What follows belongs to an exercise in optimizing a design on an open flow for small area; a production flow would make more cautious choices.
At most, simulation tests tie the RTL to the original design; equivalence was not proved.
The series may have gaps, and a smaller design here may also do less where the tests do not look.
The RTL of run 16 was laid out without a check of its function.
The clock cells of runs 6 to 15 come from the design's own scripts or RTL, not from TritonCTS.
The clock port is modelled as an ideal driver, which makes a skipped or thinned clock tree look cheaper than it is; a real chip needs a root buffer or a tree.

**flow/design.v**
```verilog
module top #(
    parameter int INC_DEC_INTERVAL = 10_000,
    parameter int INC_DEC_MAX      = 200,
    parameter int STATE_COUNT      = 6,
    parameter int PWM_INTERVAL     = 1200,
    parameter int STEP_VAL         = (PWM_INTERVAL / INC_DEC_MAX) > 0
                                   ? (PWM_INTERVAL / INC_DEC_MAX) : 1
) (
    input  logic clk,
    input  logic SW,
    output logic RGB_R,
    output logic RGB_G,
    output logic RGB_B,
    output logic LED
);
    wire rst_n = SW;
    logic [2:0] p1;        
    logic [7:0] p6;        
    logic [4:0] blk;       
    logic [7:0] J;         
    logic [2:0] m;         
    logic       started;   
    wire p1_1 = ~p1[1] &  p1[0];
    wire p1_3 =  p1[2] &  p1[0];
    wire p1_5 =  p1[2] & ~p1[1];
    wire blk_end = (p6 == 8'd66  && p1_3) ||
                   (p6 == 8'd133 && p1_1) ||
                   (p6 == 8'd199 && p1_5);
    wire tick    = blk_end && blk == 5'd24;
    wire odd     = m[0];
    wire last    = odd ? (J == 8'd1) : (J == 8'd199);
    always_ff @(posedge clk or negedge rst_n)
        if (!rst_n) begin
            p1      <= '0;
            p6      <= '0;
            blk     <= '0;
            J       <= '0;
            m       <= '0;
            started <= 1'b0;
        end else begin
            p1 <= {p1[1:0], ~p1[2]};
            if (p1_5)
                p6 <= (p6 == 8'd199) ? 8'd0 : p6 + 8'd1;
            if (blk_end)
                blk <= (blk == 5'd24) ? 5'd0 : blk + 5'd1;
            if (tick) begin
                started <= 1'b1;
                J <= odd ? J - 8'd1 : J + 8'd1;
                if (last)
                    m <= (m == 3'd5) ? 3'd0 : m + 3'd1;
            end
        end
    wire ramp = p6 < J;
    logic on_r, on_g, on_b;
    always_comb begin
        case (m)
            3'd0: begin on_r = started; on_g = ramp;  on_b = 1'b0; end
            3'd1: begin on_r = ramp;    on_g = 1'b1;  on_b = 1'b0; end
            3'd2: begin on_r = 1'b0;    on_g = 1'b1;  on_b = ramp; end
            3'd3: begin on_r = 1'b0;    on_g = ramp;  on_b = 1'b1; end
            3'd4: begin on_r = ramp;    on_g = 1'b0;  on_b = 1'b1; end
            default: begin on_r = 1'b1; on_g = 1'b0;  on_b = ramp; end
        endcase
    end
    assign RGB_R = ~on_r;
    assign RGB_G = ~on_g;
    assign RGB_B = ~on_b;
    assign LED   = 1'b1;
endmodule
```
**flow/run.sh**
```bash
#!/bin/bash
# synth_recipe.tcl (not shown) runs the flow's synth.tcl, then flattens the netlist and writes it again
# the make line also repeats each setting of config.mk as NAME=value (left out here)
make -C /OpenROAD-flow-scripts/flow DESIGN_CONFIG=/design/flow/config.mk WORK_HOME=/design/flow/orfs CLKGATE_MAP_FILE= SYNTH_SCRIPT=/design/flow/synth_recipe.tcl finish
```
**flow/config.mk**
```make
export PLATFORM = sky130hd
export DESIGN_NAME = top
export DESIGN_NICKNAME = top
export VERILOG_FILES = /design/flow/design.v
export SDC_FILE = /design/flow/constraint.sdc
export NUM_CORES = 4
export LEC_CHECK = 0
export CAP_MARGIN = 20
export CORE_MARGIN = 2
export CORE_UTILIZATION = 40
export SLEW_MARGIN = 20
```
**flow/constraint.sdc**
```tcl
create_clock -name core_clock -period 10.0 [get_ports {clk}]
set_input_delay 2.0000 -clock core_clock [delete_from_list [all_inputs] [get_ports {clk}]]
set_output_delay 2.0000 -clock core_clock [all_outputs]
set_load 0.01 [all_outputs]
```
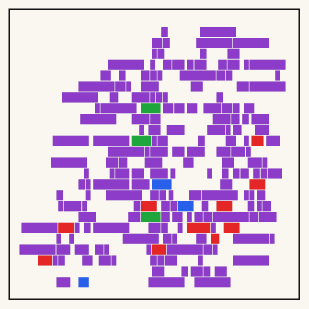
Fig. 1. Drive-strength map (run 1).
Scale: 4 px per µm.
[red] _2 cells | cells: 10 | most used: mux2_2
[green] _6 and larger | cells: 3 | most used: clkbuf_8
[purple] _0 and _1 cells | cells: 182 | most used: dfrtp_1
[blue] _3 and _4 cells | cells: 3
synthesis-to-layout area growth: 6.20%
Non-clk bufs: 5
fin worst setup slack: 5.35 ns
Final Cell Area: 1970 µm²

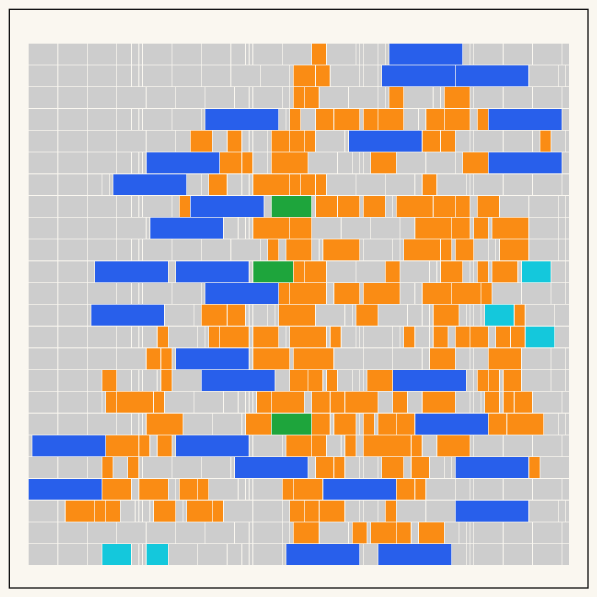
Fig. 2. Cells coloured by class (run 1).
Scale: 8 px per µm. Fill, decap, tap and diode cells in grey.
[green] clock drivers | cells: 3 | share of their area: 2.2%
[blue] sequential cells | cells: 28 | share of their area: 37%
[cyan] remaining buffers and delay cells | cells: 5 | share of their area: 2.5%
[orange] combinational and other logic | cells: 162 | share of their area: 59%
fin util: 44.7%
Core Box Area: 4410 µm²
sequential share of cell area: 35.5%
FP Rows: 24

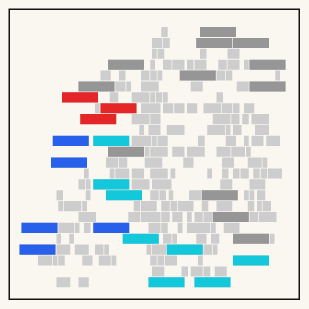
Fig. 3. Sequential cells coloured by netlist name (run 1).
Scale: 4 px per µm. Other sequential cells in the stronger grey, the rest of the logic in the fainter grey.
[cyan] `J` | flops: 8 | where: bottom centre
[red] `p1` | flops: 3
[blue] `blk` | flops: 5
not coloured: 12
register area: 701 µm²

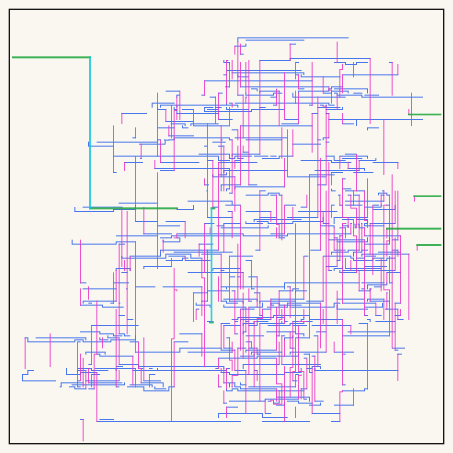
Fig. 4. Wiring by layer (run 1).
Scale: 6 px per µm.
[cyan] metal 4 | wire length: 44.2 µm
[blue] metal 1 | wire length: 1760 µm
[magenta] metal 2 | wire length: 1560 µm
[green] metal 3 | wire length: 50.4 µm
final wirelength: 3.42 mm
Routed WL per cell: 13.7 µm
vias: 1369
Global Route Usage Sum: 14.9%

==> flow_summary.json, run 1 <==
{
  "fin_worst_skew_ns": 0.00796,
  "timing.rr.end": "m[2]",
  "final_nets": 218,
  "ant_nets": 0,
  "grt_start_max_net_pins": 29,
  "status": "no timing/DRC/antenna violations",
  "hold_viol_final": 0,
  "drt_pass1_iterations": 5,
  "cts_hold_buf": 0,
  "taps": 52,
  "hold_path_class": "reg -> reg",
  "tritoncts": "done",
  "root_buffer": "clkbuf_8",
  "rsz0062_at_grt": "no",
  "max-slew-margin-rel_pct": 56.8,
  "cts_sinks": 28,
  "die-area_um2": 5210,
  "overflow": 0,
  "syn_nets": 216,
  "die_x_um": 72.2,
  "dominantRegCellSynth": "dfrtp_1",
  "postSynthCellCount": 198
}
run 1: cell usage after synthesis (all sizes together) (2+ instances only):
master | number | area share [%]
and4b | 2 | 1.1
nor3 | 5 | 1.3
and2 | 2 | 0.67
nand3 | 15 | 4.3
nor2 | 11 | 2.2
and4 | 2 | 0.94
nor2b | 4 | 1.3
xnor2 | 12 | 5.7
nand2b | 3 | 1.0
buf | 6 | 1.7
inv | 17 | 3.4
clkbuf | 2 | 0.40
nand2 | 13 | 2.6
o211ai | 2 | 0.81
ha | 16 | 11
o21a | 2 | 0.81
a31oi | 2 | 0.67
dfrtp | 28 | 38
mux2 | 5 | 3.0
a21oi | 7 | 1.9
o31ai | 4 | 1.6
and3 | 3 | 1.0
o21ai | 5 | 1.3
or4b | 2 | 1.3
a21o | 3 | 1.2
nand4 | 4 | 1.3
run 1: per-stage QoR:
stage / cell area [µm²] / hold slack [ns] / std cells / util (%)
finish: 1970 / 0.421 / 250 / 44.7
floorplan: 1860 / 0.367 / 198 / -
detailed placement: 1930 / 0.395 / 247 / 43.8
global route: 1970 / 0.432 / 250 / 44.7
CTS: 1970 / 0.421 / 250 / 44.7
global placement: 1930 / 0.395 / 247 / 43.8
run 1: sequential cells by signal (all words and copies together), names as in the netlist:
signal   cells
p6           8
p1           3
J            8
blk          5
m            3
started      1
run 1: kinds of logic after synthesis:
group | Yosys count | synth area share, %
flip-flops | 28 | 37.7
AO/OA/AOI/OAI | 36 | 13.9
adder cells (fa/ha/maj) | 16 | 10.8
buffers and inverters | 25 | 5.52
XOR/XNOR | 13 | 6.13
AND/OR/NAND/NOR | 73 | 22.2
multiplexers | 6 | 3.57
other | 1 | 0.202
run 1: layout by cell type (no fill, tap or decap), drive strengths merged, types with 4 or more instances in the layout:
| cell type | n |
|---|---|
| nand2 | 13 |
| dfrtp | 28 |
| o31ai | 4 |
| ha | 16 |
| a21oi | 7 |
| nor2 | 11 |
| nor2b | 4 |
| o21ai | 5 |
| nand3 | 15 |
| xnor2 | 12 |
| nand4 | 4 |
| mux2 | 5 |
| nor3 | 5 |
| clkdlybuf4s50 | 4 |
| inv | 17 |
run 1: per-layer routing:
metal  vias to the layer above  wire length [µm]
li1                        707                 -
met1                       651              1760
met2                         7              1560
met3                         4                50
met4                         0                44
met5                         -                 0
==> run 2: a larger rewrite; changed files in full <==
removed: flow/run.sh
==> flow/design.v <==
module top #(
    parameter int INC_DEC_INTERVAL = 10_000,
    parameter int INC_DEC_MAX      = 200,
    parameter int STATE_COUNT      = 6,
    parameter int PWM_INTERVAL     = 1200,
    parameter int STEP_VAL         = (PWM_INTERVAL / INC_DEC_MAX) > 0
                                   ? (PWM_INTERVAL / INC_DEC_MAX) : 1
) (
    input  logic clk,
    input  logic SW,
    output logic RGB_R,
    output logic RGB_G,
    output logic RGB_B,
    output logic LED
);
    wire rst_n = SW;
    logic [2:0] p1;        
    logic [7:0] p6;        
    logic [4:0] blk;       
    logic [7:0] J;         
    logic       par;       
    logic [1:0] k;         
    wire p1_1 = ~p1[1] &  p1[0];
    wire p1_3 =  p1[2] &  p1[0];
    wire p1_5 =  p1[2] & ~p1[1];
    wire blk_end = (p6 == 8'd66  && p1_3) ||
                   (p6 == 8'd133 && p1_1) ||
                   (p6 == 8'd199 && p1_5);
    wire tick    = blk_end && blk == 5'd24;
    wire odd     = par;
    wire last    = odd ? (J == 8'd1) : (J == 8'd199);
    wire start   = k[1] & k[0];
    always_ff @(posedge clk or negedge rst_n)
        if (!rst_n) begin
            p1      <= '0;
            p6      <= '0;
            blk     <= '0;
            J       <= '0;
            par     <= 1'b0;
            k       <= 2'b11;
        end else begin
            p1 <= {p1[1:0], ~p1[2]};
            if (p1_5)
                p6 <= (p6 == 8'd199) ? 8'd0 : p6 + 8'd1;
            if (blk_end)
                blk <= (blk == 5'd24) ? 5'd0 : blk + 5'd1;
            if (tick) begin
                J <= odd ? J - 8'd1 : J + 8'd1;
                if (last)
                    par <= ~par;
                if (last || start)
                    k <= {k[0] & ~k[1], ~(k[1] | k[0])};
            end
        end
    wire ramp = p6 < J;
    wire k0 = ~(k[1] ^ k[0]);
    wire k1 = k[0] & ~k[1];
    wire k2 = k[1] & ~k[0];
    wire on_g = k0 ? ramp : (k1 ?  par : ~par);
    wire on_r = k1 ? ramp : (k2 ?  par : ~par & ~k[0]);
    wire on_b = k2 ? ramp : (k0 ?  par : ~par);
    assign RGB_R = ~on_r;
    assign RGB_G = ~on_g;
    assign RGB_B = ~on_b;
    assign LED   = 1'b1;
endmodule
==> flow/flow/run.sh <==
#!/bin/bash
# Layout flow: the standard synthesis, then an area-oriented re-synthesis
# of the combinational logic only (registers untouched, same names and cells),
# then the standard layout from floorplan to finish.
set -euo pipefail
HERE=$(pwd)
MAKE_ARGS=()
[[ -f flow/settings.sh ]] && source flow/settings.sh
R=$HERE/orfs/results/$FLOW_PLATFORM/top/base
YOSYS=$FLOW_HOME/../tools/install/yosys/bin/yosys
LIB=$FLOW_HOME/platforms/sky130hd/lib/sky130_fd_sc_hd__tt_025C_1v80.lib

bash standard.sh synth > std_synth.log 2>&1
cp $R/1_2_yosys.v $HERE/std_netlist.v

# Re-synthesise the combinational logic with a few random seeds, keep the smallest.
DU=$(grep -o -- "-dont_use [^ ]*" $HERE/orfs/logs/$FLOW_PLATFORM/top/base/1_2_yosys.log | sort -u | tr '\n' ' ')
SEEDS="${RESYN_SEEDS:-1 2 3 4}"
for s in $SEEDS; do
  echo "strash; &get -n; &deepsyn -T ${RESYN_TIME:-90} -S $s; &put; dch -f; amap" > resyn_$s.abc
  cat > resyn_$s.ys <<EOT
read_liberty -ignore_miss_func $LIB
read_verilog $HERE/std_netlist.v
hierarchy -top $FLOW_TOP
setattr -set keep_hierarchy 1 t:sky130_fd_sc_hd__df* t:sky130_fd_sc_hd__conb_1
flatten
delete t:\$scopeinfo
abc -liberty $LIB $DU -script $HERE/resyn_$s.abc
opt_clean -purge
tee -o resyn_$s.stat stat -liberty $LIB
select $FLOW_TOP
write_verilog -noattr -nohex -nodec -selected resyn_$s.v
EOT
  $YOSYS -s resyn_$s.ys > resyn_$s.log 2>&1 &
done
wait
best=""; bestA=""
for s in $SEEDS; do
  a=$(grep "Chip area for module" resyn_$s.stat | awk '{print $NF}') || true
  [[ -n "$a" ]] || continue
  if [[ -z "$bestA" ]] || awk -v a=$a -v b=$bestA 'BEGIN{exit !(a<b)}'; then best=$s; bestA=$a; fi
done
echo "best seed $best area $bestA" > resyn_choice.txt
cp resyn_$best.v $R/1_2_yosys.v
rm -f $R/1_synth.odb $R/1_synth.sdc

bash standard.sh "${MAKE_ARGS[@]}" finish > std_finish.log 2>&1
==> flow/flow/settings.sh <==
RESYN_TIME=20
==> flow/standard.sh <==
#!/bin/bash
# synth_recipe.tcl (not shown) runs the flow's synth.tcl, then flattens the netlist and writes it again
# the make line also repeats each setting of config.mk as NAME=value (left out here)
make -C /OpenROAD-flow-scripts/flow DESIGN_CONFIG=/design/flow/config.mk WORK_HOME=/design/flow/orfs CLKGATE_MAP_FILE= SYNTH_SCRIPT=/design/flow/synth_recipe.tcl "${@:-finish}"
==> flow/config.mk <==
export PLATFORM = sky130hd
export DESIGN_NAME = top
export DESIGN_NICKNAME = top
export VERILOG_FILES = /design/flow/design.v
export SDC_FILE = /design/flow/constraint.sdc
export NUM_CORES = 4
export LEC_CHECK = 0
export CAP_MARGIN = 20
export CORE_MARGIN = 2
export CORE_UTILIZATION = 40
export CTS_BUF_LIST = sky130_fd_sc_hd__clkbuf_8
export SLEW_MARGIN = 20
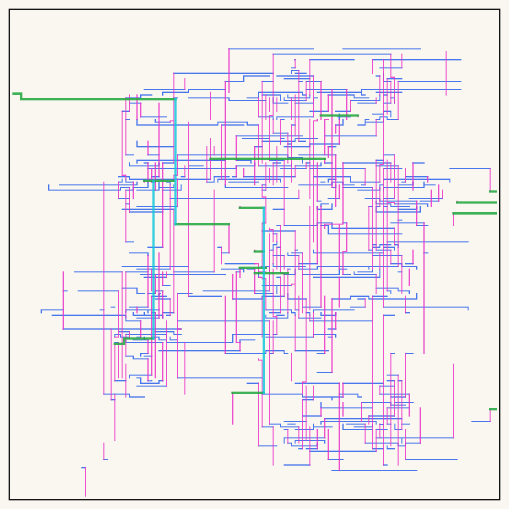
Fig. 5. Wiring by layer (run 2).
Scale: 8 px per µm.
[magenta] metal 2 | wire length: 1160 µm
[green] metal 3 | wire length: 82.5 µm
[cyan] metal 4 | wire length: 58.5 µm
[blue] metal 1 | wire length: 1250 µm
final wirelength: 2.55 mm
Routed WL per cell: 12.3 µm
vias: 1119
Global Route Usage Sum: 15.8%

==> flow_summary.json, run 2 <==
{
  "globalplace.congestion": 0.785,
  "drt_iter0_drc": 66,
  "cp.arrival_ns": 2.63,
  "rsz0062_at_grt": "no",
  "path_class": "reg -> out",
  "crit_path_start_kind": "register",
  "io_buffers": 4,
  "final_cell_mix": "clkinv_1, dfrtp_1, nor2_1",
  "coreArea_um2": 3080,
  "die-area_um2": 3740,
  "io_pins": 6,
  "hold_viol_final": 0,
  "drc": 0,
  "met3_usage_pct": 1.89,
  "root_buffer": "clkbuf_8",
  "cts_sinks": 27,
  "rows": 20,
  "die_x_um": 61.1,
  "busiest_layer": "met2",
  "drt_pass1_iterations": 4,
  "crit_path_max_incr_delay_ns": 0.48,
  "ctsResizeCount": 0,
  "grt_use_met1_pct": 20.3,
  "clockBufferDepth": 2,
  "cp.required_ns": 8.00,
  "grt_first_pass_wirelength_mm": 4.41,
  "cts_setup_buffers": 0,
  "syn_nets": 155,
  "final_nets": 166,
  "status": "no timing/DRC/antenna violations",
  "reg_top3": "J: 8 flops, p6: 8 flops, blk: 5 flops",
  "antenna_found_initial": 0,
  "cts_hold_buf": 0,
  "drive_gt1_share_pct": 4.29,
  "cp_cell_sequence": "clkinv_1, a211oi_1, o22ai_1, o21ai_0, o211ai_1, o221ai_1, o221ai_1, o221ai_1, o21ai_0, o22ai_1, o32ai_1, clkdlybuf4s50_1",
  "fin_worst_skew_ns": 0.00442,
  "path_clk_slew_ns": 0.09,
  "tritoncts": "done",
  "crit_path_frequent_cell": "o221ai_1",
  "grt_pass1_vias": 1048,
  "final_common_cell": "clkinv_1",
  "overflow": 0,
  "slew_viol_final": 0,
  "ant_nets": 0,
  "cp_max_fo": 5,
  "hold_path_class": "reg -> reg",
  "grt_start_max_net_pins": 28,
  "postSynthCellCount": 153,
  "use_met2_pct": 26.3,
  "viasPerCell": 5.41,
  "reg2reg_slack_ns": 7.04,
  "syn2layout_area_growth_pct": 11.9,
  "htreeDepth": 1,
  "drv_cap": 0
}
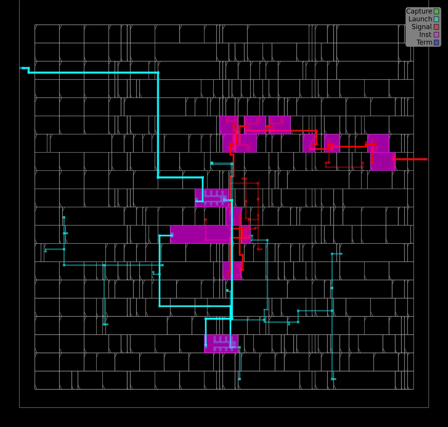
Fig. 6. Worst path highlighted (run 2).
Final TNS setup: 0 ns
fin worst setup slack: 5.37 ns
post-route minimum period: 4.63 ns

## run 2: cell count changes in the layout (fill, tap and decap cells not counted), moves of 5 or more
cell / previous run / this run
nand3_1: 14 / 2
mux2_2: 5 / 0
inv_1: 17 / 1
o22ai_1: 1 / 10
xnor2_1: 12 / 0
o21ai_0: 5 / 11
nor2_1: 11 / 23
clkinv_1: 0 / 27
ha_1: 16 / 0
## run 2: final timing paths
kind | endpoint | from | depth (start not counted)
worst max-delay path | RGB_G | J[1] | 12
worst min-delay path | p1[1] | p1[0] | 0
worst max register to register | J[7] | p6[6] | 14
worst min register to register | p1[1] | p1[0] | 0
max in group asynchronous | k[0] | SW | 2
min in group asynchronous | p6[6] | SW | 2
## run 2: final cells by class
class / instances / area, µm²
Clock buffer: 3 / 41.3
Clock inverter: 1 / 3.75
Fill cell: 310 / 1620
Inverter: 27 / 101
Multi-Input combinational cell: 99 / 526
Sequential cell: 27 / 678
Tap cell: 44 / 55.1
Timing Repair Buffer: 6 / 55.1
## run 2: metal layers
layer	part of all wire, %	vias up
li1	-	560
met5	0	-
met1	49	532
met4	2.3	0
met2	46	20
met3	3.2	7
## run 2: worst register-to-register path: stages, from the launching register on
cell and delay, ns:
dfrtp_1 0.42, clkinv_1 0.19, nor3_1 0.22, a41oi_1 0.07
or3_1 0.42, nor4_1 0.31, clkinv_1 0.20, nor2_1 0.16
clkinv_1 0.16, nor2_1 0.17, o22ai_1 0.12, clkinv_1 0.10
o221ai_1 0.13, nand2_1 0.10, o21ai_0 0.07
## run 2: per-stage QoR
step / util, % / area, µm² / instances / hold WS, ns
after global placement: 46.0 / 1420 / 203 / 0.397
after detailed placement: 46.0 / 1420 / 203 / 0.403
final: 47.4 / 1460 / 207 / 0.422
after floorplan: - / 1310 / 153 / 0.375
after CTS: 47.4 / 1460 / 207 / 0.426
after global routing: 47.4 / 1460 / 207 / 0.444
==> run 2 -> run 3 <==
==> flow/flow/settings.sh (replaced) <==
RESYN_TIME=20
MAKE_ARGS=("BUFFER_PORTS_ARGS=-buffer_cell sky130_fd_sc_hd__buf_1")
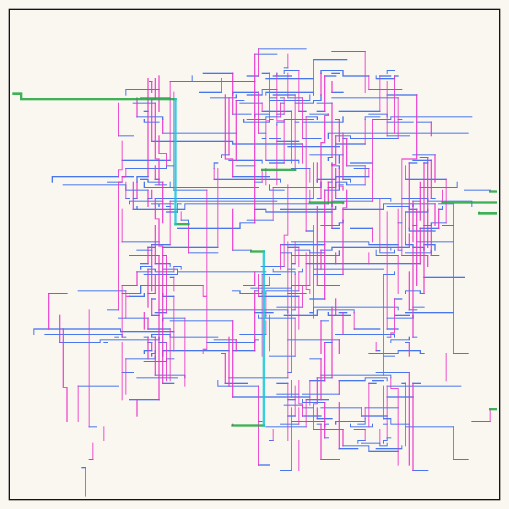
Fig. 7. Wiring by layer (run 3).
Scale: 8 px per µm.
[magenta] metal 2 | wire length: 1190 µm
[green] metal 3 | wire length: 46.5 µm
[cyan] metal 4 | wire length: 37.4 µm
[blue] metal 1 | wire length: 1250 µm
final wirelength: 2.52 mm
vias: 1099
Global Route Usage Sum: 16.1%

==> flow_summary.json, run 3 <==
{
  "drive_gt1_share_pct": 4.91,
  "coreArea_um2": 3080,
  "final_nets": 166,
  "rsz0062_at_grt": "no",
  "cp.required_ns": 8.00,
  "slew_viol_final": 0,
  "overflow": 0,
  "wire_per_inst_um": 12.2,
  "min_to": "p1[2]",
  "cp.arrival_ns": 2.36,
  "dp.cells": 203,
  "hold_path_class": "reg -> reg",
  "drt_pass1_iterations": 4,
  "fillers": 315,
  "tritoncts": "done",
  "cts_setup_buffers": 0,
  "reg2reg_slack_ns": 7.11,
  "hold_path_startpoint": "p1[1]",
  "r2r_start": "p6[6]",
  "status": "no timing/DRC/antenna violations",
  "grt_start_max_net_pins": 28,
  "dpl_cell_area_um2": 1390,
  "globalplace.congestion": 0.777,
  "hold_depth": 0,
  "final_cell_mix": "clkinv_1, dfrtp_1, nor2_1",
  "die-area_um2": 3740,
  "reg_top3": "J: 8 flops, p6: 8 flops, blk: 5 flops",
  "antenna_found_initial": 0,
  "reg2reg_depth": 14,
  "cts_sinks": 27,
  "setup_tns_ns": 0
}
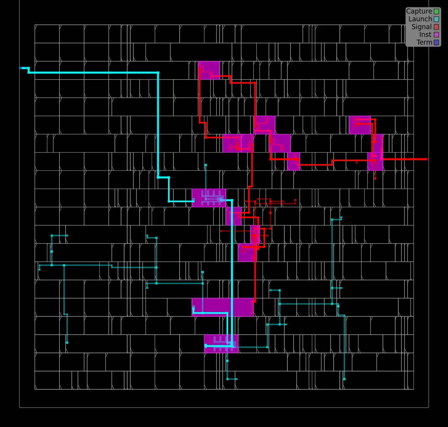
Fig. 8. Worst path highlighted (run 3).
post-route minimum period: 4.36 ns
Finished Layout Cells: 207
fin worst setup slack: 5.64 ns
fin util: 46.7%

## run 3: how the worst max path moves through the flow
stage / start / endpoint / slack [ns] / cells past startpoint
after floorplan: J[1] / RGB_G / 6.28 / 11
after global placement: J[1] / RGB_G / 6.15 / 12
after detailed placement: J[1] / RGB_G / 6.02 / 12
after CTS: J[1] / RGB_G / 5.64 / 12
after global routing: J[1] / RGB_G / 5.37 / 12
final: J[1] / RGB_G / 5.64 / 12
## run 3: layer usage
layer | routed length, µm | track usage (%) | share of wire [%] | vias to the layer above
met2 | 1190 | 26.9 | 47 | 11
met1 | 1250 | 20.7 | 49 | 525
met3 | 46 | 2.10 | 1.8 | 4
met4 | 37 | 7.45 | 1.5 | 0
li1 | - | - | - | 559
met5 | 0 | 0 | 0 | -
## run 3: final cells by class
| class | count | area, µm² | share of cell area, % |
|---|---|---|---|
| Sequential cell | 27 | 678 | 47.1 |
| Multi-Input combinational cell | 99 | 526 | 36.5 |
| Inverter | 27 | 101 | 7.04 |
| Tap cell | 44 | 55.1 | 3.83 |
| Clock buffer | 3 | 41.3 | 2.87 |
| Timing Repair Buffer | 6 | 30.0 | 2.09 |
| Clock inverter | 1 | 7.51 | 0.522 |
## run 3: worst max-delay path, cell delays in order, from the launching register on
cell and delay [ns]:
dfrtp_1 0.42, clkinv_1 0.16, a211oi_1 0.25, o22ai_1 0.12, o21ai_0 0.08, o211ai_1 0.12, o221ai_1 0.10, o221ai_1 0.15
o221ai_1 0.09, o21ai_0 0.17, o22ai_1 0.19, o32ai_1 0.10, buf_1 0.14
==> run 3 -> run 4 <==
==> flow/flow/settings.sh (replaced) <==
MAKE_ARGS=("BUFFER_PORTS_ARGS=-buffer_cell sky130_fd_sc_hd__buf_1")
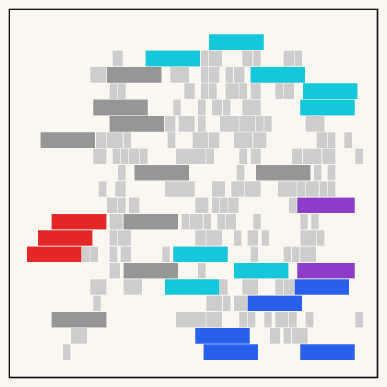
Fig. 9. Sequential cells coloured by netlist name (run 4).
Scale: 6 px per µm. Other sequential cells in the stronger grey, the rest of the logic in the fainter grey.
[cyan] `J` | flops: 8
[purple] `k` | flops: 2
[blue] `blk` | flops: 5
[red] `p1` | flops: 3
not coloured: 9
sequential share of cell area: 47.1%
register area: 678 µm²

==> flow_summary.json, run 4 <==
{
  "hold_depth": 0,
  "slew_viol_final": 0,
  "ctsResizeCount": 0,
  "cts_sinks": 27,
  "tritoncts": "done",
  "crit_path_max_incr_delay_ns": 0.42,
  "synth_area_um2": 1310,
  "cp.required_ns": 8.00,
  "fillers": 315,
  "setup_tns_ns": 0,
  "crit_path_frequent_cell": "o221ai_1",
  "dp.cells": 203,
  "crit_path_start_kind": "register",
  "wire_per_inst_um": 12.2,
  "cts_setup_buffers": 0,
  "die-area_um2": 3740,
  "slowest_stage": "dfrtp_1",
  "final_cell_mix": "clkinv_1, dfrtp_1, nor2_1",
  "grt_start_max_net_pins": 28,
  "path_buf_inv": 2,
  "drt_pass1_iterations": 4,
  "reg2reg_slack_ns": 7.11,
  "drive_gt1_share_pct": 4.91,
  "routed_wl_mm": 2.52,
  "syn_nets": 155,
  "multiInputGateArea_um2": 526,
  "track_usage_pct": 16.1,
  "status": "no timing/DRC/antenna violations",
  "path_class": "reg -> out",
  "fin_cells": 207,
  "period_minus_slack_ns": 4.36,
  "cp.arrival_ns": 2.36,
  "hold_path_class": "reg -> reg",
  "cp_num_cells": 12,
  "rsz0062_at_grt": "no",
  "final_nets": 166,
  "syn2layout_area_growth_pct": 10.3,
  "overflow": 0,
  "start_util_pct": 42.4,
  "reg_top3": "J: 8 flops, p6: 8 flops, blk: 5 flops",
  "globalplace.congestion": 0.777,
  "grt_first_pass_wirelength_mm": 4.48,
  "drv_cap": 0,
  "reg2reg_depth": 14,
  "die_h_um": 61.1,
  "cpLargestDelayFamily": "compound AO/OA/AOI/OAI gates",
  "cp_cell_sequence": "clkinv_1, a211oi_1, o22ai_1, o21ai_0, o211ai_1, o221ai_1, o221ai_1, o221ai_1, o21ai_0, o22ai_1, o32ai_1, buf_1",
  "via_count": 1099,
  "antenna_found_initial": 0
}
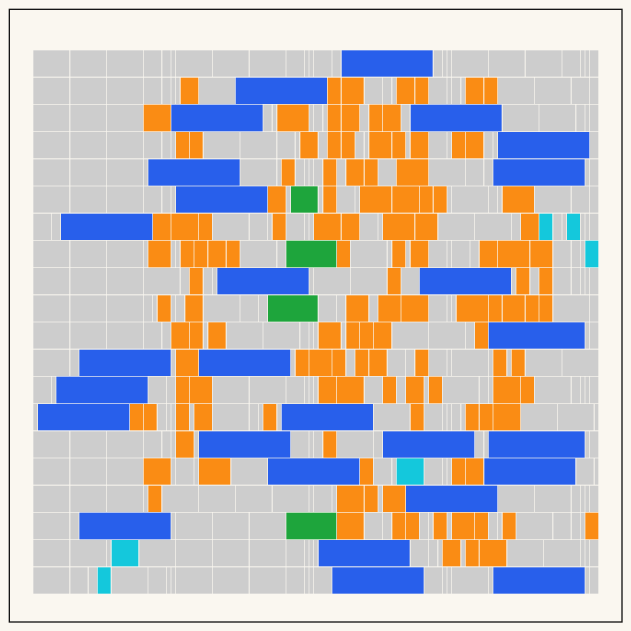
Fig. 10. Cells coloured by class (run 4).
Scale: 10 px per µm. Fill, decap, tap and diode cells in grey.
[green] clock drivers and dummy loads | cells: 4 | share of their area: 3.5%
[orange] combinational and other logic | cells: 126 | share of their area: 45%
[blue] sequential cells | cells: 27 | share of their area: 49%
[cyan] remaining buffers and delay cells | cells: 6 | share of their area: 2.2%
Core Box Area: 3080 µm²
Final Cell Area: 1440 µm²
FP Rows: 20

## run 4: final timing paths
check,end,startpoint
worst min-delay path,p1[2],p1[1]
worst min register to register,p1[2],p1[1]
max in group asynchronous,k[0],SW
worst max register to register,J[7],p6[6]
worst max-delay path,RGB_G,J[1]
min in group asynchronous,p6[0],SW
## run 4: worst register-to-register path, stage by stage (launching register included)
cell and delay (ns):
dfrtp_1 0.42, clkinv_1 0.18, nor3_1 0.22, a41oi_1 0.07, or3_1 0.42, nor4_1 0.31
clkinv_1 0.18, nor2_1 0.16, clkinv_1 0.16, nor2_1 0.17, o22ai_1 0.12, clkinv_1 0.10
o221ai_1 0.13, nand2_1 0.09, o21ai_0 0.07
## run 4: layer usage
| metal | track usage, % | up-vias | wire length [µm] | share of wire (%) |
|---|---|---|---|---|
| met1 | 20.7 | 525 | 1250 | 49 |
| li1 | - | 559 | - | - |
| met2 | 26.9 | 11 | 1190 | 47 |
| met3 | 2.10 | 4 | 46 | 1.8 |
| met5 | 0 | - | 0 | 0 |
| met4 | 7.45 | 0 | 37 | 1.5 |
## run 4: area by class of cell
cell class	count	share of cell area (%)
tap	44	3.83
timing repair buffer	6	2.09
inverter	27	7.04
clock buffer	3	2.87
sequential	27	47.1
multi-input combinational	99	36.5
clock inverter	1	0.522
## run 4: through the flow
stage	area (µm²)	hold slack, ns	setup WS (ns)	utilization [%]
5_1_grt	1440	0.438	5.37	46.7
2_1_floorplan	1310	0.375	6.28	-
6_report	1440	0.425	5.64	46.7
3_3_place_gp	1390	0.396	6.15	45.2
3_5_place_dp	1390	0.411	6.02	45.2
4_1_cts	1440	0.430	5.64	46.7
==> run 4 -> run 5 <==
==> flow/flow/settings.sh (replaced) <==
RESYN_TIME=20
--- a/flow/config.mk
+++ b/flow/config.mk
@@ -8,5 +8,7 @@
 export CAP_MARGIN = 20
 export CORE_MARGIN = 2
 export CORE_UTILIZATION = 40
-export CTS_BUF_LIST = sky130_fd_sc_hd__clkbuf_8
+export CTS_BUF_LIST = sky130_fd_sc_hd__clkbuf_16
+export CTS_CLUSTER_DIAMETER = 200
+export CTS_CLUSTER_SIZE = 30
 export SLEW_MARGIN = 20
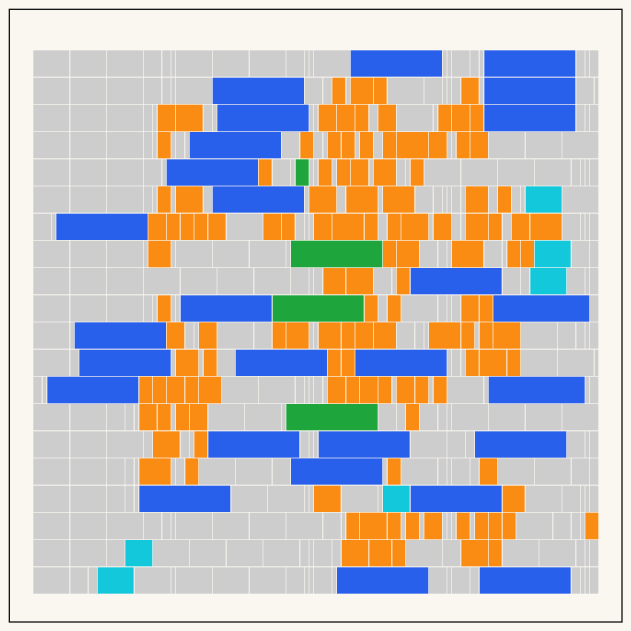
Fig. 11. Cells coloured by class (run 5).
Scale: 10 px per µm. Fill, decap, tap and diode cells in grey.
[green] clock drivers and dummy loads | cells: 4 | share of their area: 5.5%
[blue] sequential cells | cells: 27 | share of their area: 47%
[orange] combinational and other logic | cells: 126 | share of their area: 44%
[cyan] remaining buffers and delay cells | cells: 6 | share of their area: 3.8%
Final Cell Area: 1490 µm²
sequential share of cell area: 45.4%

==> flow_summary.json, run 5 <==
{
  "cp.required_ns": 8.00,
  "wire_per_inst_um": 12.6,
  "die_h_um": 61.1,
  "cp.arrival_ns": 2.70,
  "final_cell_mix": "clkinv_1, dfrtp_1, nor2_1",
  "track_usage_pct": 15.9,
  "drive_gt1_share_pct": 4.29,
  "grt_use_met1_pct": 21.3,
  "overflow": 0,
  "globalplace.congestion": 0.785,
  "die-area_um2": 3740,
  "path_class": "reg -> out",
  "rows": 20,
  "drt_pass1_iterations": 4,
  "multiInputGateArea_um2": 526,
  "ctsResizeCount": 0,
  "syn_nets": 155,
  "tritoncts": "done",
  "grt_start_max_net_pins": 28,
  "status": "no timing/DRC/antenna violations",
  "drv_cap": 0,
  "grt_first_pass_wirelength_mm": 4.46,
  "cts_setup_buffers": 0,
  "numCtsBuffers": 3,
  "fin_cells": 207,
  "fillers": 303,
  "place_ws_ns": 5.67,
  "setup_tns_ns": 0,
  "via_count": 1090,
  "syn2layout_area_growth_pct": 14.5,
  "final_nets": 166,
  "met3_usage_pct": 1.89,
  "synth_area_um2": 1310,
  "regArea_um2": 678,
  "crit_path_start_kind": "register",
  "use_met2_pct": 26.3,
  "slew_viol_final": 0,
  "die_x_um": 61.1,
  "antenna_found_initial": 0,
  "rsz0062_at_grt": "no",
  "reg_top3": "J: 8 flops, p6: 8 flops, blk: 5 flops",
  "hold_path_class": "reg -> reg",
  "dpl_cell_area_um2": 1420,
  "drt_iter0_drc": 49,
  "dp.cells": 203,
  "routed_wl_mm": 2.60,
  "coreArea_um2": 3080,
  "cts_sinks": 27
}
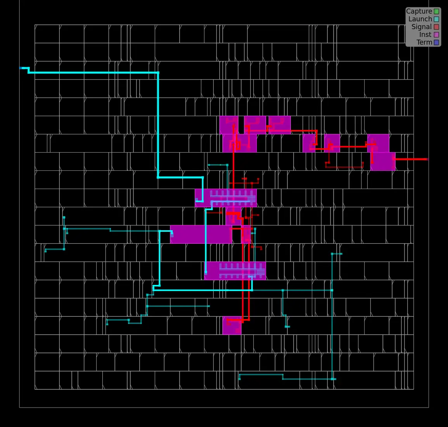
Fig. 12. Worst path highlighted (run 5).
fin worst setup slack: 5.30 ns
fin util: 48.5%
post-route minimum period: 4.70 ns

[run 5: metrics by stage]
| step | hold WS (ns) |
|---|---|
| 3_3_place_gp | 0.397 |
| 2_1_floorplan | 0.375 |
| 6_report | 0.414 |
| 4_1_cts | 0.420 |
| 5_1_grt | 0.438 |
| 3_5_place_dp | 0.403 |
[run 5: cell type report]
class	count	share of cell area, %
clock buffers	3	5.03
clock inverters	1	0.251
inverters	27	6.78
multi-input cells	99	35.2
flip-flops and latches	27	45.4
well taps	44	3.69
repair buffers	6	3.69
[run 5: path summary, 6_finish.rpt]
kind,cells past startpoint,endpoint,start,slack (ns)
max,12,RGB_G,J[1],5.30
min,0,p1[2],p1[1],0.41
max reg2reg,14,J[7],p6[6],7.04
min reg2reg,0,p1[2],p1[1],0.41
max in group asynchronous,2,k[0],SW,7.58
min in group asynchronous,2,p6[0],SW,2.11
[run 5: per-layer routing]
| metal | part of all wire [%] | routed length [µm] |
|---|---|---|
| met5 | 0 | 0 |
| met1 | 50 | 1290 |
| met4 | 1.5 | 40 |
| met2 | 46 | 1190 |
| met3 | 3.0 | 78 |
[run 5: critical path: stages (launching register included)]
cell	delay, ns
dfrtp_1	0.40
clkinv_1	0.17
a211oi_1	0.30
o22ai_1	0.14
o21ai_0	0.08
o211ai_1	0.10
o221ai_1	0.08
o221ai_1	0.14
o221ai_1	0.09
o21ai_0	0.18
o22ai_1	0.19
o32ai_1	0.10
clkdlybuf4s50_1	0.48
## Run 6: files that changed since run 5, shown whole
removed: flow/flow/settings.sh
==> flow/design.v <==
module top #(
    parameter int INC_DEC_INTERVAL = 10_000,
    parameter int INC_DEC_MAX      = 200,
    parameter int STATE_COUNT      = 6,
    parameter int PWM_INTERVAL     = 1200,
    parameter int STEP_VAL         = (PWM_INTERVAL / INC_DEC_MAX) > 0
                                   ? (PWM_INTERVAL / INC_DEC_MAX) : 1
) (
    input  logic clk,
    input  logic SW,
    output logic RGB_R,
    output logic RGB_G,
    output logic RGB_B,
    output logic LED
);
    wire rst_n = SW;
    logic [2:0] p1;        
    logic [7:0] p6;        
    logic [4:0] blk;       
    logic [7:0] J;         
    logic       par;       
    logic [1:0] k;         
    wire p1_1 = ~p1[1] &  p1[0];
    wire p1_3 =  p1[2] &  p1[0];
    wire p1_5 =  p1[2] & ~p1[1];
    wire blk_end = (p6 == 8'd66  && p1_3) ||
                   (p6 == 8'd133 && p1_1) ||
                   (p6 == 8'd199 && p1_5);
    wire tick    = blk_end && blk == 5'd31;
    wire odd     = par;
    wire last    = odd ? (J == 8'd1) : (J == 8'd199);
    wire start   = k[1] & k[0];
    always_ff @(posedge clk or negedge rst_n)
        if (!rst_n) begin
            p1      <= '0;
            p6      <= '0;
            blk     <= 5'd7;
            J       <= '0;
            par     <= 1'b0;
            k       <= 2'b11;
        end else begin
            p1 <= {p1[1:0], ~p1[2]};
            if (p1_5)
                p6 <= (p6 == 8'd199) ? 8'd0 : p6 + 8'd1;
            if (blk_end)
                blk <= (blk == 5'd31) ? 5'd7 : blk + 5'd1;
            if (tick) begin
                J <= odd ? J - 8'd1 : J + 8'd1;
                if (last)
                    par <= ~par;
                if (last || start)
                    k <= {k[0] & ~k[1], ~(k[1] | k[0])};
            end
        end
    wire ramp = p6 < J;
    wire k0 = ~(k[1] ^ k[0]);
    wire k1 = k[0] & ~k[1];
    wire k2 = k[1] & ~k[0];
    wire on_g = k0 ? ramp : (k1 ?  par : ~par);
    wire on_r = k1 ? ramp : (k2 ?  par : ~par & ~k[0]);
    wire on_b = k2 ? ramp : (k0 ?  par : ~par);
    assign RGB_R = ~on_r;
    assign RGB_G = ~on_g;
    assign RGB_B = ~on_b;
    assign LED   = 1'b1;
endmodule
==> flow/flow/run.sh <==
#!/bin/bash
# Layout flow: the standard synthesis, then an area-oriented re-synthesis
# of the combinational logic only (registers untouched: same names and
# cells), then the standard layout from floorplan to finish, with small
# port buffers and a flat clock tree of a few buffers.
set -euo pipefail
HERE=$(pwd)
RESYN_TIME=20
RESYN_ROUNDS="1 2 3 4 5 6 7 8"
CLOCK_BUF_CELL=sky130_fd_sc_hd__clkbuf_8
CLOCK_BUF_COUNT=2
[[ -f flow/settings.sh ]] && source flow/settings.sh
export CLOCK_BUF_CELL CLOCK_BUF_COUNT
R=$HERE/orfs/results/$FLOW_PLATFORM/top/base
YOSYS=$FLOW_HOME/../tools/install/yosys/bin/yosys
LIB=$FLOW_HOME/platforms/sky130hd/lib/sky130_fd_sc_hd__tt_025C_1v80.lib

bash standard.sh synth > std_synth.log 2>&1
cp $R/1_2_yosys.v $HERE/std_netlist.v

# Re-synthesise the combinational logic with several random seeds; keep the smallest.
DU=$(grep -o -- "-dont_use [^ ]*" $HERE/orfs/logs/$FLOW_PLATFORM/top/base/1_2_yosys.log | sort -u | tr '\n' ' ')
resyn() {
  local s=$1
  echo "strash; &get -n; &deepsyn -T $RESYN_TIME -S $s; &put; dch -f; amap" > resyn_$s.abc
  cat > resyn_$s.ys <<EOT
read_liberty -ignore_miss_func $LIB
read_verilog $HERE/std_netlist.v
hierarchy -top $FLOW_TOP
setattr -set keep_hierarchy 1 t:sky130_fd_sc_hd__df* t:sky130_fd_sc_hd__conb_1
flatten
delete t:\$scopeinfo
abc -liberty $LIB $DU -script $HERE/resyn_$s.abc
opt_clean -purge
tee -o resyn_$s.stat stat -liberty $LIB
select $FLOW_TOP
write_verilog -noattr -nohex -nodec -selected resyn_$s.v
EOT
  $YOSYS -s resyn_$s.ys > resyn_$s.log 2>&1 || true
}
n=0
for s in $RESYN_ROUNDS; do
  resyn $s &
  n=$((n+1)); if (( n % ${NUM_CORES:-4} == 0 )); then wait; fi
done
wait
best=""; bestA=""
for s in $RESYN_ROUNDS; do
  a=$(grep "Chip area for module" resyn_$s.stat 2>/dev/null | awk '{print $NF}') || true
  [[ -n "$a" ]] || continue
  echo "seed $s area $a" >> resyn_choice.txt
  if [[ -z "$bestA" ]] || awk -v a=$a -v b=$bestA 'BEGIN{exit !(a<b)}'; then best=$s; bestA=$a; fi
done
echo "best seed $best area $bestA" >> resyn_choice.txt
if [[ -n "$best" ]]; then
  cp resyn_$best.v $R/1_2_yosys.v
  rm -f $R/1_synth.odb $R/1_synth.sdc
fi

bash standard.sh "BUFFER_PORTS_ARGS=-buffer_cell sky130_fd_sc_hd__buf_1" \
  "POST_CTS_TCL=$HERE/flow/post_cts.tcl" finish > std_finish.log 2>&1
==> flow/flow/clockbuf.tcl <==
# Replace the clock tree that CTS built by N buffers of one cell type, each
# driven by the clock port and driving a group of sinks split by position.
proc replace_clock_tree { clk_name cell nbuf } {
  set block [ord::get_db_block]
  set clk_net [$block findNet $clk_name]
  set sinks {}
  set tree_insts {}
  set tree_nets {}
  set todo [list $clk_net]
  while {[llength $todo]} {
    set n [lindex $todo 0]; set todo [lrange $todo 1 end]
    foreach it [$n getITerms] {
      if {[$it isOutputSignal]} continue
      set inst [$it getInst]
      set m [[$inst getMaster] getName]
      if {[string match "sky130_fd_sc_hd__clkbuf_*" $m] || [string match "sky130_fd_sc_hd__clkinvlp_*" $m]} {
        if {[lsearch -exact $tree_insts $inst] < 0} { lappend tree_insts $inst }
        foreach o [$inst getITerms] {
          if {[$o isOutputSignal] && [$o getNet] ne "NULL"} { lappend todo [$o getNet]; lappend tree_nets [$o getNet] }
        }
      } else {
        lappend sinks $it
      }
    }
  }
  puts "replace_clock_tree: [llength $sinks] sinks, removing [llength $tree_insts] tree cells"
  # sort sinks by x (then split into nbuf groups of equal size)
  set keyed {}
  foreach it $sinks {
    set b [[$it getInst] getBBox]
    lappend keyed [list [expr {([$b xMin]+[$b xMax])/2}] [expr {([$b yMin]+[$b yMax])/2}] $it]
  }
  set keyed [lsort -integer -index 0 $keyed]
  foreach it $sinks { $it disconnect }
  foreach inst $tree_insts { odb::dbInst_destroy $inst }
  foreach n [lsort -unique $tree_nets] { odb::dbNet_destroy $n }
  set master [[ord::get_db] findMaster $cell]
  set total [llength $keyed]
  for {set g 0} {$g < $nbuf} {incr g} {
    set lo [expr {$g * $total / $nbuf}]
    set hi [expr {($g + 1) * $total / $nbuf - 1}]
    set grp [lrange $keyed $lo $hi]
    set sx 0; set sy 0
    foreach e $grp { set sx [expr {$sx + [lindex $e 0]}]; set sy [expr {$sy + [lindex $e 1]}] }
    set cx [expr {$sx / [llength $grp]}]; set cy [expr {$sy / [llength $grp]}]
    set buf [odb::dbInst_create $block $master clkbuf_leaf_$g]
    set leaf [odb::dbNet_create $block clknet_leaf_$g]
    $leaf setSigType CLOCK
    [$buf findITerm A] connect $clk_net
    [$buf findITerm X] connect $leaf
    foreach e $grp { [lindex $e 2] connect $leaf }
    $buf setLocation $cx $cy
    $buf setPlacementStatus PLACED
  }
}
==> flow/flow/post_cts.tcl <==
# Runs at the end of ORFS's CTS step (POST_CTS_TCL): swap the clock tree for
# a few clock buffers fed by the clock port, then legalise the placement.
source [file join [file dirname [info script]] clockbuf.tcl]
replace_clock_tree clk $::env(CLOCK_BUF_CELL) $::env(CLOCK_BUF_COUNT)
detailed_placement
check_placement -verbose
==> flow/config.mk <==
export PLATFORM = sky130hd
export DESIGN_NAME = top
export DESIGN_NICKNAME = top
export VERILOG_FILES = /design/flow/design.v
export SDC_FILE = /design/flow/constraint.sdc
export NUM_CORES = 4
export LEC_CHECK = 0
export CAP_MARGIN = 20
export CORE_MARGIN = 2
export CORE_UTILIZATION = 40
export SLEW_MARGIN = 20
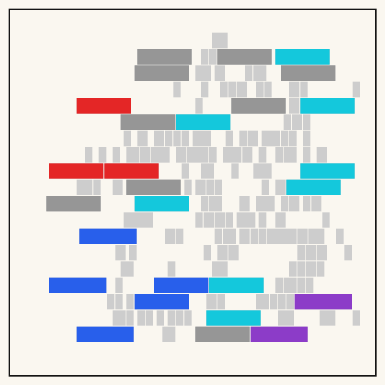
Fig. 13. Sequential cells coloured by netlist name (run 6).
Scale: 6 px per µm. Other sequential cells in the stronger grey, the rest of the logic in the fainter grey.
[red] `p1` | flops: 3
[blue] `blk` | flops: 5 | where: lower left
[purple] `k` | flops: 2
[cyan] `J` | flops: 8
register area: 682 µm²
fin util: 45.8%

==> flow_summary.json, run 6 <==
{
  "setup_tns_ns": 0,
  "multiInputGateArea_um2": 513,
  "cts_sinks": 27,
  "antenna_found_initial": 0,
  "status": "no timing/DRC/antenna violations",
  "syn2layout_area_growth_pct": 8.13,
  "hold_path_startpoint": "p1[0]",
  "reg_top3": "J: 8 flops, p6: 8 flops, blk: 5 flops",
  "rows": 20,
  "drt_pass1_iterations": 5,
  "die_x_um": 60.8,
  "synth_area_um2": 1290,
  "globalplace.congestion": 0.849,
  "syn_nets": 157,
  "slew_viol_final": 0,
  "overflow": 0,
  "via_count": 1046,
  "routed_wl_mm": 2.39,
  "wire_per_inst_um": 11.6,
  "rsz0062_at_grt": "no",
  "cp.arrival_ns": 2.25,
  "cp.required_ns": 8.00,
  "grt_first_pass_wirelength_mm": 4.37,
  "fin_hold_ws_ns": 0.414,
  "track_usage_pct": 15.8,
  "reg2reg_depth": 17,
  "path_class": "reg -> out",
  "period_minus_slack_ns": 4.25,
  "drt_iter0_drc": 64,
  "final_cell_mix": "nor2_1, clkinv_1, dfrtp_1",
  "die_h_um": 60.8,
  "r2r_start": "p6[7]",
  "grt_start_max_net_pins": 28,
  "die-area_um2": 3700,
  "hold_depth": 0
}
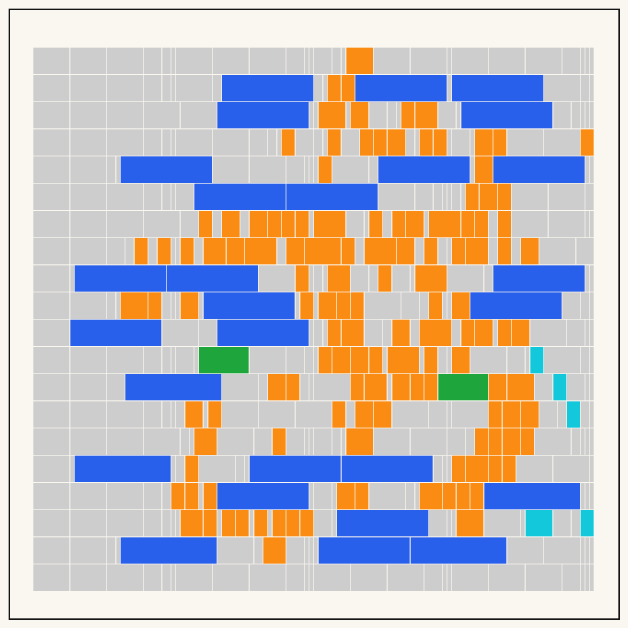
Fig. 14. Cells coloured by class (run 6).
Scale: 10 px per µm. Fill, decap, tap and diode cells in grey.
[cyan] remaining buffers and delay cells | cells: 5 | share of their area: 1.7%
[green] clock drivers | cells: 2 | share of their area: 2.1%
[blue] sequential cells | cells: 27 | share of their area: 51%
[orange] combinational and other logic | cells: 128 | share of their area: 45%
Final Cell Area: 1400 µm²
Core Box Area: 3050 µm²
sequential share of cell area: 48.8%

[run 6: critical path, stage by stage (launching register included)]
cell and delay [ns]:
dfrtp_1 0.45, clkinv_1 0.19, nor2_1 0.14, o22ai_1 0.09, a222oi_1 0.25, a221oi_1 0.09
a221oi_1 0.22, a21oi_1 0.06, o21ai_0 0.07, o221ai_1 0.12, o21ai_0 0.14, o21ai_0 0.14
buf_1 0.14
[run 6: area by class of cell]
| type | instances | share of cell area (%) |
|---|---|---|
| Multi-Input combinational cell | 102 | 36.7 |
| Sequential cell | 27 | 48.8 |
| Buffer | 2 | 1.97 |
| Timing Repair Buffer | 5 | 1.61 |
| Inverter | 26 | 6.98 |
| Tap cell | 44 | 3.94 |
[run 6: path summary, 6_finish.rpt]
| kind | endpoint | slack [ns] |
|---|---|---|
| min in group asynchronous | par | 1.83 |
| hold reg to reg | p1[1] | 0.41 |
| max in group asynchronous | blk[0] | 7.86 |
| setup reg to reg | J[7] | 6.68 |
| setup / recovery | RGB_G | 5.75 |
| hold / removal | p1[1] | 0.41 |
[run 6: metrics by stage]
stage | cell area, µm² | cells | utilization (%)
2_1_floorplan | 1290 | 155 | -
3_3_place_gp | 1370 | 204 | 44.9
3_5_place_dp | 1370 | 204 | 44.9
5_1_grt | 1400 | 206 | 45.8
6_report | 1400 | 206 | 45.8
[run 6: metal layers]
layer / global-route usage (%) / wire length [µm] / vias to the layer above
met5: 0 / 0 / -
met4: 3.73 / 27 / 0
met3: 3.84 / 76 / 2
met2: 25.8 / 1100 / 15
met1: 21.4 / 1180 / 474
li1: - / - / 555
==> run 6 -> run 7 <==
==> flow/flow/settings.sh (new file) <==
RESYN_ROUNDS="2"
CLOCK_BUF_CELL=sky130_fd_sc_hd__clkbuf_4
CLOCK_BUF_COUNT=3
==> flow/config.mk (replaced) <==
export PLATFORM = sky130hd
export DESIGN_NAME = top
export DESIGN_NICKNAME = top
export VERILOG_FILES = /design/flow/design.v
export SDC_FILE = /design/flow/constraint.sdc
export NUM_CORES = 4
export LEC_CHECK = 0
export CAP_MARGIN = 0
export CORE_MARGIN = 2
export CORE_UTILIZATION = 75
export SLEW_MARGIN = 0
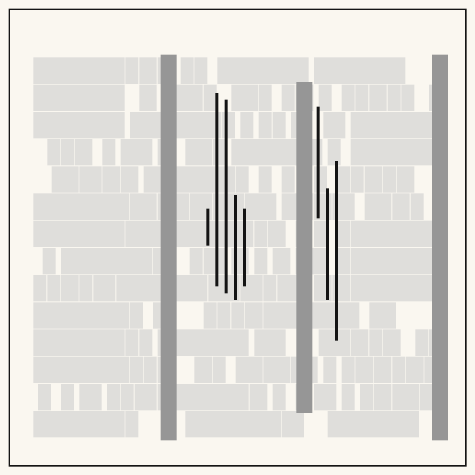
Fig. 15. The metal 4 layer (run 7).
Scale: 10 px per µm. Supply wires on this layer in grey. Cells faint in the background.
share of all routed wire: 3.8%
nets with wire on the layer: 8
longest straight run: 19.0 µm
vias: 1167
final wirelength: 2.61 mm

==> flow_summary.json, run 7 <==
{
  "die_h_um": 45.5,
  "io_buffers": 4,
  "setup_tns_ns": 0,
  "die_x_um": 45.5,
  "overflow": 0,
  "hold_depth": 0,
  "slew_viol_final": 0,
  "r2r_start": "p6[7]",
  "wire_per_inst_um": 14.6,
  "cts_sinks": 27,
  "globalplace.congestion": 0.899,
  "multiInputGateArea_um2": 513,
  "period_minus_slack_ns": 4.31,
  "fmax_ghz": 0.232,
  "syn_nets": 157,
  "min_to": "p1[2]",
  "hpwl_mm": 1.99,
  "drv_cap": 0,
  "reg_top3": "J: 8 flops, p6: 8 flops, blk: 5 flops",
  "die-area_um2": 2070,
  "rsz0062_at_grt": "no",
  "fin_worst_skew_ns": 0.0111,
  "crit_path_end_kind": "output port",
  "cp_max_fo": 6,
  "drt_pass1_iterations": 4,
  "viasPerCell": 6.52,
  "fillers": 88,
  "track_usage_pct": 31.7,
  "finalCritPeriodShare_pct": 43.1,
  "reg2reg_slack_ns": 6.34,
  "drc": 0,
  "path_class": "reg -> out",
  "synth_area_um2": 1290,
  "drt_iter0_drc": 53,
  "coreArea_um2": 1560,
  "synth_warnings": 1,
  "grt_first_pass_wirelength_mm": 4.65,
  "antenna_found_initial": 0,
  "regArea_um2": 682,
  "cp.required_ns": 8.00,
  "final_cell_mix": "nor2_1, clkinv_1, dfrtp_1",
  "syn2layout_area_growth_pct": 5.03,
  "cp.arrival_ns": 2.31,
  "reg2reg_depth": 17,
  "hold_path_startpoint": "p1[1]",
  "clock_latency_ns": 0.16,
  "grt_start_max_net_pins": 28,
  "timing.rr.end": "J[7]",
  "status": "no timing/DRC/antenna violations",
  "crit_path_start_kind": "register",
  "dpl_cell_area_um2": 1340
}
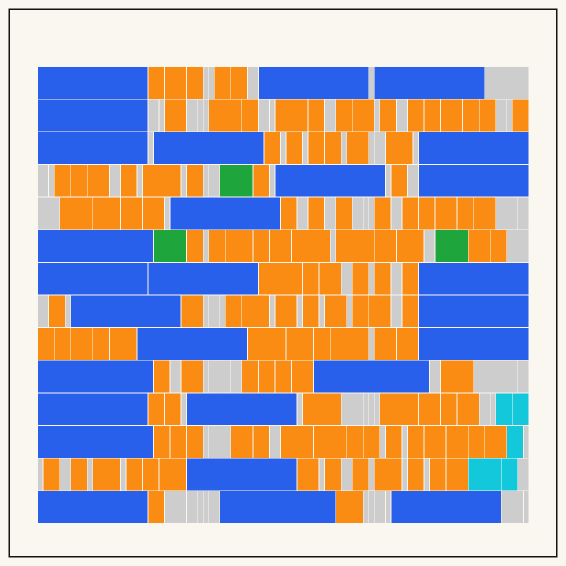
Fig. 16. Cells coloured by class (run 7).
Scale: 12 px per µm. Fill, decap, tap and diode cells in grey.
[green] clock drivers | cells: 3 | share of their area: 1.7%
[blue] sequential cells | cells: 27 | share of their area: 51%
[cyan] remaining buffers and delay cells | cells: 5 | share of their area: 1.7%
[orange] combinational and other logic | cells: 128 | share of their area: 46%
FP Rows: 14
Final Cell Area: 1360 µm²

run 7: critical path: stages (launching register included):
cell      delay [ns]
dfrtp_1         0.45
clkinv_1        0.20
nor2_1          0.15
o22ai_1         0.09
a222oi_1        0.26
a221oi_1        0.08
a221oi_1        0.22
a21oi_1         0.07
o21ai_0         0.09
o221ai_1        0.13
o21ai_0         0.15
o21ai_0         0.13
buf_1           0.14
run 7: worst max path at each step:
stage	startpoint	end	slack, ns	cells after the start
2_1_floorplan	J[0]	RGB_B	6.22	11
3_3_place_gp	J[0]	RGB_G	6.04	12
3_5_place_dp	J[0]	RGB_G	5.94	12
5_1_grt	J[0]	RGB_G	5.55	12
6_report	J[0]	RGB_G	5.69	12
run 7: stage by stage:
stage                     cells  hold slack (ns)  util [%]  setup slack, ns
final                       179            0.420      87.1             5.69
after global routing        179            0.432      87.1             5.55
after detailed placement    176            0.403      85.6             5.94
after global placement      176            0.403      85.6             6.04
after floorplan             155            0.375         -             6.22
run 7: cell type report:
cell class	count	area share (%)
multi-input cells	102	37.8
inverters	26	7.19
well taps	16	1.47
repair buffers	5	1.66
flip-flops and latches	27	50.2
plain buffers	3	1.66
run 7: layer usage:
metal / track usage [%] / up-vias / wire (µm)
met5: 0 / - / 0
met4: 14.7 / 0 / 98
met3: 9.52 / 16 / 192
li1: - / 562 / -
met2: 49.9 / 72 / 1220
met1: 39.8 / 517 / 1100
==> run 7 -> run 8 <==
--- a/flow/config.mk
+++ b/flow/config.mk
@@ -8,4 +8,5 @@
 export CAP_MARGIN = 0
 export CORE_MARGIN = 2
 export CORE_UTILIZATION = 75
+export GPL_TIMING_DRIVEN = 0
 export SLEW_MARGIN = 0
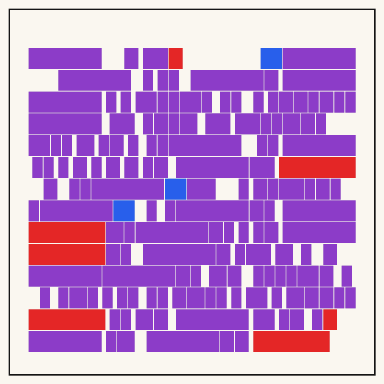
Fig. 17. Drive-strength map (run 8).
Scale: 8 px per µm.
[red] _2 cells | cells: 7 | most used: dfstp_2
[purple] _0 and _1 cells | cells: 153 | most used: nor2_1
[blue] _3 and _4 cells | cells: 3 | most used: clkbuf_4
fin worst setup slack: 5.39 ns
synthesis-to-layout area growth: 4.94%

==> flow_summary.json, run 8 <==
{
  "drt_iter0_drc": 61,
  "crit_path_start_kind": "register",
  "grt_first_pass_wirelength_mm": 4.39,
  "final_nets": 166,
  "drt_pass1_iterations": 4,
  "max-slew-margin-rel_pct": 57.8,
  "finalSetupViolations": 0,
  "reg_top3": "J: 8 flops, p6: 8 flops, blk: 5 flops",
  "final_common_cell": "nor2_1",
  "final_cell_mix": "nor2_1, clkinv_1, dfrtp_1",
  "crit_path_end_kind": "output port",
  "cp_max_fo": 6,
  "fillers": 86,
  "synth_warnings": 1,
  "status": "no timing/DRC/antenna violations",
  "coreArea_um2": 1560,
  "path_class": "reg -> out",
  "die_x_um": 45.5,
  "antenna_found_initial": 0,
  "period_minus_slack_ns": 4.61,
  "globalplace.congestion": 0.916,
  "clock_latency_ns": 0.18,
  "hpwl_mm": 1.99,
  "grt_start_max_net_pins": 28,
  "fin_worst_skew_ns": 0.0276,
  "synth_area_um2": 1290,
  "io_buffers": 4,
  "drv_cap": 0,
  "fmax_ghz": 0.217,
  "syn_nets": 157,
  "avgSynthCellArea_um2": 8.34,
  "cts_sinks": 27,
  "post-route-util_pct": 87.0,
  "slew_viol_final": 0,
  "rows": 14,
  "overflow": 0,
  "setup_tns_ns": 0,
  "routed_wl_mm": 2.77,
  "postSynthCellCount": 155,
  "viasPerCell": 6.27,
  "grt_pass1_vias": 1022,
  "use_met2_pct": 52.7,
  "grt_use_met1_pct": 36.1,
  "die_h_um": 45.5,
  "track_usage_pct": 30.6,
  "drc": 0,
  "busiest_layer": "met2",
  "die-area_um2": 2070,
  "path_clk_slew_ns": 0.10,
  "rsz0062_at_grt": "no",
  "cp.required_ns": 8.00,
  "cp.arrival_ns": 2.61,
  "met3_usage_pct": 6.75,
  "hold_viol_final": 0,
  "finalCritPeriodShare_pct": 46.1
}
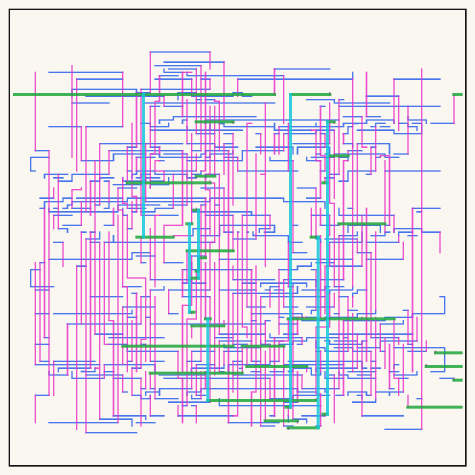
Fig. 18. Wiring by layer (run 8).
Scale: 10 px per µm.
[magenta] metal 2 | wire length: 1370 µm
[cyan] metal 4 | wire length: 118 µm
[blue] metal 1 | wire length: 1140 µm
[green] metal 3 | wire length: 138 µm
Routed WL per cell: 15.5 µm
vias: 1123

## run 8: critical path: stages, from the launching register on
cell,delay [ns]
dfrtp_1,0.46
clkinv_1,0.21
nor2_1,0.18
o22ai_1,0.12
a222oi_1,0.27
a221oi_1,0.09
a221oi_1,0.24
a21oi_1,0.11
o21ai_0,0.14
o221ai_1,0.16
o21ai_0,0.17
o21ai_0,0.14
buf_1,0.14
## run 8: cell type report
class,instances,area (µm²),area share [%]
multi-input combinational,102,513,37.8
timing repair buffer,4,16.3,1.20
tap,16,20.0,1.48
sequential,27,682,50.3
inverter,26,97.6,7.20
clock inverter,1,5.00,0.369
buffer,3,22.5,1.66
## run 8: worst paths after layout
check | startpoint | slack [ns] | end | cells after the start
min in group asynchronous | SW | 1.82 | p6[6] | 1
min | p1[1] | 0.44 | p1[2] | 0
max reg2reg | p6[7] | 6.51 | J[7] | 17
max in group asynchronous | SW | 7.74 | p6[1] | 1
min reg2reg | p1[1] | 0.44 | p1[2] | 0
max | J[0] | 5.39 | RGB_G | 12
## run 8: per-layer routing
layer / vias up / part of all wire [%]
met5: - / 0
met3: 15 / 5.0
met1: 505 / 41
li1: 552 / -
met4: 0 / 4.2
met2: 51 / 50
## run 8: per-stage QoR
step	hold slack, ns	setup slack (ns)	std cells	instance area, µm²
final	0.438	5.39	179	1360
after global routing	0.447	5.34	179	1360
after detailed placement	0.411	5.71	175	1330
after global placement	0.403	5.88	175	1330
after floorplan	0.375	6.22	155	1290
==> run 8 -> run 9 <==
==> flow/flow/settings.sh (replaced) <==
RESYN_ROUNDS="2"
CLOCK_BUF_CELL=sky130_fd_sc_hd__clkbuf_16
CLOCK_BUF_COUNT=1
--- a/flow/config.mk
+++ b/flow/config.mk
@@ -8,5 +8,4 @@
 export CAP_MARGIN = 0
 export CORE_MARGIN = 2
 export CORE_UTILIZATION = 75
-export GPL_TIMING_DRIVEN = 0
 export SLEW_MARGIN = 0
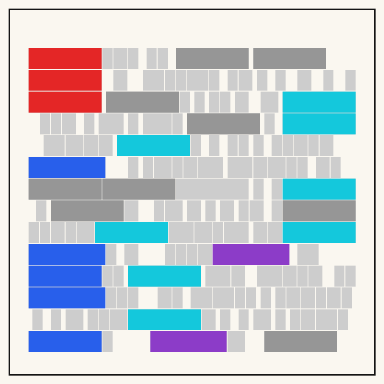
Fig. 19. Sequential cells coloured by netlist name (run 9).
Scale: 8 px per µm. Other sequential cells in the stronger grey, the rest of the logic in the fainter grey.
[red] `p1` | flops: 3
[purple] `k` | flops: 2
[cyan] `J` | flops: 8
[blue] `blk` | flops: 5
not coloured: 9
fin util: 87.2%
sequential share of cell area: 50.1%

==> flow_summary.json, run 9 <==
{
  "synth_area_um2": 1290,
  "drt_pass1_iterations": 4,
  "cts_sinks": 27,
  "fin_cells": 177,
  "status": "no timing/DRC/antenna violations",
  "place_ws_ns": 5.94,
  "synth_warnings": 1,
  "fmax_ghz": 0.230,
  "syn_nets": 157,
  "clock_latency_ns": 0.16,
  "grt_pass1_vias": 1103,
  "drt_iter0_drc": 68,
  "fillers": 87,
  "path_class": "reg -> out",
  "regArea_um2": 682,
  "die-area_um2": 2070,
  "drc": 0,
  "grt_start_max_net_pins": 28,
  "finalCritPeriodShare_pct": 43.5,
  "cp.required_ns": 8.00,
  "viasPerCell": 6.50,
  "antenna_found_initial": 0,
  "crit_path_frequent_cell": "o21ai_0",
  "coreArea_um2": 1560,
  "final_cell_mix": "nor2_1, clkinv_1, dfrtp_1",
  "multiInputGateArea_um2": 513,
  "rows": 14,
  "finalSetupViolations": 0,
  "hpwl_mm": 1.99,
  "rsz0062_at_grt": "no"
}
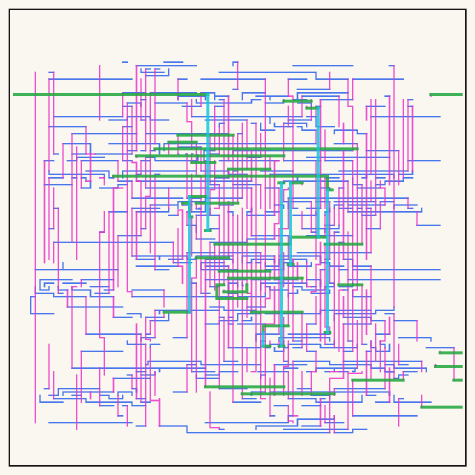
Fig. 20. Wiring by layer (run 9).
Scale: 10 px per µm.
[cyan] metal 4 | wire length: 78.2 µm
[green] metal 3 | wire length: 194 µm
[magenta] metal 2 | wire length: 1280 µm
[blue] metal 1 | wire length: 1110 µm
vias: 1151
Global Route Usage Sum: 31.6%
Routed WL per cell: 15.0 µm
final wirelength: 2.66 mm

run 9: final timing paths:
| kind | start | to | slack, ns |
|---|---|---|---|
| worst max-delay path | J[0] | RGB_G | 5.65 |
| worst min-delay path | p1[0] | p1[1] | 0.42 |
| worst max register to register | p6[7] | J[7] | 6.45 |
| worst min register to register | p1[0] | p1[1] | 0.42 |
| max in group asynchronous | SW | k[0] | 7.89 |
| min in group asynchronous | SW | par | 1.81 |
run 9: metrics by stage:
| step | area [µm²] | util, % |
|---|---|---|
| after floorplan | 1290 | - |
| after global placement | 1340 | 85.6 |
| after detailed placement | 1340 | 85.6 |
| after global routing | 1360 | 87.2 |
| final | 1360 | 87.2 |
run 9: area by class of cell:
class | count | area share [%]
repair buffers | 5 | 1.66
multi-input cells | 102 | 37.7
inverters | 26 | 7.18
well taps | 16 | 1.47
plain buffers | 1 | 1.84
flip-flops and latches | 27 | 50.1
run 9: metal layers:
layer | vias to the layer above | share of wire, % | track usage [%]
met3 | 14 | 7.3 | 7.54
met5 | - | 0 | 0
met2 | 62 | 48 | 50.1
met4 | 0 | 2.9 | 15.3
met1 | 528 | 42 | 40.4
li1 | 547 | - | -
==> run 9 -> run 10 <==
--- a/flow/flow/run.sh
+++ b/flow/flow/run.sh
@@ -6,11 +6,12 @@
 set -euo pipefail
 HERE=$(pwd)
 RESYN_TIME=20
-RESYN_ROUNDS="1 2 3 4 5 6 7 8"
+RESYN_ROUNDS="1 2 3 4 5 6 7 8 9 10 11 12 13 14 15 16"
 CLOCK_BUF_CELL=sky130_fd_sc_hd__clkbuf_8
 CLOCK_BUF_COUNT=2
+INPUT_BUF_CELL=sky130_fd_sc_hd__buf_2
 [[ -f flow/settings.sh ]] && source flow/settings.sh
-export CLOCK_BUF_CELL CLOCK_BUF_COUNT
+export CLOCK_BUF_CELL CLOCK_BUF_COUNT INPUT_BUF_CELL
 R=$HERE/orfs/results/$FLOW_PLATFORM/top/base
 YOSYS=$FLOW_HOME/../tools/install/yosys/bin/yosys
 LIB=$FLOW_HOME/platforms/sky130hd/lib/sky130_fd_sc_hd__tt_025C_1v80.lib
@@ -57,5 +58,6 @@
   rm -f $R/1_synth.odb $R/1_synth.sdc
 fi
 
-bash standard.sh "BUFFER_PORTS_ARGS=-buffer_cell sky130_fd_sc_hd__buf_1" \
+bash standard.sh "BUFFER_PORTS_ARGS=-outputs -buffer_cell sky130_fd_sc_hd__buf_1" \
+  "PRE_GLOBAL_PLACE_TCL=$HERE/flow/pre_place.tcl" \
   "POST_CTS_TCL=$HERE/flow/post_cts.tcl" finish > std_finish.log 2>&1
==> flow/flow/pre_place.tcl (new file) <==
# Runs before ORFS's global placement (PRE_GLOBAL_PLACE_TCL): buffer the input
# ports with a cell strong enough to drive the reset net; ORFS then buffers
# the output ports with BUFFER_PORTS_ARGS.
buffer_ports -inputs -buffer_cell $::env(INPUT_BUF_CELL)
==> flow/flow/settings.sh (replaced) <==
RESYN_ROUNDS="2"
CLOCK_BUF_CELL=sky130_fd_sc_hd__clkbuf_4
CLOCK_BUF_COUNT=3
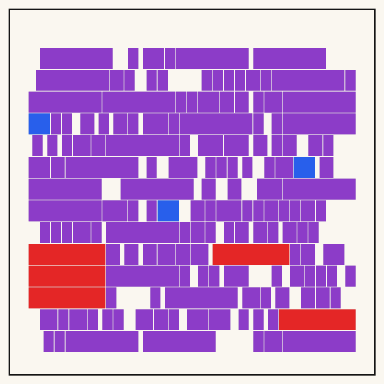
Fig. 21. Drive-strength map (run 10).
Scale: 8 px per µm.
[blue] _3 and _4 cells | cells: 3 | most used: clkbuf_4
[purple] _0 and _1 cells | cells: 153 | most used: nor2_1
[red] _2 cells | cells: 5 | most used: dfstp_2
Final Cell Area: 1350 µm²
synthesis-to-layout area growth: 4.16%
fin worst setup slack: 5.61 ns

==> flow_summary.json, run 10 <==
{
  "fin_hold_ws_ns": 0.425,
  "io_buffers": 4,
  "slew_viol_final": 0,
  "n_antenna_cell": 0,
  "drv_cap": 0,
  "cp.arrival_ns": 2.39,
  "globalplace.congestion": 0.876,
  "die-area_um2": 2070,
  "start_util_pct": 82.9,
  "avgSynthCellArea_um2": 8.34,
  "crit_path_frequent_cell": "o21ai_0",
  "grt_start_max_net_pins": 28,
  "antenna_found_initial": 0,
  "ant_nets": 0,
  "syn_nets": 157,
  "fmax_ghz": 0.228,
  "cp.required_ns": 8.00,
  "dpl_cell_area_um2": 1320,
  "drc": 0,
  "regArea_um2": 682,
  "cp_cell_sequence": "clkinv_1, nor2_1, o22ai_1, a222oi_1, a221oi_1, a221oi_1, a21oi_1, o21ai_0, o221ai_1, o21ai_0, o21ai_0, buf_1",
  "viasPerCell": 6.45,
  "drt_iter0_drc": 56,
  "final_cell_mix": "nor2_1, clkinv_1, dfrtp_1",
  "path_clk_slew_ns": 0.10,
  "die_h_um": 45.5,
  "grt_pass1_vias": 1036,
  "status": "no timing/DRC/antenna violations",
  "finalSetupViolations": 0,
  "hpwl_mm": 1.95,
  "io_pins": 6,
  "drive_gt1_share_pct": 4.97,
  "fin_worst_skew_ns": 0.0181,
  "multiInputGateArea_um2": 513,
  "synth_area_um2": 1290,
  "crit_path_max_incr_delay_ns": 0.46,
  "final_nets": 165,
  "hold_viol_final": 0,
  "finalCritPeriodShare_pct": 43.9,
  "clock_latency_ns": 0.16,
  "coreArea_um2": 1560,
  "cts_sinks": 27,
  "synth_warnings": 1,
  "postSynthCellCount": 155,
  "setup_tns_ns": 0,
  "overflow": 0,
  "path_class": "reg -> out",
  "period_minus_slack_ns": 4.39,
  "drt_pass1_iterations": 4,
  "fillers": 81,
  "reg_top3": "J: 8 flops, p6: 8 flops, blk: 5 flops",
  "rows": 14,
  "rsz0062_at_grt": "no",
  "cp_max_fo": 6
}
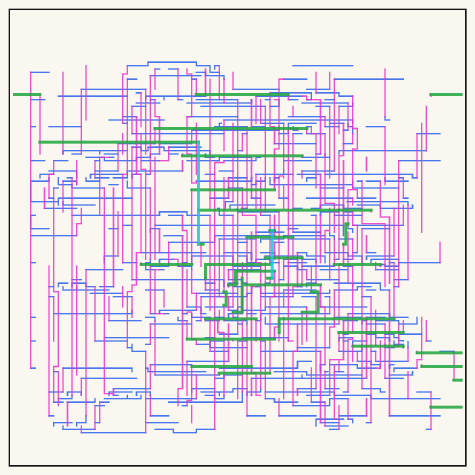
Fig. 22. Wiring by layer (run 10).
Scale: 10 px per µm.
[cyan] metal 4 | wire length: 15.0 µm
[green] metal 3 | wire length: 198 µm
[blue] metal 1 | wire length: 1090 µm
[magenta] metal 2 | wire length: 1300 µm
vias: 1142
Global Route Usage Sum: 30.0%
final wirelength: 2.60 mm
Routed WL per cell: 14.7 µm

==> run 10: per-stage QoR <==
step | setup slack, ns | utilization [%] | instances
after floorplan | 6.22 | - | 155
after global placement | 6.04 | 84.9 | 174
after detailed placement | 5.85 | 84.9 | 174
after global routing | 5.34 | 86.4 | 177
final | 5.61 | 86.4 | 177
==> run 10: cell type report <==
type	instances	share of cell area, %
buffer	3	1.67
tap	16	1.49
sequential	27	50.7
multi-input combinational	102	38.1
timing repair buffer	3	0.836
inverter	26	7.25
==> run 10: worst max-delay path, delay by kind of cell, from the launching register on <==
kind / cells / cell delay [ns]
AOI/OAI and AO/OA: 9 / 1.25
and+or+nand+nor: 1 / 0.15
buffers and inverters: 2 / 0.35
DFF: 1 / 0.46
==> run 10: final timing paths <==
check,cells after the start,end,from,slack (ns)
setup reg to reg,17,J[7],p6[7],6.66
setup / recovery,12,RGB_G,J[0],5.61
hold / removal,0,p1[2],p1[1],0.42
max in group asynchronous,0,blk[0],SW,8.29
hold reg to reg,0,p1[2],p1[1],0.42
min in group asynchronous,0,J[7],SW,1.52
==> run 10: per-layer routing <==
metal	routed length, µm	vias up	track usage [%]
met2	1300	57	50.4
li1	-	551	-
met3	197	5	7.54
met4	14	0	10.0
met5	0	-	0
met1	1090	529	37.7
==> run 10 -> run 11 <==
==> flow/flow/run.sh (replaced) <==
#!/bin/bash
# Layout flow: the standard synthesis; then an iterated, area-oriented
# re-synthesis of the combinational logic only (registers untouched: same
# names and cells); then the standard layout from floorplan to finish,
# with small port buffers and a flat clock tree of a few buffers.
set -euo pipefail
HERE=$(pwd)
RESYN_ROUNDS=8
RESYN_PAR=${NUM_CORES:-4}
RESYN_TIME=20
CLOCK_BUF_CELL=sky130_fd_sc_hd__clkbuf_4
CLOCK_BUF_COUNT=3
INPUT_BUF_CELL=sky130_fd_sc_hd__buf_2
[[ -f flow/settings.sh ]] && source flow/settings.sh
export CLOCK_BUF_CELL CLOCK_BUF_COUNT INPUT_BUF_CELL
R=$HERE/orfs/results/$FLOW_PLATFORM/top/base
export YOSYS=$FLOW_HOME/../tools/install/yosys/bin/yosys
export LIB=$FLOW_HOME/platforms/$FLOW_PLATFORM/lib/sky130_fd_sc_hd__tt_025C_1v80.lib
export TOP=$FLOW_TOP

bash standard.sh synth > std_synth.log 2>&1
cp $R/1_2_yosys.v $HERE/std_netlist.v

# Same dont-use list as the standard synthesis gave ABC.
export DU=$(grep -o -- "-dont_use [^ ]*" $HERE/orfs/logs/$FLOW_PLATFORM/top/base/1_2_yosys.log | sort -u | tr '\n' ' ')
bash flow/resyn.sh $HERE/std_netlist.v $HERE/resyn_netlist.v $HERE/resyn $RESYN_ROUNDS $RESYN_PAR $RESYN_TIME > resyn.log 2>&1
cp $HERE/resyn/choice.txt resyn_choice.txt
if grep -q "^module $FLOW_TOP" $HERE/resyn_netlist.v; then
  cp $HERE/resyn_netlist.v $R/1_2_yosys.v
  rm -f $R/1_synth.odb $R/1_synth.sdc
fi

bash standard.sh "BUFFER_PORTS_ARGS=-outputs -buffer_cell sky130_fd_sc_hd__buf_1" \
  "PRE_GLOBAL_PLACE_TCL=$HERE/flow/pre_place.tcl" \
  "POST_CTS_TCL=$HERE/flow/post_cts.tcl" finish > std_finish.log 2>&1
==> flow/flow/resyn.sh (new file) <==
#!/bin/bash
# Iterated re-synthesis of the combinational logic of a mapped netlist.
# usage: resyn.sh IN.v OUT.v WORKDIR ROUNDS PAR TIME
# Each round re-runs ABC (deepsyn + area mapping) with PAR different seeds
# on the best netlist so far and keeps the smallest result. Registers and
# the tie cell are kept as they are.
set -uo pipefail
IN=$1; OUT=$2; W=$3; ROUNDS=$4; PAR=$5; T=$6
YOSYS=${YOSYS:-$FLOW_HOME/../tools/install/yosys/bin/yosys}
LIB=${LIB:-$FLOW_HOME/platforms/sky130hd/lib/sky130_fd_sc_hd__tt_025C_1v80.lib}
DU=${DU:-}
TOP=${TOP:-top}
mkdir -p $W
cp $IN $W/best.v
bestA=""
seed=1
for ((r = 1; r <= ROUNDS; r++)); do
  for ((p = 0; p < PAR; p++)); do
    s=$seed; seed=$((seed + 1))
    echo "strash; &get -n; &deepsyn -T $T -S $((s % 101)); &put; dch -f; amap" > $W/r$s.abc
    cat > $W/r$s.ys <<EOT
read_liberty -ignore_miss_func $LIB
read_verilog $W/best.v
hierarchy -top $TOP
setattr -set keep_hierarchy 1 t:sky130_fd_sc_hd__df* t:sky130_fd_sc_hd__conb_1
flatten
delete t:\$scopeinfo
abc -liberty $LIB $DU -script $W/r$s.abc
opt_clean -purge
tee -o $W/r$s.stat stat -liberty $LIB
select $TOP
write_verilog -noattr -nohex -nodec -selected $W/r$s.v
EOT
    $YOSYS -s $W/r$s.ys > $W/r$s.log 2>&1 &
  done
  wait
  for ((s2 = seed - PAR; s2 < seed; s2++)); do
    a=$(grep "Chip area for module" $W/r$s2.stat 2>/dev/null | awk '{print $NF}')
    [[ -n "$a" ]] || continue
    echo "round $r seed $s2 area $a" >> $W/choice.txt
    if [[ -z "$bestA" ]] || awk -v a=$a -v b=$bestA 'BEGIN{exit !(a<b)}'; then bestA=$a; cp $W/r$s2.v $W/best.v; echo "  new best $a" >> $W/choice.txt; fi
  done
done
cp $W/best.v $OUT
echo "final $bestA" >> $W/choice.txt
removed: flow/flow/settings.sh
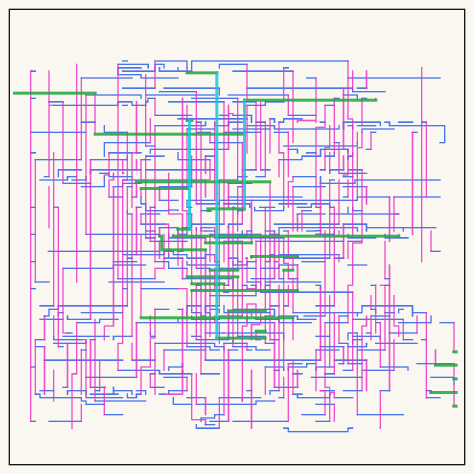
Fig. 23. Wiring by layer (run 11).
Scale: 10 px per µm.
[blue] metal 1 | wire length: 1070 µm
[green] metal 3 | wire length: 153 µm
[magenta] metal 2 | wire length: 1260 µm
[cyan] metal 4 | wire length: 48.3 µm
vias: 1113
final wirelength: 2.53 mm

==> flow_summary.json, run 11 <==
{
  "fin_worst_skew_ns": 0.0126,
  "regArea_um2": 682,
  "finalSetupViolations": 0,
  "die_h_um": 45.4,
  "hpwl_mm": 1.87,
  "track_usage_pct": 30.1,
  "timing.rr.end": "J[7]",
  "viasPerCell": 6.43,
  "path_clk_slew_ns": 0.09,
  "setup_slack_ns": 5.71,
  "start_util_pct": 82.4,
  "setup_tns_ns": 0,
  "slew_viol_final": 0,
  "final_cell_mix": "nor2_1, dfrtp_1, clkinv_1",
  "grt_pass1_vias": 1078,
  "cp_cell_sequence": "clkinv_1, nor2_1, o32ai_1, a222oi_1, a211oi_1, a211oi_1, a221oi_1, o22ai_1, clkinv_1, a211oi_1, buf_1",
  "final_nets": 161,
  "ant_nets": 0,
  "overflow": 0,
  "fillers": 84,
  "drv_cap": 0,
  "multiInputGateArea_um2": 520,
  "place_ws_ns": 6.01,
  "grt_start_max_net_pins": 28,
  "rsz0062_at_grt": "no",
  "fmax_ghz": 0.233,
  "drc": 0,
  "path_class": "reg -> out",
  "crit_path_frequent_cell": "a211oi_1",
  "postSynthCellCount": 151,
  "period_minus_slack_ns": 4.29,
  "wire_per_inst_um": 14.6,
  "status": "no timing/DRC/antenna violations",
  "die-area_um2": 2060,
  "rows": 14,
  "n_antenna_cell": 0,
  "io_buffers": 4,
  "hold_path_startpoint": "p1[0]",
  "reg2reg_depth": 13,
  "finalCritPeriodShare_pct": 42.9,
  "avgSynthCellArea_um2": 8.51,
  "clock_latency_ns": 0.16,
  "synth_warnings": 1,
  "globalplace.congestion": 0.853,
  "reg_top3": "J: 8 flops, p6: 8 flops, blk: 5 flops"
}
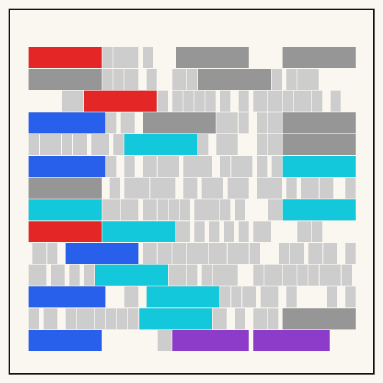
Fig. 24. Sequential cells coloured by netlist name (run 11).
Scale: 8 px per µm. Other sequential cells in the stronger grey, the rest of the logic in the fainter grey.
[blue] `blk` | flops: 5
[cyan] `J` | flops: 8
[purple] `k` | flops: 2
[red] `p1` | flops: 3
not coloured: 9
fin util: 85.9%
sequential share of cell area: 50.9%

[run 11: through the flow]
stage                     util [%]  hold slack, ns
final                         85.9           0.427
after global routing          85.9           0.448
after detailed placement      84.4           0.409
after global placement        84.4           0.388
after floorplan                  -           0.375
[run 11: metal layers]
metal,vias to the layer above,part of all wire [%],GRT usage [%]
met5,-,0,0
met4,0,1.9,9.41
met3,7,6.0,9.13
met2,45,50,50.7
met1,519,42,37.1
li1,542,-,-
[run 11: worst max-delay path, delay by kind of cell (launching register included)]
kind	cells	cell delay, ns
flip-flops	1	0.43
AO/OA/AOI/OAI	7	1.13
buffers and inverters	3	0.41
AND/OR/NAND/NOR	1	0.17
[run 11: cell type report]
cell class | instances | share of cell area [%]
Multi-Input combinational cell | 102 | 38.9
Inverter | 22 | 6.17
Tap cell | 16 | 1.50
Buffer | 3 | 1.68
Sequential cell | 27 | 50.9
Timing Repair Buffer | 3 | 0.841
[run 11: worst max path at each step]
| stage | from | end | slack, ns | cells past startpoint |
|---|---|---|---|---|
| 6_report | p6[1] | RGB_B | 5.71 | 11 |
| 5_1_grt | p6[1] | RGB_B | 5.55 | 11 |
| 3_3_place_gp | p6[1] | RGB_B | 6.02 | 11 |
| 3_5_place_dp | J[0] | RGB_R | 6.01 | 10 |
| 2_1_floorplan | p6[1] | RGB_B | 6.20 | 10 |
==> run 11 -> run 12 <==
==> flow/flow/settings.sh (new file) <==
RESYN_ROUNDS=2
--- a/flow/config.mk
+++ b/flow/config.mk
@@ -7,5 +7,6 @@
 export LEC_CHECK = 0
 export CAP_MARGIN = 0
 export CORE_MARGIN = 2
-export CORE_UTILIZATION = 75
+export CORE_UTILIZATION = 40
+export PLACE_DENSITY = 0.85
 export SLEW_MARGIN = 0
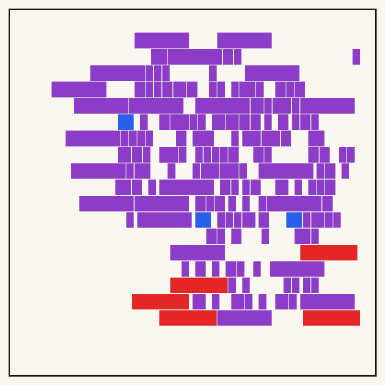
Fig. 25. Drive-strength map (run 12).
Scale: 6 px per µm.
[blue] _3 and _4 cells | cells: 3 | most used: clkbuf_4
[purple] _0 and _1 cells | cells: 153 | most used: nor2_1
[red] _2 cells | cells: 5 | most used: dfstp_2
Final Cell Area: 1380 µm²
synthesis-to-layout area growth: 6.87%
fin worst setup slack: 5.68 ns

==> flow_summary.json, run 12 <==
{
  "path_clk_slew_ns": 0.09,
  "overflow": 0,
  "viasPerCell": 5.25,
  "status": "no timing/DRC/antenna violations",
  "avgSynthCellArea_um2": 8.34,
  "fmax_ghz": 0.232,
  "period_minus_slack_ns": 4.32,
  "fillers": 300,
  "fin_worst_skew_ns": 0.00939,
  "path_buf_inv": 2,
  "crit_path_frequent_cell": "o21ai_0",
  "io_buffers": 4,
  "final_cell_mix": "nor2_1, clkinv_1, dfrtp_1",
  "hold_path_startpoint": "p1[1]",
  "synth_warnings": 1,
  "globalplace.congestion": 0.896,
  "timing.rr.end": "J[7]",
  "finalSetupViolations": 0,
  "setup_tns_ns": 0,
  "slew_viol_final": 0,
  "die-area_um2": 3700,
  "routed_wl_mm": 2.34,
  "grt_start_max_net_pins": 28,
  "reg2reg_depth": 17,
  "cpLargestDelayFamily": "compound AO/OA/AOI/OAI gates",
  "path_class": "reg -> out",
  "rows": 20,
  "reg_top3": "J: 8 flops, p6: 8 flops, blk: 5 flops",
  "place_ws_ns": 5.90,
  "drc": 0,
  "start_util_pct": 42.3,
  "n_antenna_cell": 0,
  "postSynthCellCount": 155,
  "cp_cell_sequence": "clkinv_1, nor2_1, o22ai_1, a222oi_1, a221oi_1, a221oi_1, a21oi_1, o21ai_0, o221ai_1, o21ai_0, o21ai_0, buf_1",
  "hpwl_mm": 1.81
}
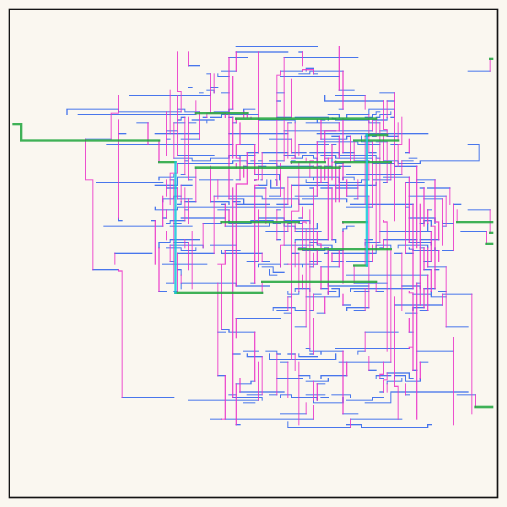
Fig. 26. Wiring by layer (run 12).
Scale: 8 px per µm.
[green] metal 3 | wire length: 142 µm
[magenta] metal 2 | wire length: 1090 µm
[cyan] metal 4 | wire length: 32.6 µm
[blue] metal 1 | wire length: 1070 µm
Routed WL per cell: 11.4 µm
Global Route Usage Sum: 14.4%

==> run 12: area by class of cell <==
| type | instances | area, µm² | share of cell area (%) |
|---|---|---|---|
| multi-input combinational | 102 | 513 | 37.1 |
| sequential | 27 | 682 | 49.4 |
| timing repair buffer | 3 | 11.3 | 0.815 |
| inverter | 26 | 97.6 | 7.07 |
| buffer | 3 | 22.5 | 1.63 |
| tap | 44 | 55.1 | 3.99 |
==> run 12: worst max-delay path by stage <==
stage / startpoint / to / slack [ns] / cells past startpoint
3_3_place_gp: J[0] / RGB_G / 6.05 / 12
2_1_floorplan: J[0] / RGB_B / 6.22 / 11
5_1_grt: J[0] / RGB_G / 5.39 / 12
6_report: J[0] / RGB_G / 5.68 / 12
3_5_place_dp: J[0] / RGB_G / 5.90 / 12
==> run 12: per-layer routing <==
layer,vias to the layer above,wire length [µm],global-route usage (%)
li1,549,-,-
met1,489,1070,18.3
met2,33,1090,24.3
met3,5,141,3.84
met4,0,32,3.73
met5,-,0,0
==> run 12: worst reg2reg max path, stage by stage (launching register included) <==
cell       delay, ns
dfrtp_1         0.40
clkinv_1        0.16
nor3_1          0.22
o2111ai_1       0.14
nor3_1          0.27
and2_0          0.23
nand2_1         0.10
nor2_1          0.12
and2_0          0.19
nand2_1         0.18
clkinv_1        0.18
nand2_1         0.09
nor2_1          0.15
clkinv_1        0.09
o22ai_1         0.26
o221ai_1        0.21
nand2_1         0.09
o21ai_0         0.07
==> run 12 -> run 13 <==
==> flow/flow/settings.sh (replaced) <==
RESYN_ROUNDS=2
CLOCK_BUF_CELL=sky130_fd_sc_hd__clkbuf_16
CLOCK_BUF_COUNT=1
--- a/flow/config.mk
+++ b/flow/config.mk
@@ -8,5 +8,4 @@
 export CAP_MARGIN = 0
 export CORE_MARGIN = 2
 export CORE_UTILIZATION = 40
-export PLACE_DENSITY = 0.85
 export SLEW_MARGIN = 0
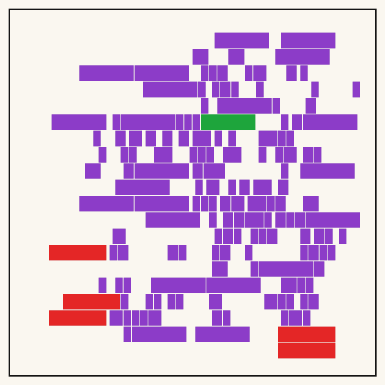
Fig. 27. Drive-strength map (run 13).
Scale: 6 px per µm.
[red] _2 cells | cells: 5 | most used: dfstp_2
[green] _6 and larger | cells: 1 | most used: clkbuf_16
[purple] _0 and _1 cells | cells: 153 | most used: nor2_1
Final Cell Area: 1380 µm²
fin worst setup slack: 5.70 ns

==> flow_summary.json, run 13 <==
{
  "status": "no timing/DRC/antenna violations",
  "hpwl_mm": 1.91,
  "path_class": "reg -> out",
  "n_antenna_cell": 0,
  "setup_tns_ns": 0,
  "hold_path_startpoint": "p1[0]",
  "r2r_start": "p6[7]",
  "overflow": 0,
  "timing.rr.end": "J[7]",
  "start_util_pct": 42.3,
  "globalplace.congestion": 0.866,
  "fillers": 308,
  "synth_area_um2": 1290,
  "hold_path_class": "reg -> reg",
  "reg2reg_depth": 17,
  "avgSynthCellArea_um2": 8.34,
  "wire_per_inst_um": 12.0,
  "synth_warnings": 1,
  "coreArea_um2": 3050,
  "routed_wl_mm": 2.44,
  "grt_pass1_vias": 1008,
  "finalSetupViolations": 0,
  "io_buffers": 4,
  "fin_worst_skew_ns": 0.00500,
  "fmax_ghz": 0.232,
  "syn_nets": 157,
  "multiInputGateArea_um2": 513,
  "track_usage_pct": 15.5,
  "grt_start_max_net_pins": 28,
  "final_cell_mix": "nor2_1, clkinv_1, dfrtp_1",
  "die_h_um": 60.8,
  "viasPerCell": 5.19,
  "cts_sinks": 27,
  "ant_nets": 0,
  "reg_top3": "J: 8 flops, p6: 8 flops, blk: 5 flops",
  "regArea_um2": 682,
  "postSynthCellCount": 155,
  "syn2layout_area_growth_pct": 7.07,
  "period_minus_slack_ns": 4.30,
  "slew_viol_final": 0,
  "drc": 0,
  "die-area_um2": 3700,
  "cp.required_ns": 8.00,
  "die_x_um": 60.8,
  "crit_path_end_kind": "output port",
  "path_clk_slew_ns": 0.10
}
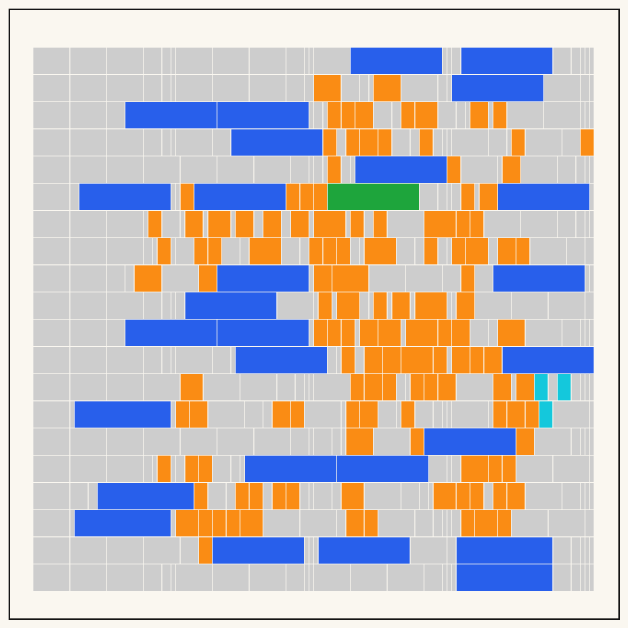
Fig. 28. Cells coloured by class (run 13).
Scale: 10 px per µm. Fill, decap, tap and diode cells in grey.
[orange] combinational and other logic | cells: 128 | share of their area: 46%
[blue] sequential cells | cells: 27 | share of their area: 51%
[cyan] remaining buffers and delay cells | cells: 3 | share of their area: 0.85%
[green] clock drivers | cells: 1 | share of their area: 1.9%
fin util: 45.3%
sequential share of cell area: 49.3%
FP Rows: 20

run 13: changes by cell type in the layout (fill, tap and decap cells not counted):
cell	before	now
clkbuf_4	3	0
clkbuf_16	0	1
run 13: worst max-delay path by stage:
stage | startpoint | endpoint | slack [ns]
final | J[0] | RGB_G | 5.70
after global routing | J[0] | RGB_G | 5.38
after detailed placement | J[0] | RGB_G | 5.90
after global placement | J[0] | RGB_G | 6.02
after floorplan | J[0] | RGB_B | 6.22
run 13: layout make-up:
type / count / area share, %
repair buffers: 3 / 0.814
inverters: 26 / 7.05
plain buffers: 1 / 1.81
flip-flops and latches: 27 / 49.3
multi-input cells: 102 / 37.1
well taps: 44 / 3.98
run 13: worst max-delay path, cell delays in order, from the launching register on:
cell and delay, ns:
dfrtp_1 0.45, clkinv_1 0.20, nor2_1 0.14, o22ai_1 0.08, a222oi_1 0.24, a221oi_1 0.08, a221oi_1 0.25, a21oi_1 0.07
o21ai_0 0.08, o221ai_1 0.12, o21ai_0 0.14, o21ai_0 0.14, buf_1 0.14
run 13: through the flow:
| step | setup WS [ns] | utilization [%] | cell area [µm²] |
|---|---|---|---|
| floorplan | 6.22 | - | 1290 |
| global placement | 6.02 | 44.5 | 1360 |
| detailed placement | 5.90 | 44.5 | 1360 |
| global route | 5.38 | 45.3 | 1380 |
| finish | 5.70 | 45.3 | 1380 |
run 13: routing by layer:
metal	vias to the layer above	wire length (µm)	GRT usage, %
met5	-	0	0
met3	4	70	2.99
met1	483	1190	20.2
met4	0	23	1.86
met2	14	1160	27.5
li1	552	-	-
==> run 13 -> run 14 <==
==> flow/flow/settings.sh (replaced) <==
RESYN_ROUNDS=12
--- a/flow/config.mk
+++ b/flow/config.mk
@@ -6,6 +6,7 @@
 export NUM_CORES = 4
 export LEC_CHECK = 0
 export CAP_MARGIN = 0
-export CORE_MARGIN = 2
-export CORE_UTILIZATION = 40
+export CORE_AREA = 2 2 60 60
+export DIE_AREA = 0 0 62 62
+export PLACE_DENSITY = 0.85
 export SLEW_MARGIN = 0
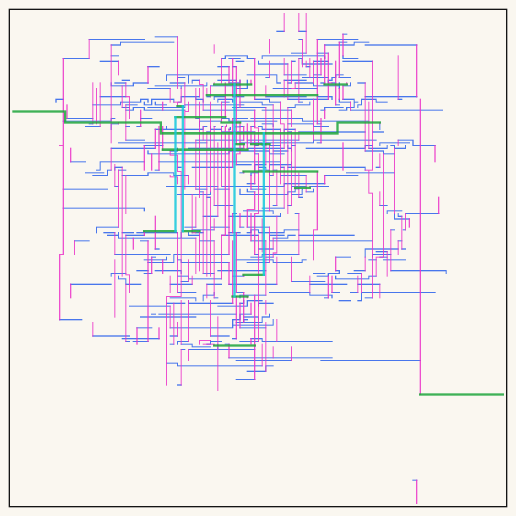
Fig. 29. Wiring by layer (run 14).
Scale: 8 px per µm.
[green] metal 3 | wire length: 131 µm
[blue] metal 1 | wire length: 1100 µm
[magenta] metal 2 | wire length: 1030 µm
[cyan] metal 4 | wire length: 74.1 µm
Global Route Usage Sum: 13.7%
Routed WL per cell: 11.5 µm

==> flow_summary.json, run 14 <==
{
  "fin_worst_skew_ns": 0.00366,
  "crit_path_end_kind": "output port",
  "hpwl_mm": 1.77,
  "postSynthCellCount": 151,
  "design_area_um2": 1380,
  "status": "no timing/DRC/antenna violations",
  "coreArea_um2": 3280,
  "setup_tns_ns": 0,
  "ant_nets": 0,
  "path_clk_slew_ns": 0.09,
  "path_class": "reg -> out",
  "syn2layout_area_growth_pct": 7.11,
  "synth_warnings": 1,
  "n_antenna_cell": 0,
  "fillers": 326,
  "crit_path_max_incr_delay_ns": 0.41,
  "r2r_start": "p6[2]",
  "slew_viol_final": 0,
  "cp_cell_sequence": "clkinv_1, nor2_1, o32ai_1, a222oi_1, a211oi_1, a211oi_1, a221oi_1, o22ai_1, clkinv_1, a211oi_1, buf_1",
  "overflow": 0,
  "timing.rr.end": "J[7]",
  "routed_wl_mm": 2.34,
  "viasPerCell": 5.30,
  "fmax_ghz": 0.233,
  "die-area_um2": 3840,
  "reg_top3": "J: 8 flops, p6: 8 flops, blk: 5 flops",
  "final_cell_mix": "nor2_1, dfrtp_1, clkinv_1",
  "synth_area_um2": 1280,
  "die_h_um": 62,
  "reg2reg_depth": 12
}
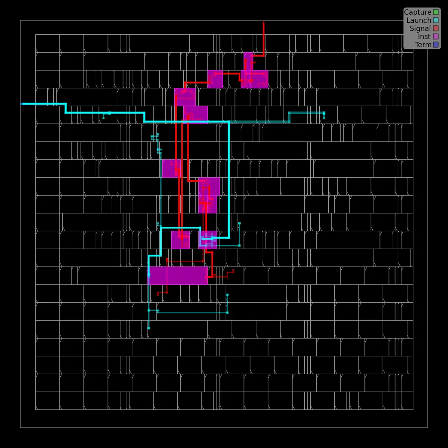
Fig. 30. Worst path highlighted (run 14).
fin util: 41.9%
fin worst setup slack: 5.71 ns
Finished Layout Cells: 203
post-route minimum period: 4.29 ns

-- run 14: worst max-delay path: cells and delay by family, from the launching register on --
kind,cells,cell delay (ns)
flops,1,0.41
simple gates,1,0.10
buf+inv,3,0.41
compound gates,7,1.22
-- run 14: worst max path at each step --
stage,slack [ns],endpoint,cells past startpoint,start
2_1_floorplan,6.20,RGB_B,10,p6[1]
3_3_place_gp,6.00,RGB_B,11,p6[1]
3_5_place_dp,5.88,RGB_B,11,p6[1]
5_1_grt,5.45,RGB_B,11,p6[1]
6_report,5.71,RGB_B,11,p6[1]
-- run 14: layout make-up --
class / count / area (µm²) / area share (%)
multi-input combinational: 102 / 520 / 37.8
timing repair buffer: 3 / 11.3 / 0.818
buffer: 3 / 22.5 / 1.64
sequential: 27 / 682 / 49.5
tap: 46 / 57.6 / 4.18
inverter: 22 / 82.6 / 6.00
-- run 14: metal layers --
layer	global-route usage (%)	routed length, µm
met5	0	0
met4	5.78	74
met3	3.93	130
met2	20.7	1030
met1	18.4	1100
==> run 14 -> run 15 <==
--- a/flow/design.v
+++ b/flow/design.v
@@ -23,33 +23,35 @@
     wire p1_1 = ~p1[1] &  p1[0];
     wire p1_3 =  p1[2] &  p1[0];
     wire p1_5 =  p1[2] & ~p1[1];
+    wire p6_199  = p6[7] & p6[6] & p6[2] & p6[1] & p6[0];
     wire blk_end = (p6 == 8'd66  && p1_3) ||
                    (p6 == 8'd133 && p1_1) ||
-                   (p6 == 8'd199 && p1_5);
-    wire tick    = blk_end && blk == 5'd31;
+                   (p6_199 && p1_5);
+    wire blk_24  = blk[4] & blk[3];
+    wire tick    = blk_end && blk_24;
     wire odd     = par;
-    wire last    = odd ? (J == 8'd1) : (J == 8'd199);
-    wire start   = k[1] & k[0];
+    wire last    = odd ? (J[7:1] == 7'd0) : (J[7] & J[6] & J[2] & J[1] & J[0]);
+    wire start   = ~k[1] & ~k[0];
     always_ff @(posedge clk or negedge rst_n)
         if (!rst_n) begin
             p1      <= '0;
             p6      <= '0;
-            blk     <= 5'd7;
+            blk     <= 5'd0;
             J       <= '0;
             par     <= 1'b0;
-            k       <= 2'b11;
+            k       <= 2'b00;
         end else begin
             p1 <= {p1[1:0], ~p1[2]};
             if (p1_5)
-                p6 <= (p6 == 8'd199) ? 8'd0 : p6 + 8'd1;
+                p6 <= p6_199 ? 8'd0 : p6 + 8'd1;
             if (blk_end)
-                blk <= (blk == 5'd31) ? 5'd7 : blk + 5'd1;
+                blk <= blk_24 ? 5'd0 : blk + 5'd1;
             if (tick) begin
                 J <= odd ? J - 8'd1 : J + 8'd1;
                 if (last)
                     par <= ~par;
                 if (last || start)
-                    k <= {k[0] & ~k[1], ~(k[1] | k[0])};
+                    k <= {~(k[1] & k[0]), k[1] | ~k[0]};
             end
         end
     wire ramp = p6 < J;
@@ -57,7 +59,7 @@
     wire k1 = k[0] & ~k[1];
     wire k2 = k[1] & ~k[0];
     wire on_g = k0 ? ramp : (k1 ?  par : ~par);
-    wire on_r = k1 ? ramp : (k2 ?  par : ~par & ~k[0]);
+    wire on_r = k1 ? ramp : (k2 ?  par : ~par & k[0]);
     wire on_b = k2 ? ramp : (k0 ?  par : ~par);
     assign RGB_R = ~on_r;
     assign RGB_G = ~on_g;
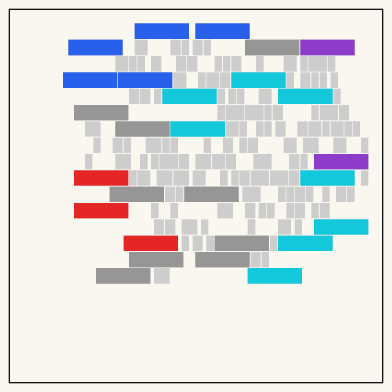
Fig. 31. Sequential cells coloured by netlist name (run 15).
Scale: 6 px per µm. Other sequential cells in the stronger grey, the rest of the logic in the fainter grey.
[cyan] `J` | flops: 8
[blue] `blk` | flops: 5
[purple] `k` | flops: 2
[red] `p1` | flops: 3
not coloured: 9
sequential share of cell area: 49.2%
fin util: 41.8%
register area: 676 µm²

==> flow_summary.json, run 15 <==
{
  "overflow": 0,
  "track_usage_pct": 13.1,
  "cp_num_cells": 12,
  "die_h_um": 62,
  "viasPerCell": 5.27,
  "wire_per_inst_um": 11.8,
  "timing.rr.end": "k[1]",
  "final_cell_mix": "dfrtp_1, clkinv_1, nor2_1",
  "reg2reg_depth": 13,
  "period_minus_slack_ns": 4.07,
  "crit_path_end_kind": "output port",
  "n_antenna_cell": 0,
  "synth_area_um2": 1280,
  "crit_path_frequent_cell": "o21ai_0",
  "setup_tns_ns": 0,
  "cp_cell_sequence": "clkinv_1, a211oi_1, o21ai_0, o21ai_0, o221ai_1, o221ai_1, o21ai_0, a21oi_1, a21oi_1, o22ai_1, o32ai_1, buf_1",
  "io_buffers": 4,
  "cpLargestDelayFamily": "compound AO/OA/AOI/OAI gates",
  "io_pins": 6,
  "path_clk_slew_ns": 0.10,
  "path_class": "reg -> out",
  "slew_viol_final": 0,
  "path_buf_inv": 2,
  "crit_path_start_kind": "register",
  "syn2layout_area_growth_pct": 7.54,
  "tightest_slew_ns": 0.557,
  "status": "no timing/DRC/antenna violations",
  "r2r_start": "p1[1]",
  "crit_path_max_incr_delay_ns": 0.42,
  "fin_worst_skew_ns": 0.0169,
  "finalCritPeriodShare_pct": 40.7,
  "postSynthCellCount": 148,
  "synth_warnings": 1,
  "hpwl_mm": 1.80,
  "antenna_found_initial": 0,
  "routed_wl_mm": 2.37,
  "reg_top3": "J: 8 flops, p6: 8 flops, blk: 5 flops",
  "ant_nets": 0
}
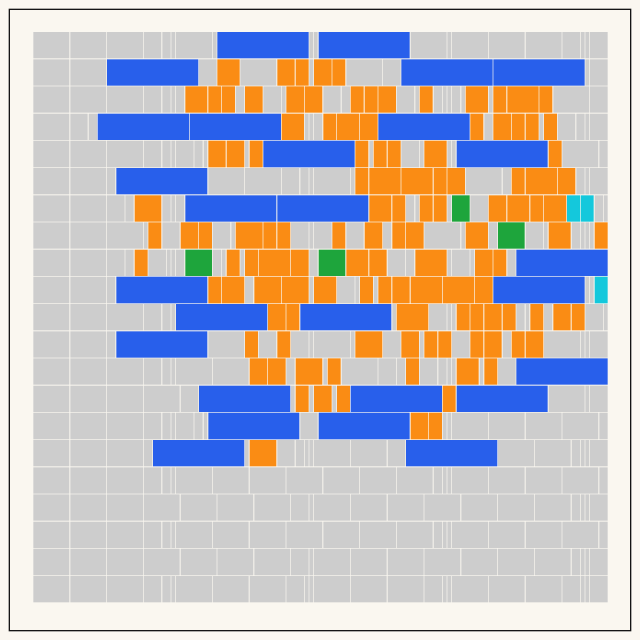
Fig. 32. Cells coloured by class (run 15).
Scale: 10 px per µm. Fill, decap, tap and diode cells in grey.
[green] clock drivers and dummy loads | cells: 4 | share of their area: 2.1%
[blue] sequential cells | cells: 27 | share of their area: 51%
[cyan] remaining buffers and delay cells | cells: 3 | share of their area: 0.86%
[orange] combinational and other logic | cells: 121 | share of their area: 46%
FP Rows: 21
Core Box Area: 3280 µm²

==> run 15: area by class of cell <==
type / instances / area (µm²) / area share (%)
timing repair buffer: 3 / 11.3 / 0.820
sequential: 27 / 676 / 49.2
tap: 46 / 57.6 / 4.19
clock inverter: 1 / 5.00 / 0.364
inverter: 23 / 86.3 / 6.28
multi-input combinational: 98 / 515 / 37.5
buffer: 3 / 22.5 / 1.64
==> run 15: through the flow <==
| step | cell area (µm²) | worst slack, ns | hold slack, ns | utilization, % |
|---|---|---|---|---|
| floorplan | 1280 | 6.35 | 0.354 | - |
| global placement | 1350 | 6.23 | 0.372 | 41.0 |
| detailed placement | 1350 | 6.11 | 0.386 | 41.0 |
| global route | 1370 | 5.63 | 0.410 | 41.8 |
| finish | 1370 | 5.93 | 0.396 | 41.8 |
==> run 15: layer usage <==
metal	wire length (µm)	vias up	share of wire, %	global-route usage, %
met4	12	0	0.51	1.82
li1	-	541	-	-
met1	1120	496	47	16.3
met3	111	2	4.7	4.35
met2	1130	20	47	22.5
met5	0	-	0	0
==> run 15: worst max path at each step <==
stage	slack, ns	from	endpoint
after global routing	5.63	J[0]	RGB_G
after detailed placement	6.11	J[0]	RGB_G
final	5.93	J[0]	RGB_G
after floorplan	6.35	J[0]	RGB_G
after global placement	6.23	J[0]	RGB_G
==> run 15: worst reg2reg max path: cells and delay by family (launching register included) <==
kind                   cells  cell delay, ns
flip-flops                 1            0.42
AO/OA/AOI/OAI              3            0.54
buffers and inverters      2            0.33
AND/OR/NAND/NOR            8            1.43
==> run 16: too many edits to list; what changed since run 15 <==
flow/design.v: 68 -> 164 lines; modules unchanged: 0
  state_timebase: new, 35 lines
  pwm_state_lookup: new, 19 lines
  pwm_duty_engine: new, 41 lines
  top: edited, 68 -> 69 lines
==> module state_timebase as of run 16 <==
module state_timebase #(
    parameter int INC_DEC_INTERVAL = 12000,
    parameter int INC_DEC_MAX      = 167,
    parameter int STATE_COUNT      = 6
)(
    input  logic       clk,            
    input  logic       rst_n,          
    input  logic [2:0] initial_state,  
    output logic       ms_tick,        
    output logic [2:0] current_state   
);
    logic [$clog2(INC_DEC_INTERVAL)-1:0] tick_counter;  
    logic [$clog2(INC_DEC_MAX)-1:0]      inc_dec_counter;  
    assign ms_tick = (tick_counter == INC_DEC_INTERVAL - 1);  
    always_ff @(posedge clk or negedge rst_n) begin
        if (!rst_n) begin
            tick_counter    <= '0;
            inc_dec_counter <= '0;
            current_state   <= initial_state % STATE_COUNT;
        end else begin
            tick_counter <= (tick_counter < INC_DEC_INTERVAL - 1)
                            ? tick_counter + 1
                            : '0;
            if (ms_tick) begin
                inc_dec_counter <= (inc_dec_counter < INC_DEC_MAX - 1)
                                   ? inc_dec_counter + 1
                                   : '0;
                if (inc_dec_counter == INC_DEC_MAX - 1)
                    current_state <= (current_state == STATE_COUNT - 1)
                                     ? 3'd0
                                     : current_state + 1;
            end
        end
    end
endmodule
==> module pwm_duty_engine as of run 16 <==
module pwm_duty_engine #(
    parameter int PWM_INTERVAL = 1200,
    parameter int STEP_VAL     = 1200/167
)(
    input  logic       clk,             
    input  logic       rst_n,           
    input  logic       ms_tick,         
    input  logic [2:0] current_state,   
    output logic       variable_duty_pwm   
);
    localparam int DUTY_W = $clog2(PWM_INTERVAL);  
    logic [DUTY_W-1:0] pwm_counter;  
    logic [DUTY_W-1:0] duty_value;  
    logic [11:0] base_duty;
    logic        ramp_enable;
    pwm_state_lookup LUT_I (
        .state(current_state),
        .base_duty(base_duty),
        .ramp_enable(ramp_enable)
    );
    always_ff @(posedge clk or negedge rst_n)
        if (!rst_n) 
            pwm_counter <= '0;
        else 
            pwm_counter <= (pwm_counter < PWM_INTERVAL - 1) ? pwm_counter + 1 : '0;
    always_ff @(posedge clk or negedge rst_n) begin
        if (!rst_n) begin
            duty_value <= 0;
        end else if (ms_tick) begin
            if (ramp_enable) begin
                if (duty_value < base_duty)
                    duty_value <= duty_value + STEP_VAL;    
                else if (duty_value > base_duty)
                    duty_value <= duty_value - STEP_VAL;    
            end else begin
                duty_value <= base_duty;
            end
        end
    end
    assign variable_duty_pwm = (pwm_counter < duty_value);
endmodule
==> module pwm_state_lookup as of run 16 <==
module pwm_state_lookup #(
    parameter STATE_COUNT = 6
)(
    input  logic [2:0]  state,
    output logic [11:0] base_duty,
    output logic        ramp_enable
);
    always_comb begin
        case (state)
            3'd0: begin base_duty = 0;     ramp_enable = 0; end
            3'd1: begin base_duty = 0;     ramp_enable = 0; end
            3'd2: begin base_duty = 12'd1200;  ramp_enable = 1; end
            3'd3: begin base_duty = 12'd1200;  ramp_enable = 0; end
            3'd4: begin base_duty = 12'd1200;  ramp_enable = 0; end
            3'd5: begin base_duty = 0;     ramp_enable = 1; end
            default: begin base_duty = 0;  ramp_enable = 0; end
        endcase
    end
endmodule
==> flow/run.sh (new file) <==
#!/bin/bash
# synth_recipe.tcl (not shown) runs the flow's synth.tcl, then flattens the netlist and writes it again
# the make line also repeats each setting of config.mk as NAME=value (left out here)
make -C /OpenROAD-flow-scripts/flow DESIGN_CONFIG=/design/flow/config.mk WORK_HOME=/design/flow/orfs CLKGATE_MAP_FILE= SYNTH_SCRIPT=/design/flow/synth_recipe.tcl finish
==> flow/config.mk (replaced) <==
export PLATFORM = sky130hd
export DESIGN_NAME = top
export DESIGN_NICKNAME = top
export VERILOG_FILES = /design/flow/design.v
export SDC_FILE = /design/flow/constraint.sdc
export NUM_CORES = 4
export LEC_CHECK = 0
export CAP_MARGIN = 20
export CORE_MARGIN = 2
export CORE_UTILIZATION = 40
export SLEW_MARGIN = 20
removed: flow/flow/run.sh
removed: flow/flow/clockbuf.tcl
removed: flow/flow/post_cts.tcl
removed: flow/flow/pre_place.tcl
removed: flow/flow/resyn.sh
removed: flow/flow/settings.sh
removed: flow/standard.sh
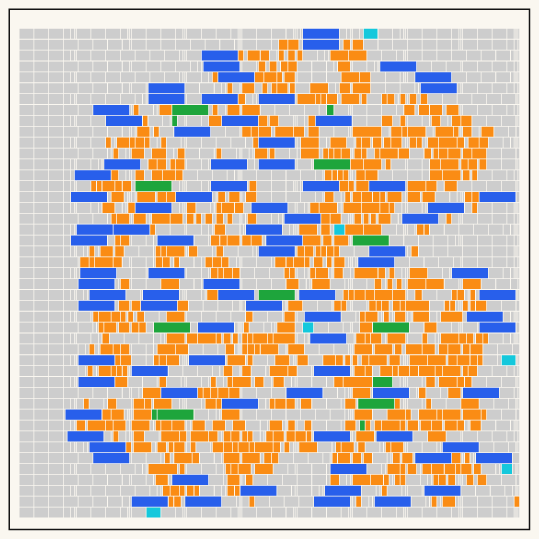
Fig. 33. Cells coloured by class (run 16).
Scale: 4 px per µm. Fill, decap, tap and diode cells in grey.
[blue] sequential cells | cells: 88 | share of their area: 33%
[cyan] remaining buffers and delay cells | cells: 6 | share of their area: 0.80%
[orange] combinational and other logic | cells: 592 | share of their area: 62%
[green] clock drivers and dummy loads | cells: 14 | share of their area: 3.9%
sequential share of cell area: 32.2%
Final Cell Area: 6840 µm²
fin util: 44.6%
FP Rows: 45

==> flow_summary.json, run 16 <==
{
  "tightest_slew_ns": 1.01,
  "hpwl_mm": 9.64,
  "viasPerCell": 5.42,
  "max-slew-margin-rel_pct": 32.6,
  "wire_per_inst_um": 14.2,
  "crit_path_end_kind": "output port",
  "grt_use_met1_pct": 20.8,
  "routed-wl-met3_um": 282,
  "ant_nets": 0,
  "final_common_cell": "dfrtp_1",
  "path_clk_slew_ns": 0.06,
  "io_pins": 6,
  "antenna_found_initial": 0,
  "setup_tns_ns": 0,
  "tritoncts": "done",
  "fin_worst_skew_ns": 0.00739,
  "die-area_um2": 16800,
  "final_cell_mix": "dfrtp_1, ha_1, nor2_1",
  "wl_met1_mm": 6.18,
  "drt_pass1_iterations": 5,
  "crit_path_start_kind": "register",
  "path_class": "reg -> out",
  "reg2reg_depth": 18,
  "top_layer_used": "met4",
  "overflow": 0,
  "busiest_layer": "met2",
  "n_antenna_cell": 0,
  "use_met2_pct": 27.6,
  "met3_usage_pct": 2.34,
  "dr_wl_met2_mm": 6.21,
  "routed_wl_mm": 12.9,
  "coreArea_um2": 15300,
  "final_nets": 777,
  "track_usage_pct": 16.3,
  "synth_area_um2": 6320,
  "status": "no timing/DRC/antenna violations",
  "clock_latency_ns": 0.34,
  "period_minus_slack_ns": 4.81,
  "synth_warnings": 4,
  "postSynthCellCount": 693,
  "finalCritPeriodShare_pct": 48.1,
  "die_h_um": 130,
  "slew_viol_final": 0,
  "drt_iter0_drc": 220,
  "synthTopCellsByArea": "dfrtp_1, ha_1, xnor2_1",
  "root_buffer": "clkbuf_16",
  "die_x_um": 130,
  "fmax_ghz": 0.208
}
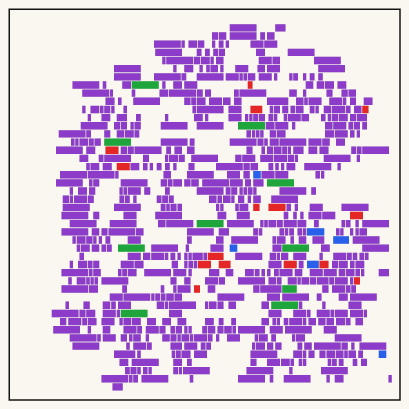
Fig. 34. Drive-strength map (run 16).
Scale: 3 px per µm.
[purple] _0 and _1 cells | cells: 669 | most used: dfrtp_1
[red] _2 cells | cells: 15 | most used: or2_2
[blue] _3 and _4 cells | cells: 6 | most used: buf_4
[green] _6 and larger | cells: 10 | most used: clkbuf_16
synthesis-to-layout area growth: 8.18%
fin worst setup slack: 5.19 ns

==> run 16: area by class of cell <==
type	instances	area [µm²]	area share (%)
clock inverter	1	5.00	0.0732
multi-input combinational	549	3900	57.1
clock buffer	13	250	3.66
tap	211	264	3.86
inverter	43	161	2.36
timing repair buffer	6	52.6	0.769
sequential	88	2200	32.2
==> run 16: per-stage QoR <==
| step | setup slack (ns) | cell area (µm²) | hold WS, ns |
|---|---|---|---|
| after global placement | 5.53 | 6580 | 0.439 |
| final | 5.19 | 6840 | 0.446 |
| after global routing | 4.97 | 6840 | 0.461 |
| after CTS | 5.19 | 6840 | 0.450 |
| after detailed placement | 5.42 | 6580 | 0.442 |
| after floorplan | 5.66 | 6320 | 0.424 |
==> run 16: logic make-up after synthesis <==
logic type | Yosys count | synth area share (%)
AND/OR/NAND/NOR | 248 | 19.9
AO/OA/AOI/OAI | 160 | 17.1
flip-flops | 88 | 34.8
adder cells (fa/ha/maj) | 78 | 15.8
buffers and inverters | 56 | 3.42
XOR/XNOR | 54 | 7.48
multiplexers | 8 | 1.39
other | 1 | 0.0593
==> run 16: worst max-delay path, cell delays in order, from the launching register on <==
cell             delay [ns]
dfrtp_1                0.40
inv_1                  0.12
ha_1                   0.31
o21a_1                 0.17
o21a_1                 0.15
o21ai_0                0.15
a211oi_1               0.10
a2111oi_0              0.45
o21bai_1               0.13
clkdlybuf4s50_1        0.49
==> run 16: final timing paths <==
path / start / endpoint
min in group asynchronous: SW / blue_engine.pwm_counter[9]
setup reg to reg: master_timebase.current_state[0] / blue_engine.duty_value[10]
setup / recovery: green_engine.duty_value[1] / RGB_G
max in group asynchronous: SW / red_engine.pwm_counter[4]
hold / removal: master_timebase.tick_counter[0] / master_timebase.tick_counter[0]
hold reg to reg: master_timebase.tick_counter[0] / master_timebase.tick_counter[0]

==> gallery <==
Wiring by layer.
shot_01.png
Scale: 4 px per µm.
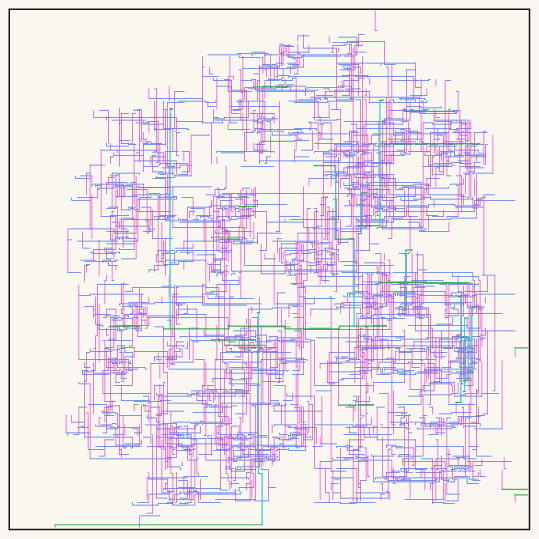
shot_02.png
Scale: 8 px per µm.
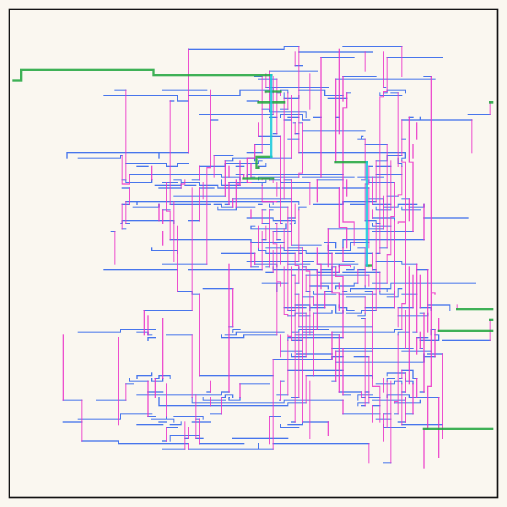
shot_03.png
Scale: 8 px per µm.
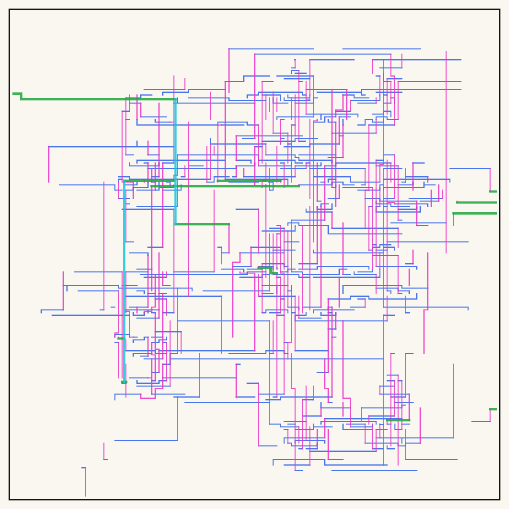
shot_04.png
Scale: 8 px per µm.
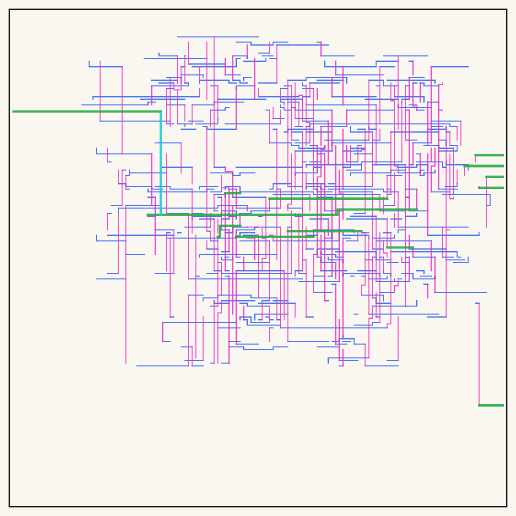
shot_05.png
Scale: 10 px per µm.
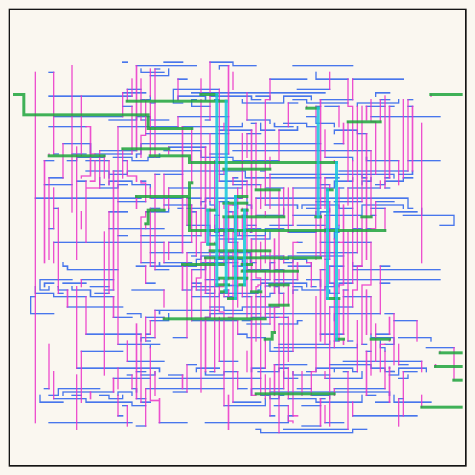
Of these, largest die: shot_01.png
Of these, smallest die: shot_05.png
- shot_01.png = run 16
- shot_03.png = run 5
- shot_05.png = run 7
- shot_02.png = run 13
- shot_04.png = run 15

Key to shot_01.png:
[blue] metal 1 | wire length: 6180 µm
[cyan] metal 4 | wire length: 278 µm
[green] metal 3 | wire length: 282 µm
[magenta] metal 2 | wire length: 6210 µm


==> notes/layouts.md <==
Pictures saved along the way, in no particular order.

Cells coloured by class.
picture 1
Scale: 12 px per µm. Fill, decap, tap and diode cells in grey.
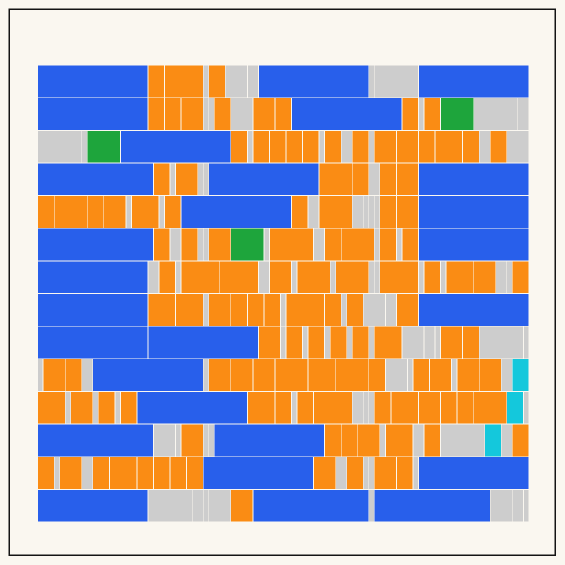
picture 2
Scale: 10 px per µm. Fill, decap, tap and diode cells in grey.
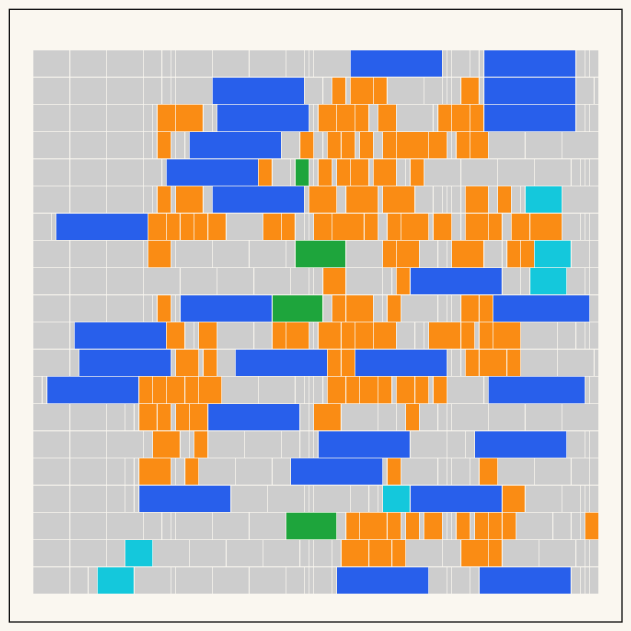
picture 3
Scale: 10 px per µm. Fill, decap, tap and diode cells in grey.
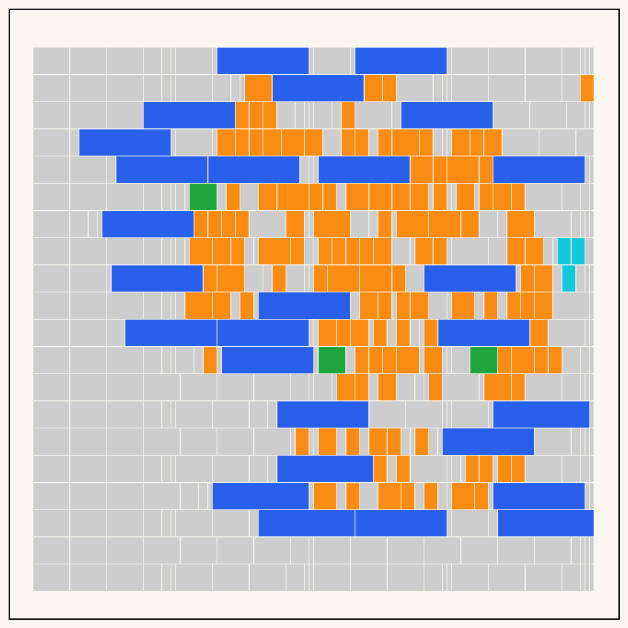
picture 4
Scale: 10 px per µm. Fill, decap, tap and diode cells in grey.
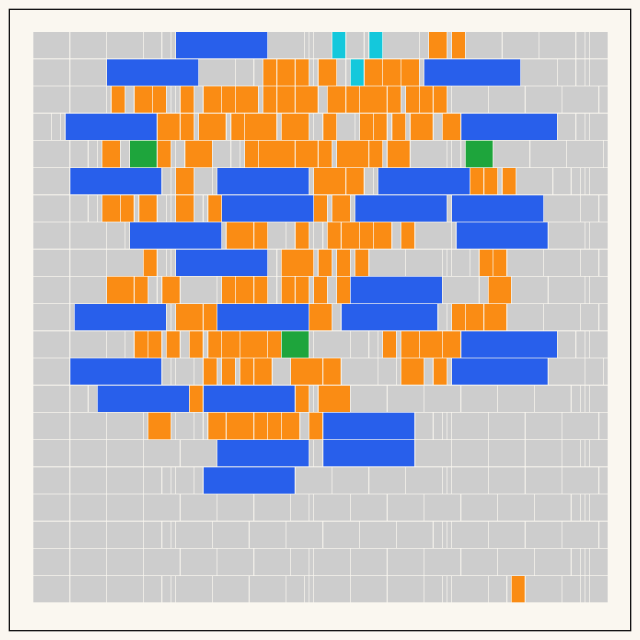
Run 2 is picture 2.
Run 14 is picture 4.
Run 11 is picture 1.
Run 12 is picture 3.
- highest utilization: picture 1
- smallest die: picture 1

==> port drivers added, routing unchanged <==
Ports are ideal in the flow. The routed layouts listed here were re-timed in OpenROAD. Step 1: set_driving_cell puts a clkbuf_16 on clk and a buf_2 on each other input, an assumption about the parent block. Step 2 adds t to the input delays and takes it off the output delays; t is the mean of the earliest and latest rising clock arrival at the registers after step 1. Input paths then give back, and output paths get back, about the clock's delay inside the block. a / b / c = ideal ports / drivers / drivers and shift; a / b = the first two.
| run | t (ns) | slack for setup (ns) | latest minus earliest clock arrival (ns) | worst register clock-pin slew, ns | worst slew at a driven data input, ns |
|---|---|---|---|---|---|
| run 1 | 0.293 | 5.354 / 5.330 / 5.623 | 0.008 / 0.008 | 0.09 / 0.09 | 0.03 |
| run 2 | 0.294 | 5.368 / 5.344 / 5.639 | 0.004 / 0.005 | 0.09 / 0.09 | 0.03 |
| run 3 | 0.299 | 5.636 / 5.613 / 5.912 | 0.002 / 0.002 | 0.10 / 0.10 | 0.03 |
| run 4 | 0.299 | 5.636 / 5.613 / 5.912 | 0.002 / 0.002 | 0.10 / 0.10 | 0.03 |
| run 5 | 0.283 | 5.301 / 5.273 / 5.557 | 0.003 / 0.003 | 0.07 / 0.07 | 0.03 |
| run 6 | 0.176 | 5.747 / 5.715 / 5.891 | 0.010 / 0.010 | 0.09 / 0.09 | 0.03 |
| run 7 | 0.183 | 5.685 / 5.653 / 5.836 | 0.011 / 0.011 | 0.09 / 0.09 | 0.03 |
| run 8 | 0.193 | 5.388 / 5.357 / 5.550 | 0.027 / 0.028 | 0.12 / 0.12 | 0.03 |
| run 9 | 0.185 | 5.652 / 5.624 / 5.809 | 0.004 / 0.004 | 0.10 / 0.10 | 0.03 |
| run 10 | 0.183 | 5.607 / 5.577 / 5.760 | 0.019 / 0.018 | 0.10 / 0.10 | 0.58 |
| run 11 | 0.182 | 5.705 / 5.674 / 5.856 | 0.012 / 0.012 | 0.10 / 0.10 | 0.56 |
| run 12 | 0.191 | 5.680 / 5.648 / 5.839 | 0.009 / 0.009 | 0.10 / 0.10 | 0.58 |
| run 13 | 0.190 | 5.698 / 5.669 / 5.858 | 0.005 / 0.005 | 0.10 / 0.10 | 0.58 |
| run 14 | 0.188 | 5.709 / 5.673 / 5.861 | 0.003 / 0.004 | 0.09 / 0.09 | 0.58 |
| run 15 | 0.195 | 5.926 / 5.894 / 6.088 | 0.017 / 0.017 | 0.11 / 0.11 | 0.59 |
| run 16 | 0.378 | 5.187 / 5.149 / 5.404 | 0.007 / 0.008 | 0.06 / 0.06 | 0.03 |
After both steps setup and hold are still met in every run listed.
